Context: an optimization exercise on an open-source flow, tuned for small area and a short achievable clock period. The choices shown serve that exercise and are no tape-out recipe.
Function was checked by simulation only, so behaviour that the tests miss may differ from the original.
Not every run is shown, and edits may drop behaviour that the tests do not exercise.
No activity file was given, so power comes from the tool's default toggle rates.

## flow/design.v

```verilog
parameter NUM_OF_CORES = 4;
parameter NUM_OF_LANES = 4;
parameter NUM_OF_PORT = 8;
parameter NUM_OF_WB = 3;
parameter MEM_REQ_PER_CORE = 2;
parameter VECTOR_REG_DEPTH = 64; 
parameter VECTOR_REG_WIDTH = 32;
parameter SCALAR_REG_DEPTH = 32; 
parameter SCALAR_REG_WIDTH = 64;
parameter NUM_OF_VECTOR_REG = 8;
parameter PIPELINE_OPCODE_WIDTH = 32;
typedef bit [PIPELINE_OPCODE_WIDTH-1:0] opcode_t;
parameter LOAD_STORE_BUFFER_DEPTH = 64;
parameter REQUEST_COUNTER_WIDTH = 8;
parameter REQUEST_LENGHT_WIDTH = 8;
parameter TAG_BIT_WIDTH = 5; 
parameter SET_BIT_WIDTH = 5; 
parameter CACHE_BLOCK_SIZE = 8;
parameter MAX_ASSOCIATIVITY = 32;
parameter CACHE_SIZE = 2048;
typedef enum { ONE_WAY_ASSOCIATIVITY = 0,
               TWO_WAY_ASSOCIATIVITY = 1,
               FOUR_WAY_ASSOCIATIVITY = 2,
               EIGHT_WAY_ASSOCIATIVITY = 3,
               SIXTEEN_WAY_ASSOCIATIVITY = 4,
               THIRTYTWO_WAY_ASSOCIATIVITY = 5 } associativity_t;
parameter BYTE = 8;
parameter ADDR_FIELD_WIDTH = 16;
parameter DATA_FIELD_WIDTH = 64;
parameter ACCESS_ID_WIDTH = 8;
parameter CORE_ID_WIDTH = 4;
typedef enum { NULL_ACCESS, READ_REQ, WRITE_REQ, READ_RSP, WRITE_RSP, THREAD_ACTIVATE, THREAD_HALT} access_type_t;
typedef enum { NON_STRIDE, STRIDE, INDEX} stride_type_t;
typedef struct packed {
    bit vld;
    access_type_t access_type;
    bit [REQUEST_LENGHT_WIDTH-1:0] access_length;
    bit [ACCESS_ID_WIDTH-1:0] access_id;
    bit [CORE_ID_WIDTH-1:0] core_id;
    bit [ADDR_FIELD_WIDTH-1:0] addr;
    bit [(DATA_FIELD_WIDTH/BYTE)-1:0] byte_en;
    bit [VECTOR_REG_DEPTH-1:0] data;
} request_t;
typedef struct packed {
    bit vld;
    access_type_t access_type;
    bit [REQUEST_LENGHT_WIDTH-1:0] access_length;
    stride_type_t stride_type;
    bit [$clog2(NUM_OF_VECTOR_REG)-1:0] vec_reg_ptr;
    bit [ADDR_FIELD_WIDTH-1:0] addr;
    bit [VECTOR_REG_DEPTH-1:0] data;
} cntrl_req_t;
typedef enum bit [7:0] {
   NO_OP = 0,
   ADDVVD = 1, ADDVSD = 2,
   SUBVVD = 3, SUBVSD = 4, SUBSVD = 5, 
   MULVVD = 6, MULVSD = 7,
   DIVVVD = 8, DIVVSD = 9, DIVSVD = 10,
   LV = 11, LVI = 12, LVWS = 13, 
   SV = 14, SVI = 15, SVWS = 16,
   SEQVVD = 17, SNEVVD = 18, SGTVVD = 19, SLTVVD = 20, SGEVVD = 21, SLEVVD = 22,
   SEQVSD = 23, SNEVSD = 24, SGTVSD = 25, SLTVSD = 26, SGEVSD = 27, SLEVSD = 28,
   POP = 29, 
   CVM = 30, 
   MTC1 = 31, MFC1 = 32,
   MVTM = 33, MVFM = 34,
   PIPE_ACTIVATE =35, PIPE_HALT = 36, 
   MOV_IMM = 37, MOV_IMM_DATA = 38
 } vopcode_t;
 typedef enum {SADD, SSUB, SMUL, SDIV, 
               FADD, FSUB, FMUL, FDIV} function_opcode_t;
 typedef enum bit [7:0] { R0,  R1,  R2,  R3,  R4,  R5,  R6,  R7,
                          R8,  R9,  R10, R11, R12, R13, R14, R15,
                          R16, R17, R18, R19, R20, R21, R22, R23,
                          R24, R25, R26, R27, R28, R29, R30, R31 } s_register_t;
 typedef enum bit [7:0] { F0,  F1,  F2,  F3,  F4,  F5,  F6,  F7,
                          F8,  F9,  F10, F11, F12, F13, F14, F15,
                          F16, F17, F18, F19, F20, F21, F22, F23,
                          F24, F25, F26, F27, F28, F29, F30, F31 } f_register_t;
 typedef enum bit [7:0] { V0, V1, V2, V3, V4, V5, V6, V7, VLR, VM} v_register_t;
module arbiter_p #(parameter VECTOR_IN = 8)
                 (input clk,
                  input [VECTOR_IN-1:0] request_vector,
                  output reg [VECTOR_IN-1:0] grant
                 );
   logic found;
   always_comb begin
       grant = 0;
       found = 0;
       for(int i = 0; i < VECTOR_IN; i++) begin
          if((request_vector[i] == 1'b1) && !found) begin
             grant[i] = 1;
             found = 1;
          end
       end
   end
endmodule
module weight_logic # (parameter VECTOR_IN = 8)
                    (input clk, 
                     input reset,
                     input [VECTOR_IN-1:0] request_vector,
                     input [VECTOR_IN-1:0][VECTOR_IN-1:0] weight,
                     output reg [VECTOR_IN-1:0] grant
                    );
   logic [VECTOR_IN-1:0] num_of_grants;
   always_ff @(posedge clk or negedge reset) begin
      if(!reset) begin
         num_of_grants <= 0;
         grant <= 0;
      end
      else begin
         for(int i = 0; i<VECTOR_IN; i++) begin
            if(request_vector[i] && (weight[i] != num_of_grants+1)) begin
               num_of_grants <= num_of_grants+1;
            end
            else if(request_vector[i] && (weight[i] == num_of_grants+1)) begin
               num_of_grants <= 0;
               for(int i = 1; i < VECTOR_IN; i++) begin
                  grant[i] <= request_vector[i-1] | grant[i-1];
               end
            end
         end
      end
   end
endmodule
module warbiter_rr # (parameter VECTOR_IN = 8)
                   (input clk,
                    input reset,
                    input [VECTOR_IN-1:0] request_vector,
                    input [VECTOR_IN-1:0][VECTOR_IN-1:0] weight,
                    output reg [VECTOR_IN-1:0] grant
                   );
   logic [VECTOR_IN-1:0] request_vector_comb, masked_request_vector,
                         unmasked_grant, unmasked_grant_ff, masked_grant, next_mask_vector;
   logic masked;
   weight_logic # (.VECTOR_IN(VECTOR_IN))
                next_mask_generator (.clk(clk),
                                     .reset(reset),
                                     .request_vector(grant),
                                     .weight(weight),
                                     .grant(next_mask_vector)
                                    );
   always_comb begin
      request_vector_comb = 0;
      for(int i=0; i<VECTOR_IN; i++) begin
         if(weight[i] != 0)
            request_vector_comb[i] = request_vector[i];
      end
   end
    always_comb begin
       masked_request_vector = request_vector & next_mask_vector;
    end
   arbiter_p # (.VECTOR_IN(VECTOR_IN))
             masked_request_grant (.clk(clk),
                                   .request_vector(masked_request_vector),
                                   .grant(masked_grant)
                                  );
   arbiter_p # (.VECTOR_IN(VECTOR_IN))
             unmasked_request_grant (.clk(clk),
                                     .request_vector(request_vector_comb),
                                     .grant(unmasked_grant)
                                    );
    always_comb begin
       masked = (masked_grant == 4'h0) ? 0 : 1;
    end
always_ff@(posedge clk or negedge reset)
begin
   if(!reset)
      unmasked_grant_ff <= 0;
   else
      unmasked_grant_ff <= unmasked_grant;
end
    always_comb begin
       if(masked)
          grant = masked_grant;
       else
          grant = unmasked_grant_ff;
    end
endmodule
module crossbar_switch (input clk,
                        input reset,
                        input [NUM_OF_PORT-1:0] req_vld,
                        input [NUM_OF_PORT-1:0] req_write,
                        input [NUM_OF_PORT-1:0][REQUEST_LENGHT_WIDTH-1:0] req_length,
                        input [NUM_OF_PORT-1:0][$clog2(NUM_OF_VECTOR_REG)-1:0] req_vec_reg_ptr,
                        input [NUM_OF_PORT-1:0][ADDR_FIELD_WIDTH-1:0] req_addr,
                        input [NUM_OF_PORT-1:0][VECTOR_REG_WIDTH-1:0] req_data,
                        output reg [NUM_OF_VECTOR_REG-1:0][$clog2(VECTOR_REG_DEPTH)-1:0] vector_read_addr_port,
                        output reg [NUM_OF_VECTOR_REG-1:0] vector_write_port,
                        output reg [NUM_OF_VECTOR_REG-1:0][$clog2(VECTOR_REG_DEPTH)-1:0] vector_write_addr_port,
                        output reg [NUM_OF_VECTOR_REG-1:0][VECTOR_REG_WIDTH-1:0] write_data,
                        output reg [NUM_OF_PORT-1:0] reg_req_grant,
                        output reg [NUM_OF_PORT-1:0] rsp_vld,
                        output reg [NUM_OF_VECTOR_REG-1:0][$clog2(VECTOR_REG_DEPTH)-1:0] rsp_addr_port                    
                       );
    logic [NUM_OF_VECTOR_REG-1:0][NUM_OF_PORT-1:0] request, grant;
    logic [NUM_OF_VECTOR_REG-1:0][NUM_OF_PORT-1:0][NUM_OF_PORT-1:0] weight;
    logic [NUM_OF_VECTOR_REG-1:0][NUM_OF_PORT-1:0] grant_rev;
    logic [NUM_OF_PORT-1:0] rsp_vld_comb;
    logic [NUM_OF_PORT-1:0][$clog2(VECTOR_REG_DEPTH)-1:0] rsp_addr_port_ff;
    always_comb begin
        for(int i = 0; i<NUM_OF_PORT; i++) begin
           for(int j = 0; j<NUM_OF_VECTOR_REG; j++) begin
              if(req_vld[i] && (req_vec_reg_ptr[i] == j)) begin
                 request[j][i] = 1;
                 weight[j][i] = req_length[i];
              end
              else begin
                 request[j][i] = 0 ;
                 weight[j][i] = 0;
              end
           end
        end
    end
    generate for(genvar i=0; i<NUM_OF_VECTOR_REG; i++) begin : xbar_arbiter
    warbiter_rr #(.VECTOR_IN(NUM_OF_PORT))
                arb (.clk(clk),
                     .reset(reset),
                     .request_vector(request[i]),
                     .weight(weight[i]),
                     .grant(grant[i])
                    );
    end endgenerate
    always_comb begin
       for(int i=0; i<NUM_OF_VECTOR_REG; i++) begin
          for(int j=0; j<NUM_OF_PORT; j++) begin
             grant_rev[i][j] = grant[j][i];
          end
       end
    end
    always_comb begin
       for(int i = 0; i<NUM_OF_PORT; i++) begin
             reg_req_grant[i] =  |grant_rev[i];
             rsp_vld_comb[i] =  req_vld[i] && |grant_rev[i];
       end
    end
    always_ff@(posedge clk or negedge reset) begin
       if(!reset) begin
          for(int i = 0; i<NUM_OF_PORT; i++) begin
             rsp_vld[i] <= 0;
             rsp_addr_port_ff[i] <= 0;
          end
       end
       else begin
          rsp_vld <= rsp_vld_comb;
          for(int i=0; i<NUM_OF_VECTOR_REG; i++) begin
             for(int j=0; j<NUM_OF_PORT; j++) begin
                if(grant[i][j]) begin
                   rsp_addr_port_ff[j] <= i;
                end
             end
          end
       end
    end
    generate for(genvar i=0; i<NUM_OF_PORT; i++) begin
always_ff@(posedge clk or negedge reset)
begin
   if(!reset)
      rsp_addr_port[i] <= 0;
   else
      rsp_addr_port[i] <= rsp_addr_port_ff[i];
end
    end endgenerate
    always_ff @(posedge clk or negedge reset) begin
       if(!reset) begin
          for(int i = 0; i<NUM_OF_VECTOR_REG; i++) begin
             vector_read_addr_port[i] <= 0;
             vector_write_port[i] <= NO_OP;
             vector_write_addr_port[i] <= 0;
             write_data[i] <= 0;
          end
       end
       else begin
          for(int i = 0; i<NUM_OF_VECTOR_REG; i++) begin
             if(|grant[i]) begin
                vector_write_port[i] <= 0;
                for(int j = 0; j<NUM_OF_PORT; j++) begin
                   if(grant[i][j] && req_vld[j] && (req_vec_reg_ptr[j] == i)) begin
                      vector_read_addr_port[i] <= req_addr[j];
                      vector_write_port[i] <= req_write[j] ? 1 : 0;
                      vector_write_addr_port[i] <= req_addr[j];
                      write_data[i] <= req_data[j];
                   end
                end
             end
             else begin
                vector_write_port[i] <= 0;   
             end
          end
       end
    end
endmodule
module vreg_xbar (input clk,
                  input reset,
                  input [7:0] req_vld,
                  input [7:0] req_write,
                  input [63:0] req_len,
                  input [23:0] req_ptr,
                  input [47:0] req_addr,
                  input [NUM_OF_PORT*VECTOR_REG_WIDTH-1:0] req_data,
                  output [47:0] rd_addr,
                  output [7:0] wr_en,
                  output [47:0] wr_addr,
                  output [NUM_OF_VECTOR_REG*VECTOR_REG_WIDTH-1:0] wr_data,
                  output [7:0] grant,
                  output [7:0] rsp_vld,
                  output [23:0] rsp_reg
                 );
   logic [NUM_OF_PORT-1:0][ADDR_FIELD_WIDTH-1:0] req_addr_w;
   logic [NUM_OF_VECTOR_REG-1:0][$clog2(VECTOR_REG_DEPTH)-1:0] vector_read_addr_port, vector_write_addr_port;
   logic [NUM_OF_VECTOR_REG-1:0] vector_write_port;
   logic [NUM_OF_VECTOR_REG-1:0][VECTOR_REG_WIDTH-1:0] write_data;
   logic [NUM_OF_PORT-1:0] reg_req_grant, rsp_vld_w;
   logic [NUM_OF_VECTOR_REG-1:0][$clog2(VECTOR_REG_DEPTH)-1:0] rsp_addr_port;
   generate for(genvar p = 0; p < NUM_OF_PORT; p++) begin : port
      assign req_addr_w[p] = {10'h0, req_addr[p*6 +: 6]};
   end endgenerate
   crossbar_switch xbar (.clk(clk),
                         .reset(reset),
                         .req_vld(req_vld),
                         .req_write(req_write),
                         .req_length(req_len),
                         .req_vec_reg_ptr(req_ptr),
                         .req_addr(req_addr_w),
                         .req_data(req_data),
                         .vector_read_addr_port(vector_read_addr_port),
                         .vector_write_port(vector_write_port),
                         .vector_write_addr_port(vector_write_addr_port),
                         .write_data(write_data),
                         .reg_req_grant(reg_req_grant),
                         .rsp_vld(rsp_vld_w),
                         .rsp_addr_port(rsp_addr_port)
                        );
   generate for(genvar r = 0; r < 8; r++) begin : flat
      assign rd_addr[r*6 +: 6] = vector_read_addr_port[r];
      assign wr_addr[r*6 +: 6] = vector_write_addr_port[r];
      assign wr_data[r*VECTOR_REG_WIDTH +: VECTOR_REG_WIDTH] = write_data[r];
      assign rsp_reg[r*3 +: 3] = rsp_addr_port[r][2:0];
   end endgenerate
   assign wr_en = vector_write_port;
   assign grant = reg_req_grant;
   assign rsp_vld = rsp_vld_w;
endmodule
```

## flow/run.sh

```bash
#!/bin/bash
# synth_recipe.tcl (not shown) runs the flow's synth.tcl, then flattens the netlist and writes it again
# the make line also repeats each setting of config.mk as NAME=value (left out here)
make -C /OpenROAD-flow-scripts/flow DESIGN_CONFIG=/design/flow/config.mk WORK_HOME=/design/flow/orfs CLKGATE_MAP_FILE= SYNTH_SCRIPT=/design/flow/synth_recipe.tcl finish
```

## flow/config.mk

```make
export PLATFORM = sky130hd
export DESIGN_NAME = vreg_xbar
export DESIGN_NICKNAME = vreg_xbar
export VERILOG_FILES = /design/flow/design.v
export SDC_FILE = /design/flow/constraint.sdc
export NUM_CORES = 4
export LEC_CHECK = 0
export CAP_MARGIN = 30
export CORE_MARGIN = 2
export CORE_UTILIZATION = 15
export PLACE_DENSITY = 0.3
export SETUP_SLACK_MARGIN = 0.3
export SLEW_MARGIN = 20
```

## flow/constraint.sdc

```tcl
create_clock -name core_clock -period 8.0 [get_ports {clk}]
set_input_delay 1.6000 -clock core_clock [delete_from_list [all_inputs] [get_ports {clk}]]
set_output_delay 1.6000 -clock core_clock [all_outputs]
set_load 0.01 [all_outputs]
```

**Run 1: metal 1**

Drawn at 1 px/um. Supply wires on this layer in gray.
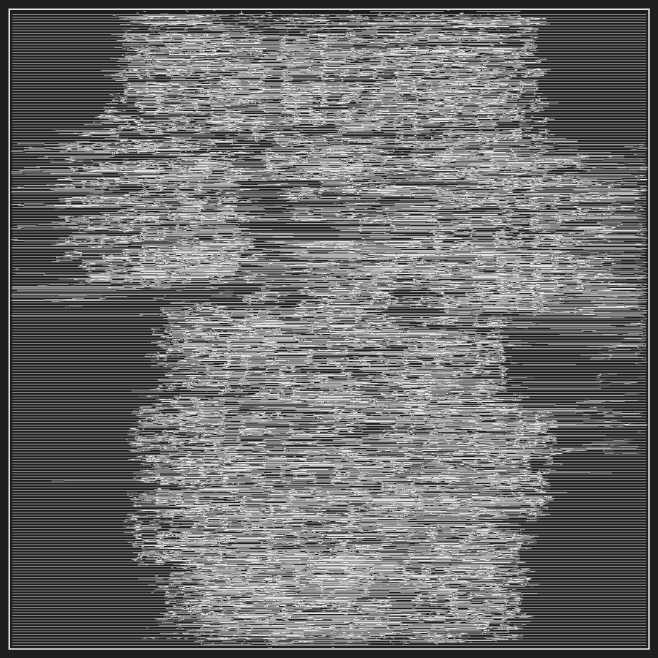
wire length on this layer = 251 mm
nets with wire on the layer = 8327
longest straight run = 224 um
share of all routed wire = 42%
main direction = horizontal
overall via count from detail_route: 77840
met1 usage in global routing: 36.3%
wirelength, routed: 596 mm

**Run 1: M2 wires**

Drawn at 1 px/um.
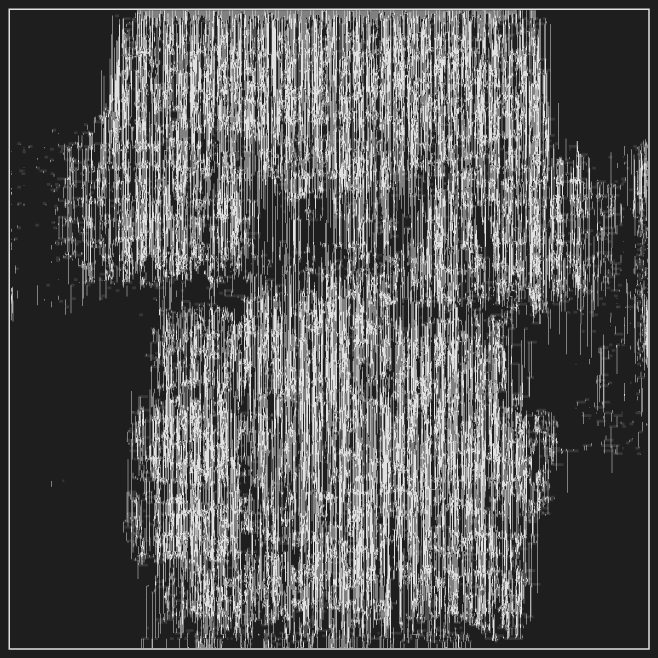
longest straight run = 239 um
wire length on this layer = 255 mm
main direction = vertical
met2 layer usage reported by global route: 41.8%

==> flow_results.xml, run 1 <==
<?xml version="1.0" encoding="UTF-8"?>
<metrics>
  <group name="yosys">
    <metric name="mean_syn_cell_area" unit="um2">7.33</metric>
    <metric name="synthCells" unit="">8226</metric>
    <metric name="synth-warning-count" unit="">4</metric>
    <metric name="yosysSeqAreaShare" unit="%">22.9</metric>
    <metric name="synth.lib_cells_used.distinct" unit="">118</metric>
    <metric name="postSynthRegisterBits" unit="">552</metric>
    <metric name="mappedNetlistArea" unit="mm2">0.0603</metric>
  </group>
  <group name="timing">
    <metric name="tightest_slew" unit="ps">1170</metric>
    <metric name="worst_slew_margin_rel" unit="%">22.0</metric>
    <metric name="setup_viols_final" unit="">0</metric>
    <metric name="unrepaired_setup_endpoints_after_global_routing" unit="">no</metric>
    <metric name="maxClockFrequency" unit="GHz">0.130</metric>
  </group>
  <group name="die">
    <metric name="fp.dieH" unit="um">638</metric>
    <metric name="fp.coreArea" unit="mm2">0.400</metric>
    <metric name="pin_count" unit="">810</metric>
    <metric name="floorplan.rows" unit="">232</metric>
  </group>
  <group name="power_and_ir_drop">
    <metric name="post-layout-total-power" unit="mW">21.2</metric>
  </group>
  <group name="placed_design">
    <metric name="globalplace.congestion" unit="">0.991</metric>
    <metric name="placedInstanceArea" unit="mm2">0.0749</metric>
    <metric name="portBuffers" unit="">809</metric>
  </group>
  <group name="status">
    <metric name="outcome" unit="">timing/DRC/antenna clean</metric>
  </group>
  <group name="global_routing">
    <metric name="grt_use_total" unit="%">27.8</metric>
  </group>
  <group name="critical_path">
    <metric name="worst_setup_path_end_kind" unit="">primary output</metric>
    <metric name="sum_of_buffers_and_inverters_on_the_critical_path" unit="">2</metric>
    <metric name="timing.critical_path.fanout_max" unit="">15</metric>
    <metric name="slowest_stage" unit="">sky130_fd_sc_hd__clkdlybuf4s50_1</metric>
  </group>
  <group name="layout">
    <metric name="fillers" unit="">44853</metric>
    <metric name="final-instance-count-excl-fill" unit="">13919</metric>
    <metric name="area_delta_synth_final" unit="%">29.7</metric>
    <metric name="most_common_cell_after_layout_fill_and_taps_aside" unit="">sky130_fd_sc_hd__nor2_1</metric>
    <metric name="most_used_cells_in_the_layout_excluding_fill_and_tap_cells" unit="">983 x sky130_fd_sc_hd__nor2_1, 763 x sky130_fd_sc_hd__clkdlybuf4s50_1, 634 x sky130_fd_sc_hd__nand2_1, 607 x sky130_fd_sc_hd__a21oi_1, 552 x sky130_fd_sc_hd__dfrtp_1</metric>
  </group>
  <group name="job">
    <metric name="max-cap-violations" unit="">0</metric>
  </group>
  <group name="clocking">
    <metric name="clock_tree.buffer_depth" unit="">4</metric>
    <metric name="clk-insertion-delay-late" unit="ps">930</metric>
    <metric name="numClockSinks" unit="">552</metric>
    <metric name="root_buffer" unit="">sky130_fd_sc_hd__clkbuf_16</metric>
  </group>
  <group name="routing">
    <metric name="antenna_violating_nets_post_route" unit="">0</metric>
    <metric name="drt_pre_antenna_iters" unit="">9</metric>
  </group>
</metrics>
**Run 1: M3 wires**

Drawn at 1 px/um.
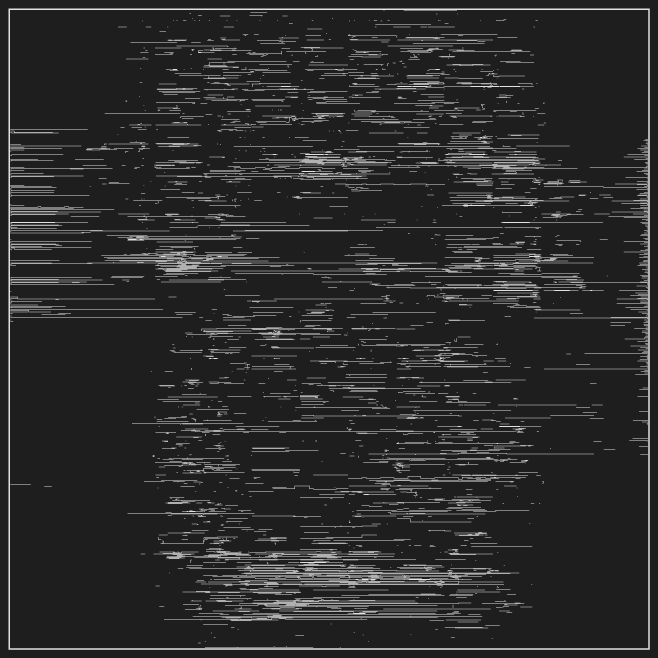
wire length on this layer = 50.7 mm
longest straight run = 320 um
nets with wire on the layer = 1603
met3 routing resource usage after global routing: 6.15%

**Run 1: met4 routing**

Drawn at 1 px/um. Supply wires on this layer in gray.
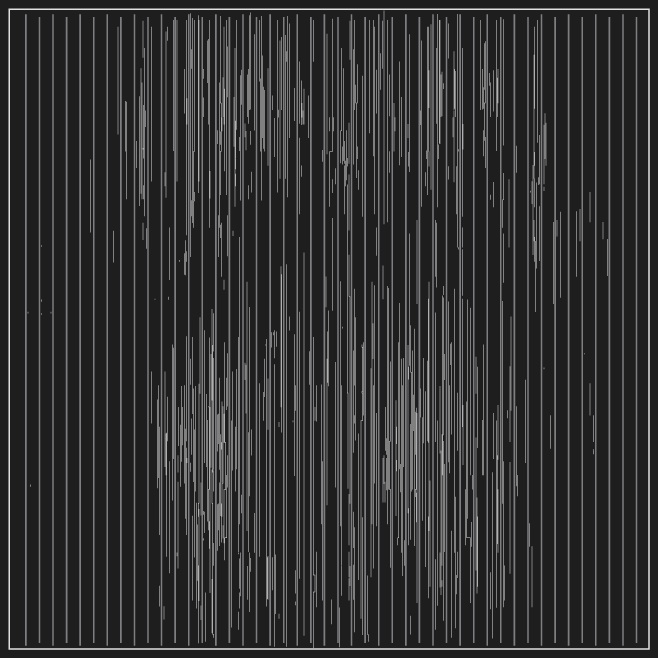
longest straight run = 383 um
wire length on this layer = 39.5 mm
share of all routed wire = 6.6%
nets with wire on the layer = 385
main direction = vertical

==> run 1: Yosys cell counts (all sizes together), types with 36 or more instances <==
library cell and number:
and2 68, clkbuf 771, xnor2 176, a221o 49, xor2 49, or3 66, a21o 39, nand4b 43
a221oi 90, nor2b 53, a211oi 349, a21oi 614, dfrtp 552, o211ai 153, a32oi 56, o31ai 64
inv 76, a211o 74, nand4 112, o221ai 161, nand2b 47, a22oi 123, buf 368, and3 96
nand3 191, nand2 654, o22a 43, o21ai 534, mux2i 336, xnor3 51, o32ai 36, o22ai 102
a31oi 126, a21boi 38, nor2 1007, o221a 40, and4 36, nor4 80, nor3 207
==> run 1: state kept, by name, indices dropped and copies added (netlist names) <==
name / count
xbar.write_data: 256
xbar.xbar_arbiter.arb.next_mask_generator.num_of_grants: 64
xbar.xbar_arbiter.arb.unmasked_grant_ff: 64
xbar.xbar_arbiter.arb.next_mask_generator.grant: 56
xbar.vector_write_addr_port: 30
xbar.rsp_addr_port: 24
xbar.rsp_addr_port_ff: 24
xbar.vector_read_addr_port: 18
xbar.rsp_vld: 8
xbar.vector_write_port: 8
==> run 1: layer usage <==
metal	GRT usage, %	up-vias	wire length, um
li1	-	31557	-
met3	6.15	1124	50700
met5	0	-	230
met2	41.8	5104	255000
met4	16.3	34	39500
met1	36.3	40021	251000
==> run 1: where the power goes <==
group | switching (mW) | internal [mW]
sequential | 1.66 | 3.92
clock | 1.90 | 2.48
combinational | 6.59 | 4.65
total | 10.1 | 11.0
==> run 1: final cells by class <==
class                   count  area (um2)  area share (%)
inverters                  85         319           0.408
well taps                5265        6590            8.42
multi-input cells        6450       42100            53.8
clock buffers             130        2670            3.41
flip-flops and latches    552       13800            17.7
repair buffers           1300       12200            15.6
diodes                    106         265           0.339
clock inverters            31         342           0.437
==> run 1: logic make-up after synthesis <==
| kind of cell | synth area share (%) |
|---|---|
| AOI/OAI and AO/OA | 33.9 |
| xor gates and xnor gates | 5.43 |
| adders and majority gates | 0.166 |
| buffers and inverters | 8.54 |
| DFF | 22.9 |
| muxes | 5.87 |
| and+or+nand+nor | 23.2 |
==> run 1: what timing repair did <==
action,CTS,global route
pin swaps,1,0
gates resized for setup,0,2
setup buffers,2,0
endpoints found under the setup margin,1,1
==> run 1: metrics by stage <==
stage               hold slack, ps  setup WS [ps]
CTS                            377            310
detailed placement             365            162
global placement               370            231
floorplan                      349           2780
finish                         377            302
global route                   396            357
==> run 1: path summary, 6_finish.rpt <==
path | start | cells after the start | endpoint | slack (ps)
max | req_ptr[23] | 8 | grant[2] | 300
max reg2reg | flip-flop | 12 | flip-flop | 2500
min reg2reg | xbar.rsp_addr_port_ff[0]$_DFFE_PN0N_ | 0 | xbar.rsp_addr_port[0]$_DFF_PN0_ | 380
min | xbar.rsp_addr_port_ff[0]$_DFFE_PN0N_ | 0 | xbar.rsp_addr_port[0]$_DFF_PN0_ | 380
min in group asynchronous | reset | 1 | async pin | 730
max in group asynchronous | reset | 3 | xbar.rsp_addr_port[8]$_DFF_PN0_ | 5840
==> run 1: worst register-to-register path, stage by stage (launching register included) <==
cell and delay [ps]:
sky130_fd_sc_hd__dfrtp_1 320, sky130_fd_sc_hd__buf_4 360, sky130_fd_sc_hd__ha_1 560, sky130_fd_sc_hd__nand3_1 300
sky130_fd_sc_hd__o21ai_1 830, sky130_fd_sc_hd__and2_1 610, sky130_fd_sc_hd__or3_1 210, sky130_fd_sc_hd__a311o_1 280
sky130_fd_sc_hd__nor2_1 100, sky130_fd_sc_hd__or3_1 500, sky130_fd_sc_hd__nor3b_1 760, sky130_fd_sc_hd__a221oi_1 250
sky130_fd_sc_hd__a41oi_1 210
==> run 2, diff against run 1 <==
==> flow/design.v (replaced) <==
module vreg_xbar (input clk,
                  input reset,
                  input [7:0] req_vld,
                  input [7:0] req_write,
                  input [63:0] req_len,
                  input [23:0] req_ptr,
                  input [47:0] req_addr,
                  input [255:0] req_data,
                  output [47:0] rd_addr,
                  output [7:0] wr_en,
                  output [47:0] wr_addr,
                  output [255:0] wr_data,
                  output [7:0] grant,
                  output [7:0] rsp_vld,
                  output [23:0] rsp_reg
                 );
   wire [63:0] g;                 
   reg  [7:0]  gp;                
   generate for (genvar r = 0; r < 8; r++) begin : arb
      reg  [7:0] req, reqc, mreq, mg, ugff, gr, sel, len_sel;
      reg        anym, hit, anyg, match, pre;
      reg  [6:0] nm;              
      reg  [7:0] num;             
      reg  [2:0] ug_idx;          
      reg        ug_v;
      reg  [2:0] ug_idx_d;
      reg  [5:0] addr_q;
      reg        wen_q;
      reg  [31:0] data_q;
      always_comb begin
         for (int p = 0; p < 8; p++) begin
            req[p]  = req_vld[p] && (req_ptr[p*3 +: 3] == r);
            reqc[p] = req[p] && (req_len[p*8 +: 8] != 0);
            ugff[p] = ug_v && (ug_idx == p);
         end
         mreq = req & {nm, 1'b0};
         anym = |mreq;
         pre = 1'b0;
         for (int p = 0; p < 8; p++) begin
            mg[p] = mreq[p] & ~pre;
            pre = pre | mreq[p];
         end
         gr   = anym ? mg : ugff;
         sel  = anym ? mg : (ugff & req);
         hit  = |sel;
         anyg = anym | ug_v;
         len_sel = 0;
         for (int p = 0; p < 8; p++)
            len_sel = len_sel | ({8{sel[p]}} & req_len[p*8 +: 8]);
         match = hit && (num != 8'hff) && (len_sel == num + 8'd1);
         ug_idx_d = 0;
         for (int p = 7; p >= 0; p--)
            if (reqc[p]) ug_idx_d = p;
      end
      assign g[r*8 +: 8] = gr;
      always_ff @(posedge clk or negedge reset) begin
         if (!reset) begin
            nm <= 0;
            num <= 0;
            ug_idx <= 0;
            ug_v <= 0;
         end else begin
            ug_v <= |reqc;
            ug_idx <= ug_idx_d;
            if (anyg) begin
               if (match) begin
                  num <= 0;
                  nm <= {nm[5:0], 1'b0} | (anym ? 7'd0 : ugff[6:0]);
               end else
                  num <= num + 8'd1;
            end
         end
      end
      reg [5:0]  addr_d;
      reg [31:0] data_d;
      always_comb begin
         addr_d = {6{~hit}} & addr_q;
         data_d = {32{~hit}} & data_q;
         for (int p = 0; p < 8; p++) begin
            addr_d = addr_d | ({6{sel[p]}} & req_addr[p*6 +: 6]);
            data_d = data_d | ({32{sel[p]}} & req_data[p*32 +: 32]);
         end
      end
      always_ff @(posedge clk or negedge reset) begin
         if (!reset) begin
            addr_q <= 0;
            wen_q <= 0;
            data_q <= 0;
         end else begin
            wen_q <= |(sel & req_write);
            addr_q <= addr_d;
            data_q <= data_d;
         end
      end
      assign rd_addr[r*6 +: 6] = addr_q;
      assign wr_addr[r*6 +: 6] = addr_q;
      assign wr_en[r] = wen_q;
      assign wr_data[r*32 +: 32] = data_q;
   end endgenerate
   always_comb begin
      for (int p = 0; p < 8; p++) begin
         gp[p] = 0;
         for (int r = 0; r < 8; r++) gp[p] = gp[p] | g[r*8+p];
      end
   end
   assign grant = gp;
   reg [7:0]  rspv_q;
   reg [23:0] rsp_ff, rsp_q;
   always_ff @(posedge clk or negedge reset) begin
      if (!reset) begin
         rspv_q <= 0;
         rsp_ff <= 0;
         rsp_q <= 0;
      end else begin
         rspv_q <= req_vld & gp;
         rsp_q <= rsp_ff;
         for (int p = 0; p < 8; p++)
            for (int r = 0; r < 8; r++)
               if (g[r*8+p]) rsp_ff[p*3 +: 3] <= r;
      end
   end
   assign rsp_vld = rspv_q;
   assign rsp_reg = rsp_q;
endmodule
**Run 2: met4 routing**

Drawn at 1 px/um. Supply wires on this layer in gray.
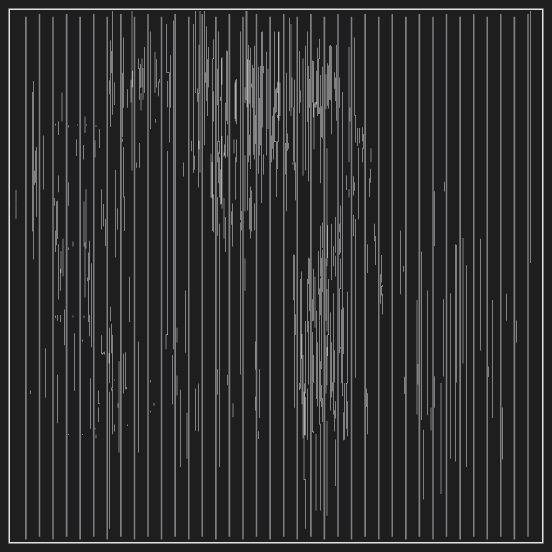
main direction = vertical
wire length on this layer = 19800 um
longest straight run = 328 um

**Run 2: metal 1**

Drawn at 1 px/um. Supply wires on this layer in gray.
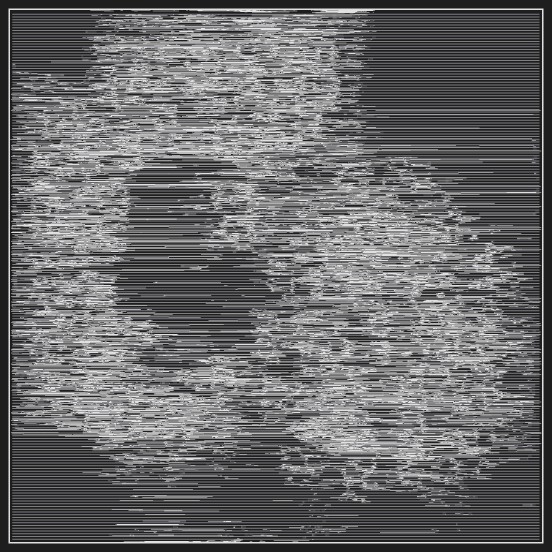
nets with wire on the layer = 5341
wire length on this layer = 162 mm
longest straight run = 167 um
share of all routed wire = 40%
wirelength, routed: 403 mm
met1 usage in global routing: 34.3%
overall via count from detail_route: 53816

==> flow_results.xml, run 2 <==
<?xml version="1.0" encoding="UTF-8"?>
<metrics>
  <group name="job">
    <metric name="max-cap-violations" unit="">0</metric>
  </group>
  <group name="clocking">
    <metric name="postCtsSetupBuffers" unit="">0</metric>
    <metric name="clk-insertion-delay-late" unit="ps">750</metric>
    <metric name="post_cts_resized" unit="">0</metric>
    <metric name="root_buffer" unit="">sky130_fd_sc_hd__clkbuf_16</metric>
  </group>
  <group name="power_and_ir_drop">
    <metric name="power.share.combinational" unit="%">39.1</metric>
    <metric name="seqPwrFrac" unit="%">32.7</metric>
    <metric name="power_frac_clock" unit="%">28.1</metric>
  </group>
  <group name="critical_path">
    <metric name="worst_setup_path_end_kind" unit="">primary output</metric>
  </group>
  <group name="status">
    <metric name="outcome" unit="">timing/DRC/antenna clean</metric>
  </group>
  <group name="timing">
    <metric name="maxClockFrequency" unit="GHz">0.134</metric>
    <metric name="unrepaired_setup_endpoints_after_global_routing" unit="">no</metric>
  </group>
  <group name="yosys">
    <metric name="synth.lib_cells_used.distinct" unit="">98</metric>
    <metric name="postSynthRegisterBits" unit="">520</metric>
    <metric name="mappedNetlistArea" unit="mm2">0.0418</metric>
    <metric name="dominant_cell_by_count_in_the_synthesized_netlist" unit="">sky130_fd_sc_hd__clkbuf_1</metric>
  </group>
  <group name="layout">
    <metric name="regMostFlops" unit="">arb.data_q</metric>
    <metric name="top_regs" unit="">arb.data_q x256, arb.num x64, arb.nm x56</metric>
    <metric name="most_common_cell_after_layout_fill_and_taps_aside" unit="">sky130_fd_sc_hd__clkdlybuf4s50_1</metric>
    <metric name="largest_reg_flops" unit="">256</metric>
  </group>
  <group name="routing">
    <metric name="drt_pre_antenna_iters" unit="">14</metric>
  </group>
  <group name="die">
    <metric name="pin_count" unit="">810</metric>
    <metric name="fp.dieH" unit="um">532</metric>
  </group>
  <group name="global_routing">
    <metric name="grt_use_total" unit="%">27.1</metric>
  </group>
  <group name="placed_design">
    <metric name="portBuffers" unit="">809</metric>
  </group>
</metrics>
**Run 2: M3 wires**

Drawn at 1 px/um.
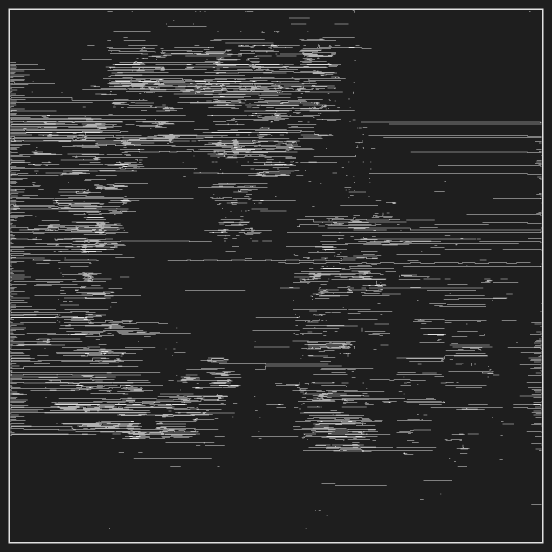
share of all routed wire = 10%
longest straight run = 254 um
main direction = horizontal
nets with wire on the layer = 1307
wire length on this layer = 41.3 mm

-- run 2: cell types whose count changed in the layout (fill, tap and decap cells not counted), sizes merged, moves of 135 or more --
cell	delta
a21oi	-443
o21ai	-439
o211ai	-136
mux2i	-320
nand2	-174
xnor2	-135
nor2	-823
buf	-291
o221ai	-159
a222oi	+513
nand3	+193
a211oi	-334
a22oi	+305
-- run 2: worst max-delay path: cells and delay by family --
kind / cells / cell delay [ps]
buffers and inverters: 2 / 1450
AOI/OAI and AO/OA: 2 / 980
and+or+nand+nor: 6 / 1820
-- run 2: final cells by class --
cell class / instances / area [um2]
Clock inverter: 33 / 383
Multi-Input combinational cell: 3625 / 25600
Timing Repair Buffer: 1050 / 10100
Tap cell: 3705 / 4640
Fill cell: 30702 / 220000
Inverter: 68 / 255
Antenna cell: 58 / 145
Sequential cell: 520 / 13000
Clock buffer: 112 / 2350
-- run 2: power groups by stage --
stage	clock network [mW]	registers [mW]	logic, mW
2_1_floorplan	0	4.24	2.14
3_3_place_gp	0	4.57	5.43
3_5_place_dp	0	4.54	5.40
4_1_cts	4.00	4.52	5.44
5_1_grt	4.07	4.61	5.71
6_report	3.90	4.54	5.42
-- run 2: logic make-up (layout without fill, tap and decap cells) --
group | count (synthesis) | count (layout) | share of synthesized area (%)
AO/OA/AOI/OAI | 1848 | 1848 | 36.5
XOR/XNOR | 72 | 72 | 1.51
adder cells (fa/ha/maj) | 8 | 8 | 0.239
buffers and inverters | 913 | 1263 | 8.90
flip-flops | 520 | 520 | 31.1
multiplexers | 36 | 36 | 0.922
other | 0 | 58 | 0
AND/OR/NAND/NOR | 1661 | 1661 | 20.8
-- run 2: per-stage QoR --
| stage | area [um2] | instances | total power, mW | hold slack (ps) | worst slack [ps] |
|---|---|---|---|---|---|
| after floorplan | 41800 | 5058 | 6.38 | 350 | 2620 |
| after global placement | 53400 | 8956 | 9.99 | 367 | 748 |
| after detailed placement | 53500 | 8965 | 9.94 | 365 | 626 |
| after CTS | 56300 | 9110 | 14.0 | 378 | 624 |
| after global routing | 56400 | 9152 | 14.4 | 389 | 448 |
| final | 56500 | 9171 | 13.9 | 375 | 529 |
-- run 2: per-layer routing --
layer  GRT usage (%)  wire length (um)
met1            34.3            162000
met2            42.3            180000
met3            7.94             41300
met5           0.101               273
met4            11.9             19800
-- run 2: worst paths after layout --
| check | slack, ps | endpoint | start | depth (start not counted) |
|---|---|---|---|---|
| worst max-delay path | 530 | grant[4] | req_ptr[7] | 10 |
| max in group asynchronous | 5460 | arb[4].addr_q[3]$_DFF_PN0_ | reset | 3 |
| worst min-delay path | 370 | rsp_q[17]$_DFF_PN0_ | rsp_ff[17]$_DFFE_PN0P_ | 0 |
| worst min register to register | 370 | rsp_q[17]$_DFF_PN0_ | rsp_ff[17]$_DFFE_PN0P_ | 0 |
| worst max register to register | 3020 | arb[2].nm[0]$_DFFE_PN0P_ | arb[2].ug_v$_DFF_PN0_ | 12 |
| min in group asynchronous | 900 | rsp_q[22]$_DFF_PN0_ | reset | 1 |
==> run 3, diff against run 2 <==
--- a/flow/design.v
+++ b/flow/design.v
@@ -16,7 +16,33 @@
                  );
+   wire [63:0] mask;              
+   wire [63:0] ugff;              
+   reg  [63:0] t, nt_pre;         
+   reg  [7:0]  nanym;             
+   reg  [7:0]  win, ugw;
+   reg  [63:0] dec;               
+   always_comb begin
+      for (int r = 0; r < 8; r++) begin
+         for (int q = 0; q < 8; q++) begin
+            dec[r*8+q] = req_vld[q] && (req_ptr[q*3 +: 3] == r);
+            t[r*8+q] = dec[r*8+q] && mask[r*8+q];
+         end
+         nt_pre[r*8] = 1'b1;
+         for (int q = 1; q < 8; q++)
+            nt_pre[r*8+q] = nt_pre[r*8+q-1] && !t[r*8+q-1];
+         nanym[r] = nt_pre[r*8+7] && !t[r*8+7];
+      end
+      for (int p = 0; p < 8; p++) begin
+         win[p] = 1'b0;
+         ugw[p] = 1'b0;
+         for (int r = 0; r < 8; r++) begin
+            win[p] = win[p] | (t[r*8+p] && nt_pre[r*8+p]);
+            ugw[p] = ugw[p] | (ugff[r*8+p] && nanym[r]);
+         end
+      end
+   end
+   assign grant = win | ugw;
    wire [63:0] g;                 
-   reg  [7:0]  gp;                
    generate for (genvar r = 0; r < 8; r++) begin : arb
-      reg  [7:0] req, reqc, mreq, mg, ugff, gr, sel, len_sel;
-      reg        anym, hit, anyg, match, pre;
+      reg  [7:0] req, reqc, mg, uf, sel, len_sel;
+      reg        hit, anyg, match;
       reg  [6:0] nm;              
@@ -29,19 +55,13 @@
       reg  [31:0] data_q;
+      assign mask[r*8 +: 8] = {nm, 1'b0};
       always_comb begin
          for (int p = 0; p < 8; p++) begin
-            req[p]  = req_vld[p] && (req_ptr[p*3 +: 3] == r);
+            req[p]  = dec[r*8+p];
             reqc[p] = req[p] && (req_len[p*8 +: 8] != 0);
-            ugff[p] = ug_v && (ug_idx == p);
+            uf[p]   = ug_v && (ug_idx == p);
+            mg[p]   = t[r*8+p] && nt_pre[r*8+p];
          end
-         mreq = req & {nm, 1'b0};
-         anym = |mreq;
-         pre = 1'b0;
-         for (int p = 0; p < 8; p++) begin
-            mg[p] = mreq[p] & ~pre;
-            pre = pre | mreq[p];
-         end
-         gr   = anym ? mg : ugff;
-         sel  = anym ? mg : (ugff & req);
+         sel  = !nanym[r] ? mg : (uf & req);
          hit  = |sel;
-         anyg = anym | ug_v;
+         anyg = !nanym[r] | ug_v;
          len_sel = 0;
@@ -54,3 +74,4 @@
       end
-      assign g[r*8 +: 8] = gr;
+      assign ugff[r*8 +: 8] = uf;
+      assign g[r*8 +: 8] = !nanym[r] ? mg : uf;
       always_ff @(posedge clk or negedge reset) begin
@@ -67,3 +88,3 @@
                   num <= 0;
-                  nm <= {nm[5:0], 1'b0} | (anym ? 7'd0 : ugff[6:0]);
+                  nm <= {nm[5:0], 1'b0} | (!nanym[r] ? 7'd0 : uf[6:0]);
                end else
@@ -99,9 +120,2 @@
    end endgenerate
-   always_comb begin
-      for (int p = 0; p < 8; p++) begin
-         gp[p] = 0;
-         for (int r = 0; r < 8; r++) gp[p] = gp[p] | g[r*8+p];
-      end
-   end
-   assign grant = gp;
    reg [7:0]  rspv_q;
@@ -114,3 +128,3 @@
       end else begin
-         rspv_q <= req_vld & gp;
+         rspv_q <= req_vld & grant;
          rsp_q <= rsp_ff;
==> flow/flow/run.sh (new file) <==
#!/bin/bash
# Own layout flow: the standard ORFS flow (standard synthesis unchanged), with the
# port buffers made from the smallest buffer cell instead of the resizer's default pick.
set -euo pipefail
export BUFFER_PORTS_ARGS="-buffer_cell sky130_fd_sc_hd__buf_1"
bash standard.sh > standard_flow.log 2>&1
==> flow/standard.sh (new file) <==
#!/bin/bash
# synth_recipe.tcl (not shown) runs the flow's synth.tcl, then flattens the netlist and writes it again
# the make line also repeats each setting of config.mk as NAME=value (left out here)
make -C /OpenROAD-flow-scripts/flow DESIGN_CONFIG=/design/flow/config.mk WORK_HOME=/design/flow/orfs CLKGATE_MAP_FILE= SYNTH_SCRIPT=/design/flow/synth_recipe.tcl "${@:-finish}"
--- a/flow/config.mk
+++ b/flow/config.mk
@@ -8,6 +8,9 @@
 export CAP_MARGIN = 30
+export CELL_PAD_IN_SITES_DETAIL_PLACEMENT = 1
+export CELL_PAD_IN_SITES_GLOBAL_PLACEMENT = 2
 export CORE_MARGIN = 2
-export CORE_UTILIZATION = 15
-export PLACE_DENSITY = 0.3
-export SETUP_SLACK_MARGIN = 0.3
+export CORE_UTILIZATION = 25
+export CTS_BUF_LIST = sky130_fd_sc_hd__clkbuf_8
+export PLACE_DENSITY = 0.35
+export SETUP_SLACK_MARGIN = 3.5
 export SLEW_MARGIN = 20
removed: flow/run.sh
**Run 3: static IR drop**

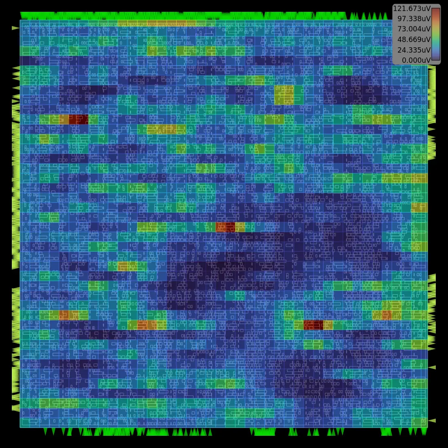
Switching Power: 5.84 mW
cell internal power dissipation: 7.13 mW
PwrDens: 239 mW/mm2

**Run 3: metal 1**

Drawn at 1.5 px/um. Supply wires on this layer in gray.
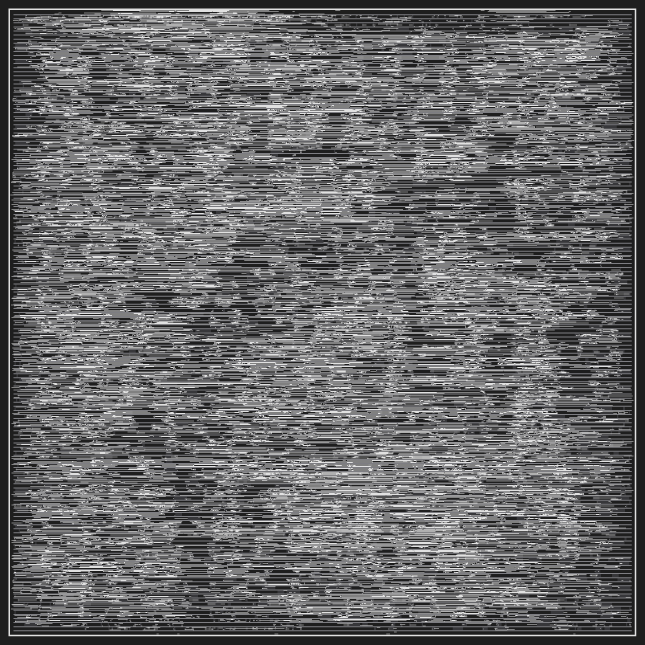
longest straight run = 131 um
share of all routed wire = 39%
nets with wire on the layer = 5800
overall via count from detail_route: 56736
met1 usage in global routing: 52.0%
wirelength, routed: 378 mm

==> flow_results.xml, run 3 <==
<?xml version="1.0" encoding="UTF-8"?>
<metrics>
  <group name="layout">
    <metric name="area.sequential" unit="mm2">0.0130</metric>
    <metric name="final-instance-count-excl-fill" unit="">8233</metric>
    <metric name="most_used_cells_in_the_layout_excluding_fill_and_tap_cells" unit="">808 x sky130_fd_sc_hd__nand2_1, 747 x sky130_fd_sc_hd__buf_1, 519 x sky130_fd_sc_hd__dfrtp_1, 507 x sky130_fd_sc_hd__a222oi_1, 415 x sky130_fd_sc_hd__buf_4</metric>
    <metric name="top_regs" unit="">arb.data_q x256, arb.num x64, arb.nm x56</metric>
    <metric name="regMostFlops" unit="">arb.data_q</metric>
    <metric name="fillers" unit="">19982</metric>
    <metric name="largest_reg_flops" unit="">256</metric>
  </group>
  <group name="power_and_ir_drop">
    <metric name="power_frac_clock" unit="%">27.2</metric>
    <metric name="seqPwrFrac" unit="%">35.7</metric>
    <metric name="power.share.combinational" unit="%">37.1</metric>
  </group>
  <group name="placed_design">
    <metric name="portBuffers" unit="">809</metric>
    <metric name="number_of_cells_in_the_design_after_placement" unit="">7664</metric>
    <metric name="dpl_worst_slack" unit="ps">1180</metric>
    <metric name="globalplace.congestion" unit="">0.979</metric>
  </group>
  <group name="timing">
    <metric name="tightest_slew" unit="ps">1160</metric>
    <metric name="setup_viols_final" unit="">0</metric>
    <metric name="maxClockFrequency" unit="GHz">0.185</metric>
    <metric name="worst_slew_margin_rel" unit="%">22.9</metric>
    <metric name="setup_ws" unit="ps">2610</metric>
    <metric name="hold_slack" unit="ps">376</metric>
  </group>
  <group name="yosys">
    <metric name="synth.lib_cells_used.distinct" unit="">116</metric>
    <metric name="synthCells" unit="">5292</metric>
    <metric name="dominant_cell_by_count_in_the_synthesized_netlist" unit="">sky130_fd_sc_hd__nand2_1</metric>
    <metric name="mean_syn_cell_area" unit="um2">8.04</metric>
    <metric name="yosysSeqAreaShare" unit="%">30.6</metric>
    <metric name="mappedNetlistArea" unit="mm2">0.0425</metric>
    <metric name="synth-warning-count" unit="">1</metric>
  </group>
  <group name="critical_path">
    <metric name="r2r_end" unit="">arb[7].nm[3]$_DFFE_PN0P_</metric>
    <metric name="worst_r2r_startpoint" unit="">arb[7].ug_v$_DFF_PN0_</metric>
    <metric name="sum_of_buffers_and_inverters_on_the_critical_path" unit="">4</metric>
    <metric name="slowest_stage" unit="">sky130_fd_sc_hd__or4_4</metric>
    <metric name="rr_worst_depth" unit="">11</metric>
    <metric name="worstSetupPathDepth" unit="">12</metric>
    <metric name="worst-r2r-setup-slack" unit="ps">3210</metric>
    <metric name="worst_path_dominant_cell_family" unit="">simple AND/OR/NAND/NOR gates</metric>
    <metric name="worst_setup_path_end_kind" unit="">primary output</metric>
  </group>
  <group name="global_routing">
    <metric name="grt_use_total" unit="%">41.1</metric>
  </group>
  <group name="clocking">
    <metric name="clock_tree.buffer_depth" unit="">3</metric>
    <metric name="clk-insertion-delay-late" unit="ps">960</metric>
    <metric name="root_buffer" unit="">sky130_fd_sc_hd__clkbuf_8</metric>
  </group>
  <group name="routing">
    <metric name="drt_pre_antenna_iters" unit="">12</metric>
    <metric name="antenna_violating_nets_post_route" unit="">0</metric>
  </group>
  <group name="status">
    <metric name="outcome" unit="">timing/DRC/antenna clean</metric>
  </group>
  <group name="job">
    <metric name="max-cap-violations" unit="">0</metric>
  </group>
  <group name="die">
    <metric name="fp.coreArea" unit="mm2">0.169</metric>
  </group>
</metrics>
**Run 3: met4 routing**

Drawn at 1.5 px/um. Supply wires on this layer in gray.
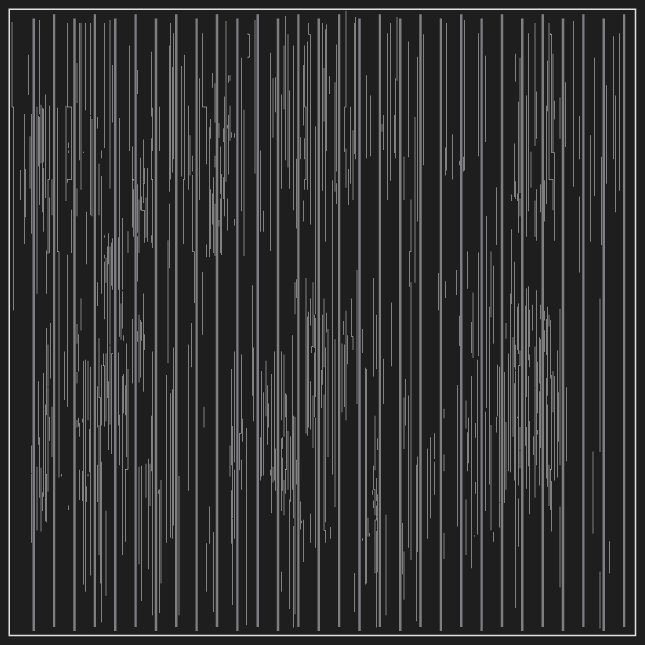
share of all routed wire = 6.7%
longest straight run = 196 um
wire length on this layer = 25.5 mm
nets with wire on the layer = 305

-- run 3: changes by cell type in the layout (fill, tap and decap cells not counted), moves of 38 or more --
cell / delta
sky130_fd_sc_hd__inv_1: +38
sky130_fd_sc_hd__a22oi_1: -150
sky130_fd_sc_hd__nand4_1: +80
sky130_fd_sc_hd__buf_6: +48
sky130_fd_sc_hd__buf_1: +747
sky130_fd_sc_hd__a21o_1: -124
sky130_fd_sc_hd__nand2_1: +330
sky130_fd_sc_hd__clkdlybuf4s50_1: -807
sky130_fd_sc_hd__clkbuf_8: +139
sky130_fd_sc_hd__nand3_1: -102
sky130_fd_sc_hd__clkbuf_16: -71
sky130_fd_sc_hd__buf_4: +191
-- run 3: power groups by stage --
stage	sequential (mW)	combinational, mW	clock (mW)
5_1_grt	4.69	5.08	3.70
3_3_place_gp	4.60	4.37	0
4_1_cts	4.58	4.60	3.59
3_5_place_dp	4.59	4.36	0
6_report	4.63	4.81	3.53
2_1_floorplan	4.39	2.33	0
-- run 3: cell type report --
cell class                      count  share of cell area [%]
Inverter                           83                   0.579
Timing Repair Buffer             1303                    14.5
Tap cell                         2218                    5.12
Sequential cell                   520                    24.0
Clock inverter                     58                   0.863
Multi-Input combinational cell   3842                    50.8
Antenna cell                       56                   0.258
Clock buffer                      153                    3.88
-- run 3: worst min path at each step --
stage	startpoint	to	cells after the start
floorplan	rsp_ff[6]$_DFFE_PN0P_	rsp_q[6]$_DFF_PN0_	0
global placement	rsp_ff[17]$_DFFE_PN0P_	rsp_q[17]$_DFF_PN0_	0
detailed placement	rsp_ff[0]$_DFFE_PN0P_	rsp_q[0]$_DFF_PN0_	0
CTS	rsp_ff[12]$_DFFE_PN0P_	rsp_q[12]$_DFF_PN0_	0
global route	rsp_ff[12]$_DFFE_PN0P_	rsp_q[12]$_DFF_PN0_	0
finish	rsp_ff[0]$_DFFE_PN0P_	rsp_q[0]$_DFF_PN0_	0
-- run 3: worst register-to-register path, delay by kind of cell (launching register included) --
family	cells	cell delay, ps
AOI/OAI and AO/OA	5	1950
and+or+nand+nor	5	1510
DFF	1	700
muxes	1	490
-- run 3: routing by layer --
metal  global-route usage (%)  share of wire, %  up-vias
li1                         -                 -    22002
met4                     23.6               6.7       24
met3                     11.9                11     1148
met2                     62.1                43     4185
met1                     52.0                39    29377
met5                        0             0.040        -
-- run 3: cell families after synthesis --
logic type               after synthesis  share of synthesized area [%]
AO/OA/AOI/OAI                       1686                           33.0
XOR/XNOR                              80                           1.68
adder cells (fa/ha/maj)                8                          0.235
buffers and inverters                936                           9.63
flip-flops                           520                           30.6
multiplexers                          32                          0.803
AND/OR/NAND/NOR                     2030                           24.1
-- run 3: what timing repair did --
action	in CTS	in global routing
setup endpoints to repair	398	201
buffers inserted	188	89
pin swaps	104	84
gates resized for setup	308	139
cloned	6	16
-- run 3: through the flow --
| step | util, % | power [mW] | area (um2) |
|---|---|---|---|
| 3_5_place_dp | 27.9 | 8.96 | 47200 |
| 6_report | 32.0 | 13.0 | 54200 |
| 4_1_cts | 31.0 | 12.8 | 52400 |
| 2_1_floorplan | - | 6.72 | 43300 |
| 3_3_place_gp | 27.8 | 8.97 | 47100 |
| 5_1_grt | 32.0 | 13.5 | 54200 |
==> run 4, diff against run 3 <==
--- a/flow/design.v
+++ b/flow/design.v
@@ -48,3 +48,3 @@
       reg  [6:0] nm;              
-      reg  [7:0] num;             
+      reg  [7:0] c;               
       reg  [2:0] ug_idx;          
@@ -69,3 +69,3 @@
             len_sel = len_sel | ({8{sel[p]}} & req_len[p*8 +: 8]);
-         match = hit && (num != 8'hff) && (len_sel == num + 8'd1);
+         match = hit && (c != 8'd0) && (len_sel == c);
          ug_idx_d = 0;
@@ -79,3 +79,3 @@
             nm <= 0;
-            num <= 0;
+            c <= 8'd1;
             ug_idx <= 0;
@@ -87,6 +87,6 @@
                if (match) begin
-                  num <= 0;
+                  c <= 8'd1;
                   nm <= {nm[5:0], 1'b0} | (!nanym[r] ? 7'd0 : uf[6:0]);
                end else
-                  num <= num + 8'd1;
+                  c <= c + 8'd1;
             end
--- a/flow/config.mk
+++ b/flow/config.mk
@@ -14,3 +14,4 @@
 export PLACE_DENSITY = 0.35
-export SETUP_SLACK_MARGIN = 3.5
+export SETUP_SLACK_MARGIN = 4.0
 export SLEW_MARGIN = 20
+export TNS_END_PERCENT = 0
**Run 4: static IR drop**

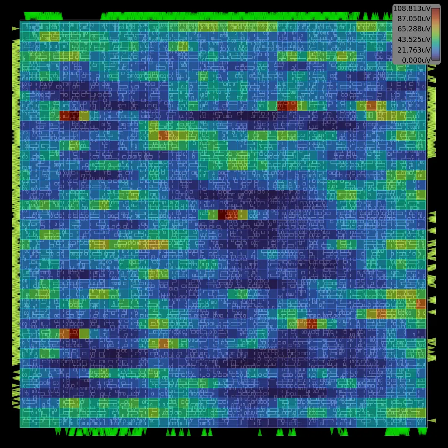
cell internal power dissipation: 6.87 mW
Power Total: 12.4 mW
Switching Power: 5.57 mW
PwrDens: 242 mW/mm2

**Run 4: M3 wires**

Drawn at 1 px/um.
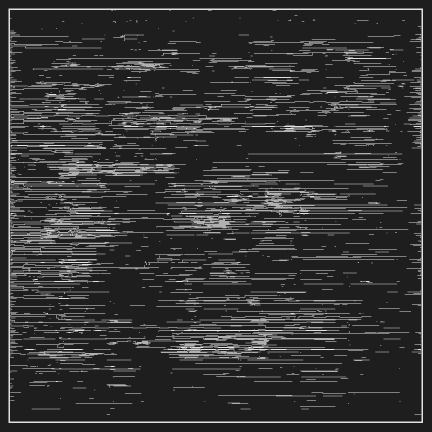
wire length on this layer = 35.1 mm
main direction = horizontal
overall via count from detail_route: 53644
wirelength, routed: 349 mm

==> flow_results.xml, run 4 <==
<?xml version="1.0" encoding="UTF-8"?>
<metrics>
  <group name="layout">
    <metric name="regMostFlops" unit="">arb.data_q</metric>
    <metric name="area_delta_synth_final" unit="%">23.6</metric>
    <metric name="top_regs" unit="">arb.data_q x256, arb.c x64, arb.nm x56</metric>
    <metric name="most_used_cells_in_the_layout_excluding_fill_and_tap_cells" unit="">772 x sky130_fd_sc_hd__buf_1, 656 x sky130_fd_sc_hd__nand2_1, 512 x sky130_fd_sc_hd__dfrtp_1, 482 x sky130_fd_sc_hd__a222oi_1, 390 x sky130_fd_sc_hd__a22oi_1</metric>
    <metric name="final-instance-count-excl-fill" unit="">7863</metric>
    <metric name="most_common_cell_after_layout_fill_and_taps_aside" unit="">sky130_fd_sc_hd__buf_1</metric>
  </group>
  <group name="job">
    <metric name="max-cap-violations" unit="">0</metric>
  </group>
  <group name="power_and_ir_drop">
    <metric name="seqPwrFrac" unit="%">37.8</metric>
    <metric name="power_frac_clock" unit="%">27.3</metric>
    <metric name="switching_fraction" unit="%">44.8</metric>
  </group>
  <group name="yosys">
    <metric name="dominant_cell_by_count_in_the_synthesized_netlist" unit="">sky130_fd_sc_hd__nand2_1</metric>
    <metric name="synth-warning-count" unit="">1</metric>
    <metric name="synth_simple_gate_area_share" unit="%">22.3</metric>
    <metric name="yosysSeqAreaShare" unit="%">31.4</metric>
    <metric name="multiplexer_share_of_the_synthesized_area" unit="%">1.61</metric>
    <metric name="synth-xor-area-share" unit="%">1.71</metric>
    <metric name="synth_top_family_by_area" unit="">compound AO/OA/AOI/OAI gates</metric>
    <metric name="mappedNetlistArea" unit="mm2">0.0415</metric>
    <metric name="most_frequent_cells_after_synthesis" unit="">678 x sky130_fd_sc_hd__nand2_1, 512 x sky130_fd_sc_hd__dfrtp_1, 482 x sky130_fd_sc_hd__a222oi_1</metric>
    <metric name="synth_compound_area_share" unit="%">33.5</metric>
    <metric name="synthCells" unit="">5101</metric>
  </group>
  <group name="critical_path">
    <metric name="worst_path_dominant_cell_family" unit="">simple AND/OR/NAND/NOR gates</metric>
    <metric name="timing.critical_path.fanout_max" unit="">10</metric>
    <metric name="rr_worst_depth" unit="">10</metric>
    <metric name="sum_of_buffers_and_inverters_on_the_critical_path" unit="">4</metric>
    <metric name="r2r_end" unit="">arb[6].nm[1]$_DFFE_PN0P_</metric>
    <metric name="worst_setup_path_end_kind" unit="">primary output</metric>
  </group>
  <group name="routing">
    <metric name="drt_pre_antenna_iters" unit="">12</metric>
  </group>
  <group name="timing">
    <metric name="unrepaired_setup_endpoints_after_global_routing" unit="">yes</metric>
    <metric name="tightest_slew" unit="ps">1130</metric>
    <metric name="maxClockFrequency" unit="GHz">0.188</metric>
  </group>
  <group name="clocking">
    <metric name="root_buffer" unit="">sky130_fd_sc_hd__clkbuf_8</metric>
    <metric name="clk-insertion-delay-late" unit="ps">950</metric>
  </group>
  <group name="placed_design">
    <metric name="placedInstanceArea" unit="mm2">0.0464</metric>
    <metric name="portBuffers" unit="">809</metric>
  </group>
  <group name="status">
    <metric name="outcome" unit="">timing/DRC/antenna clean</metric>
  </group>
  <group name="global_routing">
    <metric name="grt_use_total" unit="%">39.5</metric>
  </group>
  <group name="die">
    <metric name="fp.dieH" unit="um">412</metric>
  </group>
  <group name="worst_hold_path">
    <metric name="min_from" unit="">rsp_ff[6]$_DFFE_PN0P_</metric>
  </group>
</metrics>
**Run 4: metal 1**

Drawn at 1.5 px/um. Supply wires on this layer in gray.
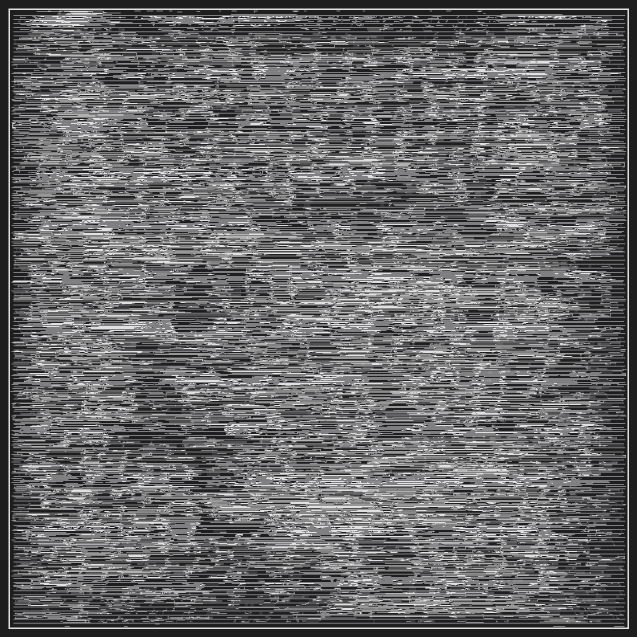
share of all routed wire = 41%
wire length on this layer = 142 mm
nets with wire on the layer = 5471

run 4: cell types whose count changed after synthesis, sizes merged, moves of 20 or more:
cell / change
a22oi: +113
mux2: +22
o21ai: -53
a222oi: -25
nand2: -151
a221oi: +24
nand3: +26
clkbuf: -26
a221o: -72
nand4: -60
nor2: -22
and2: +26
a21o: +30
a31oi: +20
run 4: layout make-up:
type / instances / area (um2) / area share (%)
sequential: 520 / 13000 / 25.4
tap: 2189 / 2740 / 5.34
antenna: 38 / 95.1 / 0.185
inverter: 78 / 293 / 0.570
clock buffer: 155 / 2130 / 4.16
timing repair buffer: 1160 / 6170 / 12.0
multi-input combinational: 3668 / 26500 / 51.7
clock inverter: 55 / 345 / 0.673
run 4: power by group through the flow:
stage / combinational, mW / sequential, mW / clock, mW
2_1_floorplan: 2.12 / 4.48 / 0
3_3_place_gp: 4.10 / 4.70 / 0
3_5_place_dp: 4.11 / 4.68 / 0
4_1_cts: 4.29 / 4.67 / 3.45
5_1_grt: 4.64 / 4.79 / 3.55
6_report: 4.34 / 4.70 / 3.39
run 4: what timing repair did:
| item | CTS | global route |
|---|---|---|
| buffers inserted | 115 | 10 |
| endpoints found under the setup margin | 451 | 425 |
| resized for setup | 323 | 22 |
| pin swaps | 67 | 13 |
| gates cloned | 1 | 0 |
run 4: cell families (layout without fill, tap and decap cells):
group / after synthesis / count (layout)
AO/OA/AOI/OAI: 1695 / 1695
XOR/XNOR: 81 / 81
adder cells (fa/ha/maj): 16 / 16
buffers and inverters: 913 / 1448
flip-flops: 520 / 520
multiplexers: 62 / 62
other: 0 / 38
AND/OR/NAND/NOR: 1814 / 1814
run 4: routing by layer:
layer  up-vias  track usage (%)  part of all wire, %
li1      21016                -                    -
met1     27912             51.1                   41
met2      3747             61.1                   44
met3       905             10.7                   10
met4        64             17.7                  5.2
met5         -                0                 0.12
run 4: stage by stage:
stage / hold WS, ps / util, %
floorplan: 346 / -
global placement: 359 / 28.0
detailed placement: 364 / 28.1
CTS: 379 / 30.9
global route: 394 / 31.1
finish: 377 / 31.1
run 4: worst max-delay path by stage:
stage	depth (start not counted)	start	to	slack, ps
2_1_floorplan	15	req_ptr[12]	arb[1].nm[0]$_DFFE_PN0P_	3130
3_3_place_gp	10	req_vld[1]	grant[1]	1250
3_5_place_dp	11	req_ptr[5]	arb[0].nm[3]$_DFFE_PN0P_	1200
4_1_cts	11	req_ptr[17]	grant[1]	2750
5_1_grt	11	req_ptr[12]	grant[4]	2670
6_report	12	req_ptr[7]	grant[4]	2690
==> run 5, diff against run 4 <==
==> flow/flow/run.sh (replaced) <==
#!/bin/bash
# Own layout flow: the standard ORFS flow (standard synthesis unchanged), with
#  - port buffers made from the smallest buffer cell instead of the resizer's default pick,
#  - clock tree built from clkbuf_8 in larger sink clusters, without dummy balancing loads.
set -euo pipefail
export BUFFER_PORTS_ARGS="-buffer_cell sky130_fd_sc_hd__buf_1"
export CTS_ARGS="-sink_clustering_enable -repair_clock_nets -sink_clustering_size 12 -sink_clustering_max_diameter 60 -buf_list sky130_fd_sc_hd__clkbuf_8 -dont_use_dummy_load"
bash standard.sh > standard_flow.log 2>&1
**Run 5: metal 1**

Drawn at 1.5 px/um. Supply wires on this layer in gray.
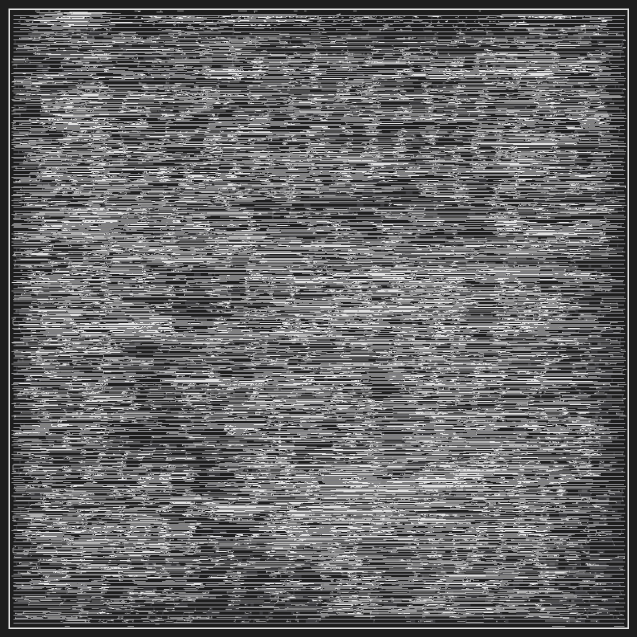
main direction = horizontal
share of all routed wire = 40%
overall via count from detail_route: 53206
wirelength, routed: 349 mm
met1 usage in global routing: 51.0%

**Run 5: met4 routing**

Drawn at 1.5 px/um. Supply wires on this layer in gray.
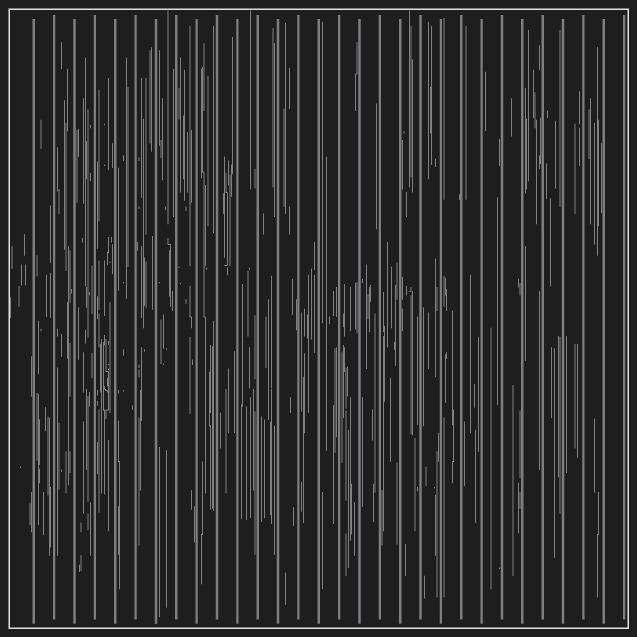
main direction = vertical
share of all routed wire = 5.0%
wire length on this layer = 17500 um
nets with wire on the layer = 243
longest straight run = 201 um

==> flow_results.xml, run 5 <==
<?xml version="1.0" encoding="UTF-8"?>
<metrics>
  <group name="status">
    <metric name="outcome" unit="">timing/DRC/antenna clean</metric>
  </group>
  <group name="global_routing">
    <metric name="grt_use_total" unit="%">39.4</metric>
  </group>
  <group name="yosys">
    <metric name="most_frequent_cells_after_synthesis" unit="">678 x sky130_fd_sc_hd__nand2_1, 512 x sky130_fd_sc_hd__dfrtp_1, 482 x sky130_fd_sc_hd__a222oi_1</metric>
    <metric name="synth.lib_cells_used.distinct" unit="">102</metric>
    <metric name="yosysSeqAreaShare" unit="%">31.4</metric>
    <metric name="dominant_cell_by_count_in_the_synthesized_netlist" unit="">sky130_fd_sc_hd__nand2_1</metric>
    <metric name="mean_syn_cell_area" unit="um2">8.14</metric>
    <metric name="postSynthRegisterBits" unit="">520</metric>
    <metric name="synth-warning-count" unit="">1</metric>
  </group>
  <group name="power_and_ir_drop">
    <metric name="pwr_density_cell" unit="mW/mm2">227</metric>
    <metric name="switching_fraction" unit="%">46.4</metric>
    <metric name="power.share.combinational" unit="%">38.3</metric>
    <metric name="cell_internal_power_dissipation" unit="mW">6.12</metric>
    <metric name="seqPwrFrac" unit="%">41.2</metric>
  </group>
  <group name="placed_design">
    <metric name="number_of_cells_in_the_design_after_placement" unit="">7487</metric>
  </group>
  <group name="layout">
    <metric name="final-instance-count-excl-fill" unit="">7765</metric>
    <metric name="fillers" unit="">19489</metric>
    <metric name="regMostFlops" unit="">arb.data_q</metric>
    <metric name="largest_reg_flops" unit="">256</metric>
    <metric name="area.sequential" unit="mm2">0.0130</metric>
  </group>
  <group name="die">
    <metric name="fp.coreArea" unit="mm2">0.165</metric>
    <metric name="fp.dieH" unit="um">412</metric>
    <metric name="floorplan.rows" unit="">149</metric>
  </group>
  <group name="critical_path">
    <metric name="worst-r2r-setup-slack" unit="ps">3120</metric>
    <metric name="timing.critical_path.fanout_max" unit="">9</metric>
    <metric name="worst_r2r_startpoint" unit="">arb[6].ug_idx[1]$_DFF_PN0_</metric>
    <metric name="r2r_end" unit="">arb[6].nm[1]$_DFFE_PN0P_</metric>
  </group>
  <group name="job">
    <metric name="max-cap-violations" unit="">0</metric>
  </group>
  <group name="routing">
    <metric name="drt_pre_antenna_iters" unit="">14</metric>
    <metric name="antenna_violating_nets_post_route" unit="">0</metric>
  </group>
  <group name="clocking">
    <metric name="clk-insertion-delay-late" unit="ps">890</metric>
    <metric name="root_buffer" unit="">sky130_fd_sc_hd__clkbuf_8</metric>
    <metric name="clock_tree.buffer_depth" unit="">3</metric>
  </group>
  <group name="worst_hold_path">
    <metric name="min_to" unit="">rsp_q[6]$_DFF_PN0_</metric>
    <metric name="min_from" unit="">rsp_ff[6]$_DFFE_PN0P_</metric>
  </group>
  <group name="timing">
    <metric name="tightest_slew" unit="ps">1120</metric>
  </group>
</metrics>
**Run 5: M2 wires**

Drawn at 1.5 px/um.
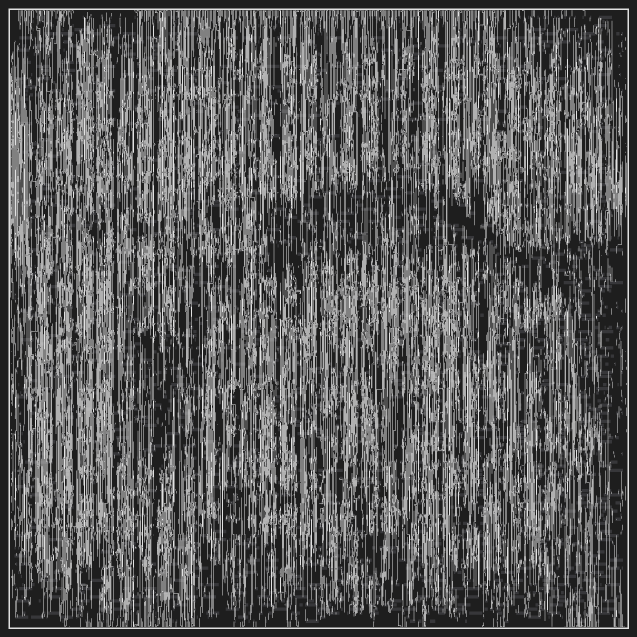
nets with wire on the layer = 5272
main direction = vertical
share of all routed wire = 44%
longest straight run = 166 um
met2 layer usage reported by global route: 61.2%

[run 5: cell counts after synthesis]
No cell type changed its count.
[run 5: cells by family (layout without fill, tap and decap cells)]
| logic type | after synthesis | after routing | share of synthesized area, % |
|---|---|---|---|
| and+or+nand+nor | 1814 | 1815 | 22.3 |
| xor gates and xnor gates | 81 | 81 | 1.71 |
| other | 0 | 36 | 0 |
| AOI/OAI and AO/OA | 1695 | 1695 | 33.5 |
| DFF | 520 | 520 | 31.4 |
| buffers and inverters | 913 | 1351 | 9.09 |
| adders and majority gates | 16 | 16 | 0.482 |
| muxes | 62 | 62 | 1.61 |
[run 5: timing repair]
action / in CTS / in global routing
gates resized for setup: 315 / 42
pin swaps: 63 / 30
endpoints found under the setup margin: 453 / 435
setup buffers: 118 / 23
gates cloned: 1 / 1
[run 5: metal layers]
| metal | wire length, um | part of all wire, % | vias to the layer above | global-route usage, % |
|---|---|---|---|---|
| met4 | 17500 | 5.0 | 68 | 17.5 |
| met2 | 155000 | 44 | 3669 | 61.2 |
| met1 | 140000 | 40 | 27738 | 51.0 |
| met3 | 35700 | 10 | 813 | 10.5 |
| met5 | 434 | 0.12 | - | 0 |
| li1 | - | - | 20918 | - |
[run 5: final cells by class]
| cell class | count | share of cell area (%) |
|---|---|---|
| tap | 2189 | 5.44 |
| clock buffer | 96 | 2.62 |
| antenna | 36 | 0.179 |
| sequential | 520 | 25.9 |
| inverter | 78 | 0.581 |
| multi-input combinational | 3669 | 52.8 |
| timing repair buffer | 1177 | 12.5 |
[run 5: power groups by stage]
| stage | Combinational (mW) | Sequential [mW] | Clock (mW) |
|---|---|---|---|
| 2_1_floorplan | 2.12 | 4.48 | 0 |
| 3_3_place_gp | 4.10 | 4.70 | 0 |
| 3_5_place_dp | 4.11 | 4.68 | 0 |
| 4_1_cts | 4.29 | 4.67 | 2.39 |
| 5_1_grt | 4.66 | 4.79 | 2.48 |
| 6_report | 4.38 | 4.71 | 2.34 |
[run 5: worst max-delay path, cell delays in order]
cell and delay (ps):
sky130_fd_sc_hd__buf_1 80, sky130_fd_sc_hd__buf_6 140, sky130_fd_sc_hd__buf_12 130, sky130_fd_sc_hd__nor4b_4 230, sky130_fd_sc_hd__buf_4 190, sky130_fd_sc_hd__a22oi_2 120, sky130_fd_sc_hd__and3_4 210, sky130_fd_sc_hd__nand2_2 100
sky130_fd_sc_hd__nor3_4 70, sky130_fd_sc_hd__nor4b_4 480, sky130_fd_sc_hd__nand2_2 170, sky130_fd_sc_hd__buf_6 160
[run 5: worst max-delay path by stage]
stage | startpoint | to | cells past startpoint
floorplan | req_ptr[12] | arb[1].nm[0]$_DFFE_PN0P_ | 15
global placement | req_vld[1] | grant[1] | 10
detailed placement | req_ptr[5] | arb[0].nm[3]$_DFFE_PN0P_ | 11
CTS | req_ptr[15] | grant[1] | 12
global route | req_ptr[22] | grant[4] | 9
finish | req_ptr[21] | grant[1] | 12
[run 5: through the flow]
step                      util, %  hold slack [ps]  cell area (um2)  setup WS, ps  total power, mW
after detailed placement     28.1              364            46400          1200             8.79
after CTS                    30.2              380            49900          2740             11.3
final                        30.5              374            50400          2700             11.4
after global routing         30.5              399            50300          2680             11.9
after floorplan                 -              346            41900          3130             6.59
after global placement       28.0              359            46300          1250             8.80
==> run 6, diff against run 5 <==
--- a/flow/design.v
+++ b/flow/design.v
@@ -48,3 +48,3 @@
       reg  [6:0] nm;              
-      reg  [7:0] c;               
+      reg  [7:0] num;             
       reg  [2:0] ug_idx;          
@@ -69,3 +69,3 @@
             len_sel = len_sel | ({8{sel[p]}} & req_len[p*8 +: 8]);
-         match = hit && (c != 8'd0) && (len_sel == c);
+         match = hit && (num != 8'hff) && (len_sel == num + 8'd1);
          ug_idx_d = 0;
@@ -79,3 +79,3 @@
             nm <= 0;
-            c <= 8'd1;
+            num <= 0;
             ug_idx <= 0;
@@ -87,6 +87,6 @@
                if (match) begin
-                  c <= 8'd1;
+                  num <= 0;
                   nm <= {nm[5:0], 1'b0} | (!nanym[r] ? 7'd0 : uf[6:0]);
                end else
-                  c <= c + 8'd1;
+                  num <= num + 8'd1;
             end
--- a/flow/flow/run.sh
+++ b/flow/flow/run.sh
@@ -3,3 +3,3 @@
 #  - port buffers made from the smallest buffer cell instead of the resizer's default pick,
-#  - clock tree built from clkbuf_8 in larger sink clusters, without dummy balancing loads.
+#  - clock tree built from clkbuf_8 in 12-sink clusters, without dummy balancing loads.
 set -euo pipefail
**Run 6: static IR drop**

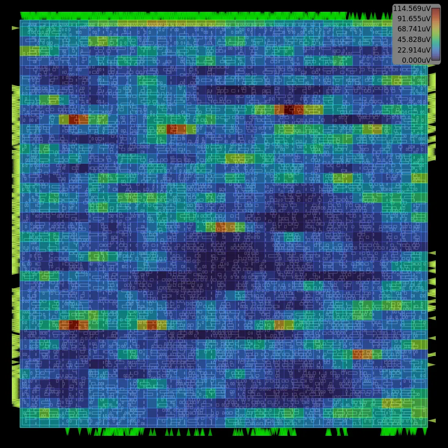
Power Total: 11.5 mW
Switching Power: 5.39 mW
cell internal power dissipation: 6.15 mW

**Run 6: M3 wires**

Drawn at 1 px/um.
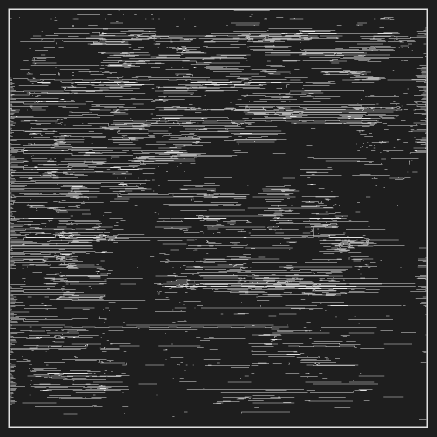
share of all routed wire = 9.9%
nets with wire on the layer = 1086
main direction = horizontal
longest straight run = 201 um

==> flow_results.xml, run 6 <==
<?xml version="1.0" encoding="UTF-8"?>
<metrics>
  <group name="status">
    <metric name="outcome" unit="">timing/DRC/antenna clean</metric>
  </group>
  <group name="worst_hold_path">
    <metric name="whs_path_depth" unit="">0</metric>
  </group>
  <group name="die">
    <metric name="fp.dieH" unit="um">417</metric>
    <metric name="fp.coreArea" unit="mm2">0.169</metric>
    <metric name="pin_count" unit="">810</metric>
    <metric name="floorplan.rows" unit="">151</metric>
  </group>
  <group name="critical_path">
    <metric name="worst_setup_path_end_kind" unit="">primary output</metric>
    <metric name="r2r_end" unit="">arb[7].nm[3]$_DFFE_PN0P_</metric>
    <metric name="worst_r2r_startpoint" unit="">arb[7].ug_idx[2]$_DFF_PN0_</metric>
    <metric name="cp-endpoint" unit="">grant[1]</metric>
    <metric name="critPathLaunch" unit="">req_ptr[6]</metric>
    <metric name="worst_setup_path_start_kind" unit="">input port</metric>
    <metric name="timing.critical_path.fanout_max" unit="">7</metric>
    <metric name="worst-r2r-setup-slack" unit="ps">3390</metric>
    <metric name="rr_worst_depth" unit="">11</metric>
  </group>
  <group name="yosys">
    <metric name="synthCells" unit="">5292</metric>
    <metric name="dominant_cell_by_count_in_the_synthesized_netlist" unit="">sky130_fd_sc_hd__nand2_1</metric>
    <metric name="synth-warning-count" unit="">1</metric>
    <metric name="most_frequent_cells_after_synthesis" unit="">828 x sky130_fd_sc_hd__nand2_1, 520 x sky130_fd_sc_hd__dfrtp_1, 507 x sky130_fd_sc_hd__a222oi_1</metric>
    <metric name="mappedNetlistArea" unit="mm2">0.0425</metric>
    <metric name="yosysSeqAreaShare" unit="%">30.6</metric>
    <metric name="syn-num-nets" unit="">5710</metric>
    <metric name="synth.lib_cells_used.distinct" unit="">116</metric>
    <metric name="postSynthRegisterBits" unit="">520</metric>
    <metric name="mean_syn_cell_area" unit="um2">8.04</metric>
  </group>
  <group name="routing">
    <metric name="antenna_violating_nets_post_route" unit="">0</metric>
    <metric name="remaining_drc_errors" unit="">0</metric>
    <metric name="via_per_inst" unit="">6.89</metric>
    <metric name="drt_pre_antenna_iters" unit="">13</metric>
    <metric name="dr_total_vias" unit="">55036</metric>
  </group>
  <group name="global_routing">
    <metric name="grt_use_total" unit="%">39.9</metric>
  </group>
  <group name="timing">
    <metric name="clock_skew" unit="ps">128</metric>
    <metric name="fin_tns_setup" unit="ps">0</metric>
    <metric name="tightest_slew" unit="ps">1160</metric>
    <metric name="worst_slew_margin_rel" unit="%">22.4</metric>
    <metric name="period_minus_slack" unit="ps">5360</metric>
    <metric name="setup_ws" unit="ps">2640</metric>
    <metric name="unrepaired_setup_endpoints_after_global_routing" unit="">yes</metric>
    <metric name="maxClockFrequency" unit="GHz">0.187</metric>
    <metric name="setup_viols_final" unit="">0</metric>
  </group>
  <group name="layout">
    <metric name="final_core_util" unit="%">30.0</metric>
    <metric name="most_common_cell_after_layout_fill_and_taps_aside" unit="">sky130_fd_sc_hd__nand2_1</metric>
    <metric name="largest_reg_flops" unit="">256</metric>
    <metric name="drive_above_1_share" unit="%">14.2</metric>
    <metric name="top_regs" unit="">arb.data_q x256, arb.num x64, arb.nm x56</metric>
    <metric name="most_used_cells_in_the_layout_excluding_fill_and_tap_cells" unit="">806 x sky130_fd_sc_hd__nand2_1, 772 x sky130_fd_sc_hd__buf_1, 520 x sky130_fd_sc_hd__dfrtp_1, 507 x sky130_fd_sc_hd__a222oi_1, 328 x sky130_fd_sc_hd__buf_4</metric>
    <metric name="area_delta_synth_final" unit="%">19.4</metric>
    <metric name="regMostFlops" unit="">arb.data_q</metric>
  </group>
  <group name="placed_design">
    <metric name="globalplace.congestion" unit="">0.977</metric>
    <metric name="portBuffers" unit="">809</metric>
    <metric name="dpl_worst_slack" unit="ps">1260</metric>
  </group>
  <group name="job">
    <metric name="max-cap-violations" unit="">0</metric>
  </group>
  <group name="clocking">
    <metric name="clk-insertion-delay-late" unit="ps">920</metric>
    <metric name="numClockSinks" unit="">520</metric>
    <metric name="clock_tree.buffer_depth" unit="">3</metric>
    <metric name="root_buffer" unit="">sky130_fd_sc_hd__clkbuf_8</metric>
  </group>
  <group name="power_and_ir_drop">
    <metric name="pwr_density_cell" unit="mW/mm2">227</metric>
  </group>
</metrics>
**Run 6: metal 1**

Drawn at 1.5 px/um. Supply wires on this layer in gray.
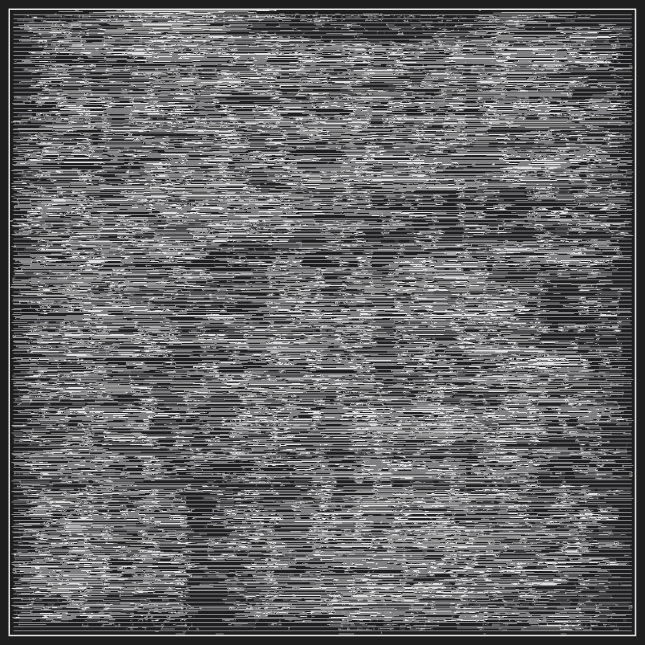
wire length on this layer = 143 mm
share of all routed wire = 39%
main direction = horizontal
longest straight run = 132 um
met1 usage in global routing: 49.9%
wirelength, routed: 363 mm

[run 6: logic make-up after synthesis]
logic type | Yosys count | synth area share, %
buf+inv | 936 | 9.63
compound gates | 1686 | 33.0
flops | 520 | 30.6
xor+xnor | 80 | 1.68
simple gates | 2030 | 24.1
mux | 32 | 0.803
fa+ha+maj | 8 | 0.235
[run 6: metal layers]
layer	up-vias	share of wire [%]	track usage, %
met5	-	0.083	0.306
li1	21586	-	-
met2	3918	44	60.7
met1	28432	39	49.9
met4	36	6.6	24.6
met3	1064	9.9	10.8
[run 6: worst max-delay path: stages]
cell,delay [ps]
sky130_fd_sc_hd__buf_8,100
sky130_fd_sc_hd__buf_8,130
sky130_fd_sc_hd__nand4b_1,110
sky130_fd_sc_hd__buf_6,130
sky130_fd_sc_hd__buf_6,100
sky130_fd_sc_hd__or2_4,120
sky130_fd_sc_hd__nand4_1,190
sky130_fd_sc_hd__nor2_4,180
sky130_fd_sc_hd__nand2_2,70
sky130_fd_sc_hd__or4_4,490
sky130_fd_sc_hd__nor3b_4,190
sky130_fd_sc_hd__and3_4,190
sky130_fd_sc_hd__inv_4,60
sky130_fd_sc_hd__buf_6,90
[run 6: how the worst min path moves through the flow]
stage                                       from                   to
after floorplan            rsp_ff[6]$_DFFE_PN0P_   rsp_q[6]$_DFF_PN0_
after global placement    rsp_ff[21]$_DFFE_PN0P_  rsp_q[21]$_DFF_PN0_
after detailed placement   rsp_ff[3]$_DFFE_PN0P_   rsp_q[3]$_DFF_PN0_
after CTS                 rsp_ff[15]$_DFFE_PN0P_  rsp_q[15]$_DFF_PN0_
after global routing      rsp_ff[15]$_DFFE_PN0P_  rsp_q[15]$_DFF_PN0_
final                     rsp_ff[15]$_DFFE_PN0P_  rsp_q[15]$_DFF_PN0_
[run 6: report_power, final]
group          internal [mW]  leakage, nW  switching (mW)
clock network           1.05        0.691            1.32
registers               3.51         6.38            1.09
logic                   1.59         12.7            2.97
[run 6: cell type report]
cell class | instances | area [um2]
fill | 20100 | 118000
multi-input combinational | 3838 | 27000
sequential | 520 | 13000
timing repair buffer | 1173 | 6170
tap | 2218 | 2780
clock buffer | 96 | 1320
inverter | 83 | 314
antenna | 64 | 160
[run 6: stage by stage]
stage,hold slack [ps],std cells,power (mW),cell area [um2]
floorplan,349,5292,6.67,42700
CTS,315,7881,11.4,49900
detailed placement,365,7684,8.86,46900
global placement,362,7677,8.87,46800
finish,344,7992,11.5,50800
global route,331,7970,12.0,50700
[run 6: timing repair]
action | in CTS | in global routing
buffers inserted | 98 | 42
resized for setup | 234 | 94
pin swaps | 53 | 48
endpoints found under the setup margin | 448 | 436
gates cloned | 3 | 3
==> run 7, diff against run 6 <==
==> flow/flow/run.sh (replaced) <==
#!/bin/bash
# Own layout flow: the standard ORFS flow (standard synthesis unchanged), with
#  - port buffers made from the smallest buffer cell instead of the resizer's default pick,
#  - clock tree built from clkbuf_4 in 8-sink clusters, without dummy balancing loads.
set -euo pipefail
export BUFFER_PORTS_ARGS="-buffer_cell sky130_fd_sc_hd__buf_1"
export CTS_ARGS="-sink_clustering_enable -repair_clock_nets -sink_clustering_size 8 -sink_clustering_max_diameter 40 -buf_list sky130_fd_sc_hd__clkbuf_4 -dont_use_dummy_load"
bash standard.sh > standard_flow.log 2>&1
--- a/flow/config.mk
+++ b/flow/config.mk
@@ -12,3 +12,3 @@
 export CORE_UTILIZATION = 25
-export CTS_BUF_LIST = sky130_fd_sc_hd__clkbuf_8
+export CTS_BUF_LIST = sky130_fd_sc_hd__clkbuf_4
 export PLACE_DENSITY = 0.35
**Run 7: metal 1**

Drawn at 1.5 px/um. Supply wires on this layer in gray.
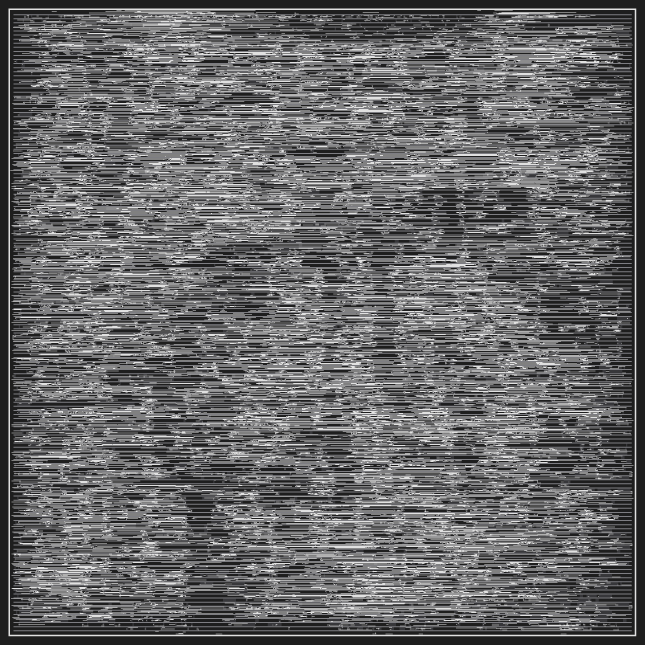
nets with wire on the layer = 5695
longest straight run = 132 um
share of all routed wire = 39%

**Run 7: met4 routing**

Drawn at 1.5 px/um. Supply wires on this layer in gray.
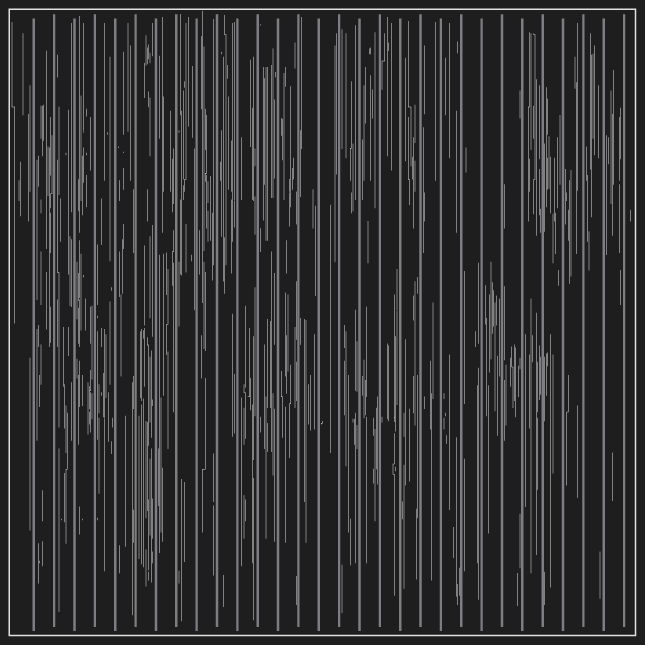
longest straight run = 199 um
share of all routed wire = 6.6%
wire length on this layer = 24.1 mm
nets with wire on the layer = 287
wirelength, routed: 363 mm
overall via count from detail_route: 55445

==> flow_results.xml, run 7 <==
<?xml version="1.0" encoding="UTF-8"?>
<metrics>
  <group name="yosys">
    <metric name="synth-warning-count" unit="">1</metric>
    <metric name="synthCells" unit="">5292</metric>
    <metric name="postSynthRegisterBits" unit="">520</metric>
    <metric name="multiplexer_share_of_the_synthesized_area" unit="%">0.803</metric>
    <metric name="synth_compound_area_share" unit="%">33.0</metric>
    <metric name="mappedNetlistArea" unit="mm2">0.0425</metric>
    <metric name="mean_syn_cell_area" unit="um2">8.04</metric>
    <metric name="synth-xor-area-share" unit="%">1.68</metric>
    <metric name="yosysSeqAreaShare" unit="%">30.6</metric>
    <metric name="synth_simple_gate_area_share" unit="%">24.1</metric>
    <metric name="syn-num-nets" unit="">5710</metric>
    <metric name="yosys.area_share.adder" unit="%">0.235</metric>
  </group>
  <group name="die">
    <metric name="pin_count" unit="">810</metric>
    <metric name="floorplan.rows" unit="">151</metric>
    <metric name="fp.coreArea" unit="mm2">0.169</metric>
    <metric name="fp.dieH" unit="um">417</metric>
  </group>
  <group name="critical_path">
    <metric name="r2r_end" unit="">arb[3].nm[4]$_DFFE_PN0P_</metric>
    <metric name="worst_setup_path_start_kind" unit="">input port</metric>
    <metric name="timing.critical_path.fanout_max" unit="">9</metric>
    <metric name="worst-r2r-setup-slack" unit="ps">3220</metric>
  </group>
  <group name="placed_design">
    <metric name="globalplace.congestion" unit="">0.977</metric>
    <metric name="portBuffers" unit="">809</metric>
  </group>
  <group name="timing">
    <metric name="period_minus_slack" unit="ps">5350</metric>
    <metric name="hold_slack" unit="ps">343</metric>
    <metric name="setup_viols_final" unit="">0</metric>
    <metric name="tightest_slew" unit="ps">1180</metric>
    <metric name="clock_skew" unit="ps">106</metric>
  </group>
  <group name="global_routing">
    <metric name="grt_use_total" unit="%">40.0</metric>
  </group>
  <group name="routing">
    <metric name="remaining_drc_errors" unit="">0</metric>
    <metric name="routed-wl-met2" unit="mm">159</metric>
    <metric name="antenna_violating_nets_post_route" unit="">0</metric>
    <metric name="route.met3.wl" unit="mm">37.0</metric>
    <metric name="via_per_inst" unit="">6.90</metric>
  </group>
  <group name="status">
    <metric name="outcome" unit="">timing/DRC/antenna clean</metric>
  </group>
  <group name="worst_hold_path">
    <metric name="whs_path_depth" unit="">0</metric>
    <metric name="min_to" unit="">rsp_q[15]$_DFF_PN0_</metric>
    <metric name="min_from" unit="">rsp_ff[15]$_DFFE_PN0P_</metric>
  </group>
  <group name="layout">
    <metric name="regMostFlops" unit="">arb.data_q</metric>
    <metric name="largest_reg_flops" unit="">256</metric>
    <metric name="drive_above_1_share" unit="%">14.8</metric>
    <metric name="final-instance-count-excl-fill" unit="">8038</metric>
    <metric name="most_common_cell_after_layout_fill_and_taps_aside" unit="">sky130_fd_sc_hd__nand2_1</metric>
  </group>
  <group name="clocking">
    <metric name="clk-insertion-delay-late" unit="ps">1270</metric>
  </group>
  <group name="job">
    <metric name="max-cap-violations" unit="">0</metric>
  </group>
</metrics>
**Run 7: static IR drop**

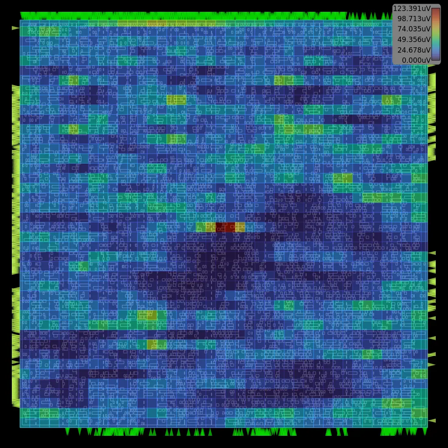
Switching Power: 5.37 mW
cell internal power dissipation: 5.96 mW
PwrDens: 224 mW/mm2
Power Total: 11.3 mW

[run 7: report_power, final]
| group | switching [mW] | internal, mW |
|---|---|---|
| Combinational | 2.96 | 1.58 |
| Sequential | 1.08 | 3.51 |
| Clock | 1.32 | 0.865 |
[run 7: per-stage QoR]
stage | setup slack, ps | area [um2]
finish | 2650 | 50600
global route | 2560 | 50500
CTS | 2620 | 49800
detailed placement | 1260 | 46900
global placement | 652 | 46800
floorplan | 2960 | 42700
[run 7: kinds of logic (layout without fill, tap and decap cells)]
kind of cell | count (synthesis) | after routing
DFF | 520 | 520
AOI/OAI and AO/OA | 1686 | 1686
and+or+nand+nor | 2030 | 2031
buffers and inverters | 936 | 1400
xor gates and xnor gates | 80 | 80
adders and majority gates | 8 | 8
muxes | 32 | 32
other | 0 | 63
[run 7: final cells by class]
| cell class | count | area, um2 | area share, % |
|---|---|---|---|
| diodes | 63 | 158 | 0.312 |
| repair buffers | 1163 | 6130 | 12.1 |
| clock buffers | 154 | 1160 | 2.29 |
| multi-input cells | 3837 | 27000 | 53.4 |
| inverters | 83 | 314 | 0.621 |
| flip-flops and latches | 520 | 13000 | 25.7 |
| well taps | 2218 | 2780 | 5.49 |
[run 7: worst max-delay path by stage]
stage | startpoint | end | slack (ps) | cells after the start
after floorplan | req_ptr[6] | grant[1] | 2960 | 11
after global placement | req_ptr[18] | grant[4] | 650 | 9
after detailed placement | req_ptr[8] | arb[3].nm[1]$_DFFE_PN0P_ | 1260 | 12
after CTS | req_ptr[6] | grant[1] | 2620 | 14
after global routing | req_vld[3] | grant[2] | 2560 | 11
final | req_vld[3] | grant[2] | 2650 | 11
[run 7: timing repair]
action | 4_1_cts | 5_1_grt
gates resized for setup | 230 | 89
setup endpoints to repair | 437 | 408
buffers inserted | 98 | 30
gates cloned | 2 | 2
pin swaps | 51 | 44
[run 7: critical path, cell delays in order]
cell,delay (ps)
sky130_fd_sc_hd__buf_1,70
sky130_fd_sc_hd__buf_4,180
sky130_fd_sc_hd__and4_4,360
sky130_fd_sc_hd__a22oi_2,150
sky130_fd_sc_hd__buf_4,190
sky130_fd_sc_hd__and4_2,340
sky130_fd_sc_hd__nor3_2,250
sky130_fd_sc_hd__nand4_1,200
sky130_fd_sc_hd__nor2_4,230
sky130_fd_sc_hd__inv_2,50
sky130_fd_sc_hd__buf_6,110
[run 7: metal layers]
metal	global-route usage, %	up-vias
li1	-	21723
met1	50.0	28610
met2	60.9	3993
met3	11.2	1087
met4	24.5	32
met5	0	-
==> run 8, diff against run 7 <==
--- a/flow/design.v
+++ b/flow/design.v
@@ -48,3 +48,3 @@
       reg  [6:0] nm;              
-      reg  [7:0] num;             
+      reg  [7:0] c;               
       reg  [2:0] ug_idx;          
@@ -69,3 +69,3 @@
             len_sel = len_sel | ({8{sel[p]}} & req_len[p*8 +: 8]);
-         match = hit && (num != 8'hff) && (len_sel == num + 8'd1);
+         match = hit && (c != 8'd0) && (len_sel == c);
          ug_idx_d = 0;
@@ -79,3 +79,3 @@
             nm <= 0;
-            num <= 0;
+            c <= 8'd1;
             ug_idx <= 0;
@@ -87,6 +87,6 @@
                if (match) begin
-                  num <= 0;
+                  c <= 8'd1;
                   nm <= {nm[5:0], 1'b0} | (!nanym[r] ? 7'd0 : uf[6:0]);
                end else
-                  num <= num + 8'd1;
+                  c <= c + 8'd1;
             end
**Run 8: M3 wires**

Drawn at 1 px/um.
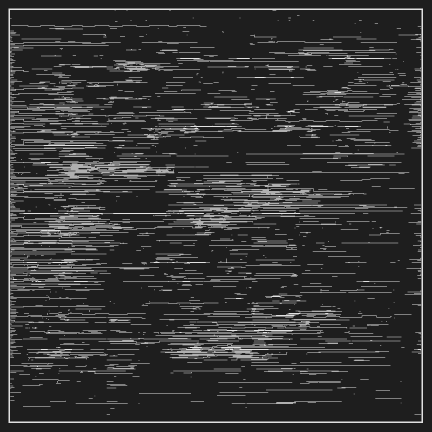
main direction = horizontal
longest straight run = 231 um
nets with wire on the layer = 1087

**Run 8: metal 1**

Drawn at 1.5 px/um. Supply wires on this layer in gray.
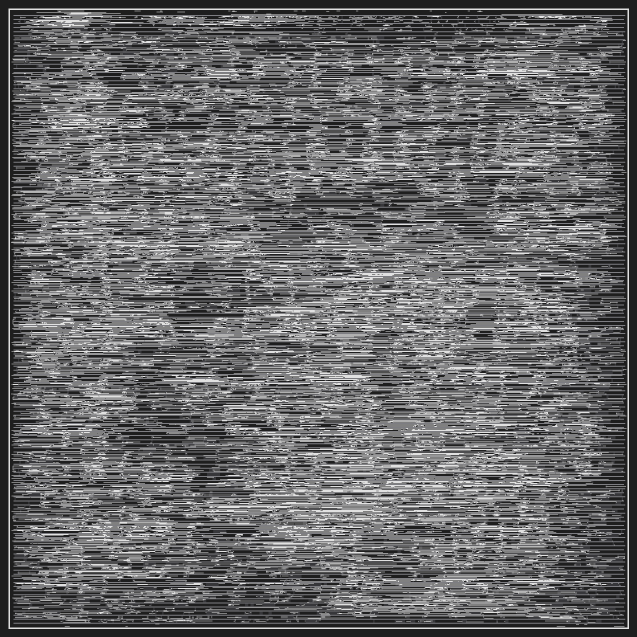
share of all routed wire = 41%
wire length on this layer = 143 mm
longest straight run = 140 um
main direction = horizontal
wirelength, routed: 350 mm
overall via count from detail_route: 53875
met1 usage in global routing: 51.4%

==> flow_results.xml, run 8 <==
<?xml version="1.0" encoding="UTF-8"?>
<metrics>
  <group name="status">
    <metric name="outcome" unit="">timing/DRC/antenna clean</metric>
  </group>
  <group name="die">
    <metric name="fp.dieH" unit="um">412</metric>
    <metric name="fp.coreArea" unit="mm2">0.165</metric>
  </group>
  <group name="power_and_ir_drop">
    <metric name="pwr_density_cell" unit="mW/mm2">223</metric>
  </group>
  <group name="routing">
    <metric name="via_per_inst" unit="">6.86</metric>
    <metric name="antenna_violating_nets_post_route" unit="">0</metric>
    <metric name="remaining_drc_errors" unit="">0</metric>
  </group>
  <group name="critical_path">
    <metric name="worst_setup_path_end_kind" unit="">flip-flop</metric>
    <metric name="sum_of_buffers_and_inverters_on_the_critical_path" unit="">29</metric>
    <metric name="cp_slowest_stage_delay" unit="ps">270</metric>
    <metric name="critPathLaunch" unit="">req_ptr[4]</metric>
    <metric name="slowest_stage" unit="">sky130_fd_sc_hd__a22oi_2</metric>
    <metric name="worst_r2r_startpoint" unit="">arb[6].ug_idx[0]$_DFF_PN0_</metric>
    <metric name="critical-path-top-cell-by-count" unit="">sky130_fd_sc_hd__buf_4</metric>
    <metric name="timing.critical_path.fanout_max" unit="">10</metric>
    <metric name="worst-r2r-setup-slack" unit="ps">2800</metric>
  </group>
  <group name="timing">
    <metric name="unrepaired_setup_endpoints_after_global_routing" unit="">yes</metric>
    <metric name="worst_slew_margin_rel" unit="%">24.3</metric>
    <metric name="period_minus_slack" unit="ps">5300</metric>
    <metric name="clock_skew" unit="ps">145</metric>
    <metric name="setup_viols_final" unit="">0</metric>
    <metric name="maxClockFrequency" unit="GHz">0.189</metric>
    <metric name="hold_slack" unit="ps">377</metric>
  </group>
  <group name="layout">
    <metric name="final_core_util" unit="%">30.5</metric>
    <metric name="area_delta_synth_final" unit="%">21.3</metric>
    <metric name="regMostFlops" unit="">arb.data_q</metric>
  </group>
  <group name="clocking">
    <metric name="clk-insertion-delay-late" unit="ps">1300</metric>
    <metric name="clock_tree.buffer_depth" unit="">3</metric>
    <metric name="root_buffer" unit="">sky130_fd_sc_hd__clkbuf_4</metric>
  </group>
  <group name="yosys">
    <metric name="syn-num-nets" unit="">5527</metric>
    <metric name="synthCells" unit="">5101</metric>
    <metric name="mean_syn_cell_area" unit="um2">8.14</metric>
    <metric name="yosysSeqAreaShare" unit="%">31.4</metric>
  </group>
  <group name="placed_design">
    <metric name="dpl_worst_slack" unit="ps">1200</metric>
  </group>
  <group name="worst_hold_path">
    <metric name="min_from" unit="">rsp_ff[6]$_DFFE_PN0P_</metric>
  </group>
  <group name="job">
    <metric name="max-cap-violations" unit="">0</metric>
  </group>
</metrics>
**Run 8: M2 wires**

Drawn at 1.5 px/um.
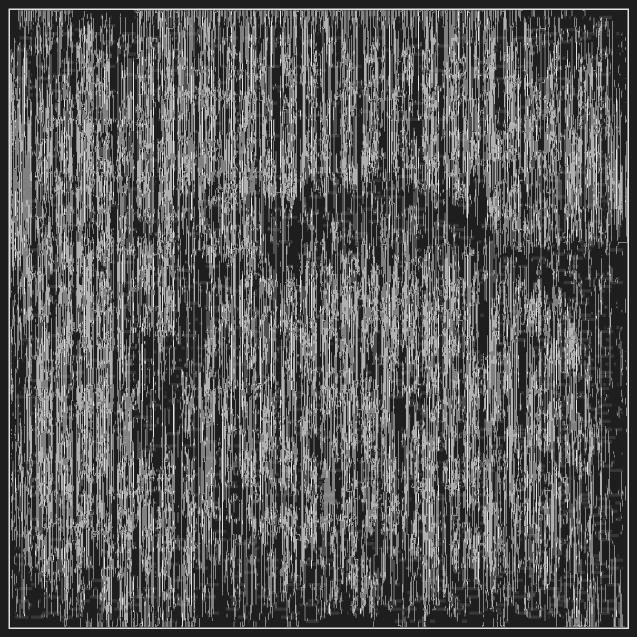
share of all routed wire = 44%
nets with wire on the layer = 5341
main direction = vertical
longest straight run = 180 um
wire length on this layer = 154 mm

[run 8: cells by family (layout without fill, tap and decap cells)]
group	Yosys count	after routing	share of synthesized area, %
and+or+nand+nor	1814	1814	22.3
AOI/OAI and AO/OA	1695	1695	33.5
buffers and inverters	913	1431	9.09
DFF	520	520	31.4
xor gates and xnor gates	81	81	1.71
muxes	62	62	1.61
adders and majority gates	16	16	0.482
other	0	46	0
[run 8: final timing paths]
path	to	cells after the start
min in group asynchronous	rsp_q[7]$_DFF_PN0_	1
max in group asynchronous	arb[4].data_q[27]$_DFF_PN0_	3
worst max-delay path	rsp_ff[19]$_DFFE_PN0P_	36
worst max register to register	arb[6].nm[3]$_DFFE_PN0P_	10
worst min-delay path	rsp_q[6]$_DFF_PN0_	0
worst min register to register	rsp_q[6]$_DFF_PN0_	0
[run 8: routing by layer]
layer / part of all wire (%) / wire, um / vias to the layer above / track usage, %
li1: - / - / 21128 / -
met2: 44 / 154000 / 3656 / 61.1
met4: 5.1 / 17900 / 52 / 18.5
met5: 0.10 / 351 / - / 0.0565
met1: 41 / 143000 / 28180 / 51.4
met3: 9.9 / 34800 / 859 / 10.8
[run 8: metrics by stage]
| step | power, mW | cell area, um2 |
|---|---|---|
| finish | 11.2 | 50400 |
| global route | 11.8 | 50300 |
| floorplan | 6.59 | 41900 |
| detailed placement | 8.79 | 46400 |
| global placement | 8.80 | 46300 |
| CTS | 11.2 | 50000 |
[run 8: what timing repair did]
item / in CTS / in global routing
cloned: 1 / 1
setup endpoints to repair: 438 / 340
resized for setup: 346 / 23
pin swaps: 79 / 32
hold buffers: 0 / 0
buffers inserted: 152 / 15
[run 8: cell type report]
cell class              count  area [um2]
fillers                 19606      115000
inverters                  78         293
flip-flops and latches    520       13000
diodes                     46         115
well taps                2189        2740
repair buffers           1203        6480
clock buffers             150        1130
multi-input cells        3668       26600
[run 8: where the power goes]
| part | switching, mW | internal (mW) |
|---|---|---|
| Clock | 1.29 | 0.844 |
| Combinational | 2.87 | 1.52 |
| Sequential | 1.14 | 3.56 |
==> run 9, diff against run 8 <==
--- a/flow/config.mk
+++ b/flow/config.mk
@@ -11,5 +11,5 @@
 export CORE_MARGIN = 2
-export CORE_UTILIZATION = 25
+export CORE_UTILIZATION = 30
 export CTS_BUF_LIST = sky130_fd_sc_hd__clkbuf_4
-export PLACE_DENSITY = 0.35
+export PLACE_DENSITY = 0.4
 export SETUP_SLACK_MARGIN = 4.0
**Run 9: met4 routing**

Drawn at 1.5 px/um. Supply wires on this layer in gray.
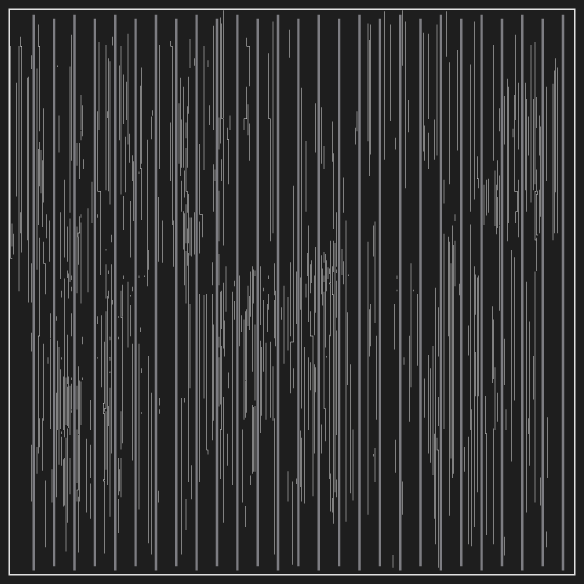
longest straight run = 214 um
nets with wire on the layer = 317
wire length on this layer = 21.5 mm

**Run 9: metal 1**

Drawn at 2 px/um. Supply wires on this layer in gray.
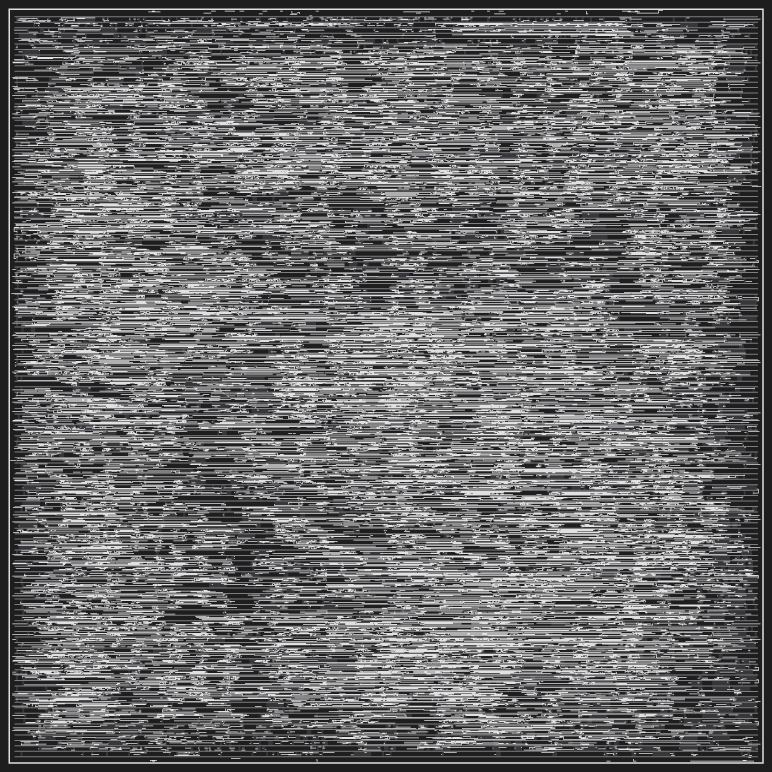
share of all routed wire = 38%
nets with wire on the layer = 5480
main direction = horizontal
overall via count from detail_route: 54003
met1 usage in global routing: 55.0%
wirelength, routed: 322 mm

==> flow_results.xml, run 9 <==
<?xml version="1.0" encoding="UTF-8"?>
<metrics>
  <group name="timing">
    <metric name="tightest_slew" unit="ps">1190</metric>
  </group>
  <group name="clocking">
    <metric name="clock_tree.buffer_depth" unit="">3</metric>
    <metric name="root_buffer" unit="">sky130_fd_sc_hd__clkbuf_4</metric>
    <metric name="clk-insertion-delay-late" unit="ps">1200</metric>
  </group>
  <group name="critical_path">
    <metric name="critical-path-top-cell-by-count" unit="">sky130_fd_sc_hd__buf_4</metric>
    <metric name="worst_setup_path_end_kind" unit="">flip-flop</metric>
    <metric name="worst_setup_path_start_kind" unit="">input port</metric>
    <metric name="timing.critical_path.fanout_max" unit="">6</metric>
  </group>
  <group name="layout">
    <metric name="drive_above_1_share" unit="%">16.0</metric>
    <metric name="largest_reg_flops" unit="">256</metric>
    <metric name="regMostFlops" unit="">arb.data_q</metric>
  </group>
  <group name="routing">
    <metric name="routedLengthMet1" unit="mm">122</metric>
    <metric name="antenna_violating_nets_post_route" unit="">0</metric>
    <metric name="route.met3.wl" unit="mm">39.8</metric>
    <metric name="remaining_drc_errors" unit="">0</metric>
    <metric name="drt_pre_antenna_iters" unit="">12</metric>
  </group>
  <group name="yosys">
    <metric name="synth.lib_cells_used.distinct" unit="">102</metric>
    <metric name="yosysSeqAreaShare" unit="%">31.4</metric>
    <metric name="most_frequent_cells_after_synthesis" unit="">678 x sky130_fd_sc_hd__nand2_1, 512 x sky130_fd_sc_hd__dfrtp_1, 482 x sky130_fd_sc_hd__a222oi_1</metric>
  </group>
  <group name="placed_design">
    <metric name="globalplace.congestion" unit="">1.03</metric>
    <metric name="portBuffers" unit="">809</metric>
  </group>
  <group name="die">
    <metric name="fp.dieH" unit="um">376</metric>
    <metric name="fp.coreArea" unit="mm2">0.137</metric>
  </group>
  <group name="job">
    <metric name="max-cap-violations" unit="">0</metric>
  </group>
  <group name="status">
    <metric name="outcome" unit="">timing/DRC/antenna clean</metric>
  </group>
</metrics>
**Run 9: static IR drop**

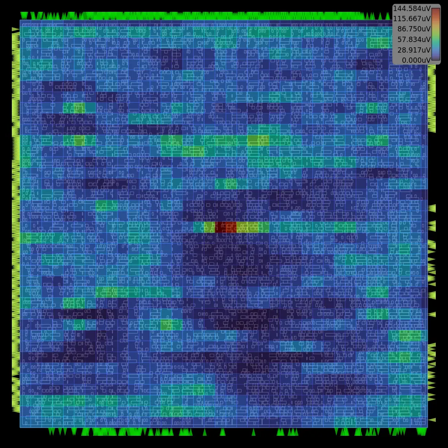
Switching Power: 5.13 mW
Power Total: 11.0 mW

run 9: cell counts after synthesis:
Identical to the previous run, type by type.
run 9: critical path, delay by kind of cell:
kind,cells,cell delay (ps)
AOI/OAI and AO/OA,2,130
buffers and inverters,27,3360
and+or+nand+nor,6,1190
run 9: cell families after synthesis:
logic type                 share of synthesized area [%]
xor gates and xnor gates                            1.71
AOI/OAI and AO/OA                                   33.5
and+or+nand+nor                                     22.3
muxes                                               1.61
buffers and inverters                               9.09
DFF                                                 31.4
adders and majority gates                          0.482
run 9: cell type report:
type | count | area [um2]
Antenna cell | 31 | 77.6
Inverter | 78 | 293
Multi-Input combinational cell | 3668 | 26500
Tap cell | 1794 | 2240
Timing Repair Buffer | 1174 | 6290
Fill cell | 16415 | 88000
Clock buffer | 137 | 1030
Sequential cell | 520 | 13000
run 9: layer usage:
layer / vias up / global-route usage, %
li1: 21035 / -
met1: 27428 / 55.0
met2: 4434 / 65.8
met3: 1042 / 13.3
met4: 64 / 25.0
met5: - / 0
run 9: where the power goes:
part           switching (mW)  total [mW]  internal, mW  leakage [nW]
registers                1.11        4.67          3.56          6.44
logic                    2.79        4.32          1.53          12.9
clock network            1.23        2.00         0.774         0.630
total                    5.13        11.0          5.86          19.9
run 9: timing repair:
| item | CTS | global route |
|---|---|---|
| gates resized for setup | 295 | 48 |
| cloned | 1 | 1 |
| buffers inserted | 127 | 25 |
| pin swaps | 71 | 37 |
| setup endpoints to repair | 442 | 358 |
run 9: final timing paths:
path | slack [ps] | from | end | depth (start not counted)
setup reg to reg | 3140 | arb[7].nm[3]$_DFFE_PN0P_ | rsp_ff[1]$_DFFE_PN0P_ | 34
setup / recovery | 2730 | req_ptr[6] | rsp_ff[1]$_DFFE_PN0P_ | 35
min in group asynchronous | 480 | reset | arb[2].ug_idx[0]$_DFF_PN0_ | 1
hold / removal | 380 | rsp_ff[22]$_DFFE_PN0P_ | rsp_q[22]$_DFF_PN0_ | 0
max in group asynchronous | 5780 | reset | arb[4].data_q[22]$_DFF_PN0_ | 3
hold reg to reg | 380 | rsp_ff[22]$_DFFE_PN0P_ | rsp_q[22]$_DFF_PN0_ | 0
run 9: metrics by stage:
stage          power [mW]  utilization (%)  area [um2]  worst slack (ps)
6_report             11.0             36.0       49500              2730
4_1_cts              10.9             35.6       49000              2770
3_3_place_gp         8.60             33.1       45500              1110
5_1_grt              11.5             36.0       49500              2690
2_1_floorplan        6.59                -       41900              3130
3_5_place_dp         8.63             33.3       45700              1110

==> layout pictures side by side <==
Static IR drop.
image #1
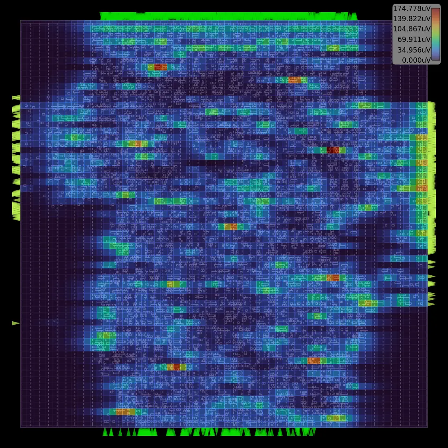
image #2
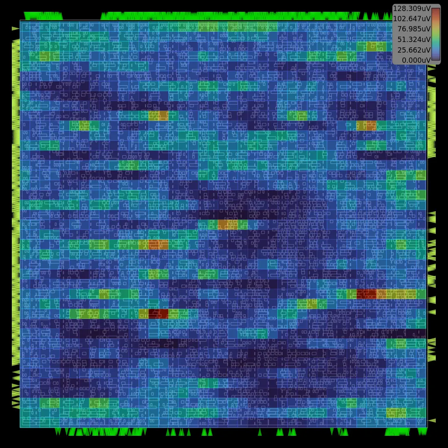
image #3
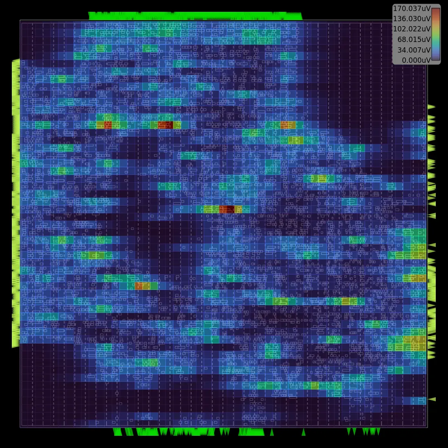
- run 1 = image #1
- run 5 = image #2
- run 2 = image #3

port drivers added, routing unchanged:
In the flow no input, the clock included, has a driving cell. The finished layouts below were timed again as built, in two steps. Step 1, drivers: a clkbuf_16 drives clk and a buf_2 each remaining input, both assumed. Step 2 times the ports against the registers' clock, not the clock port: input delays grow and output delays shrink by t, the midpoint of the rising clock arrivals with the driver on. a / b / c = no drivers / after step 1 / after step 2; a / b = the first two.
run | t (ns) | setup slack, ns | worst setup path after step 2
run 1 | 0.972 | 0.302 / 0.279 / 0.279 | input to output
run 2 | 0.826 | 0.529 / 0.499 / 0.499 | input to output
run 3 | 1.008 | 2.607 / 2.378 / 1.813 | input to register
run 4 | 1.012 | 2.685 / 2.602 / 1.876 | input to register
run 5 | 0.938 | 2.700 / 2.653 / 1.915 | input to register
run 6 | 0.950 | 2.639 / 2.597 / 1.798 | input to register
run 7 | 1.317 | 2.646 / 2.609 / 1.526 | input to register
run 8 | 1.320 | 2.703 / 2.678 / 1.399 | input to register
run 9 | 1.196 | 2.733 / 2.678 / 1.565 | input to register
After both steps every run listed still meets setup and hold. For run 8, which loses most, drivers alone change the setup slack by -0.025 ns; drivers and shift together by -1.304 ns.
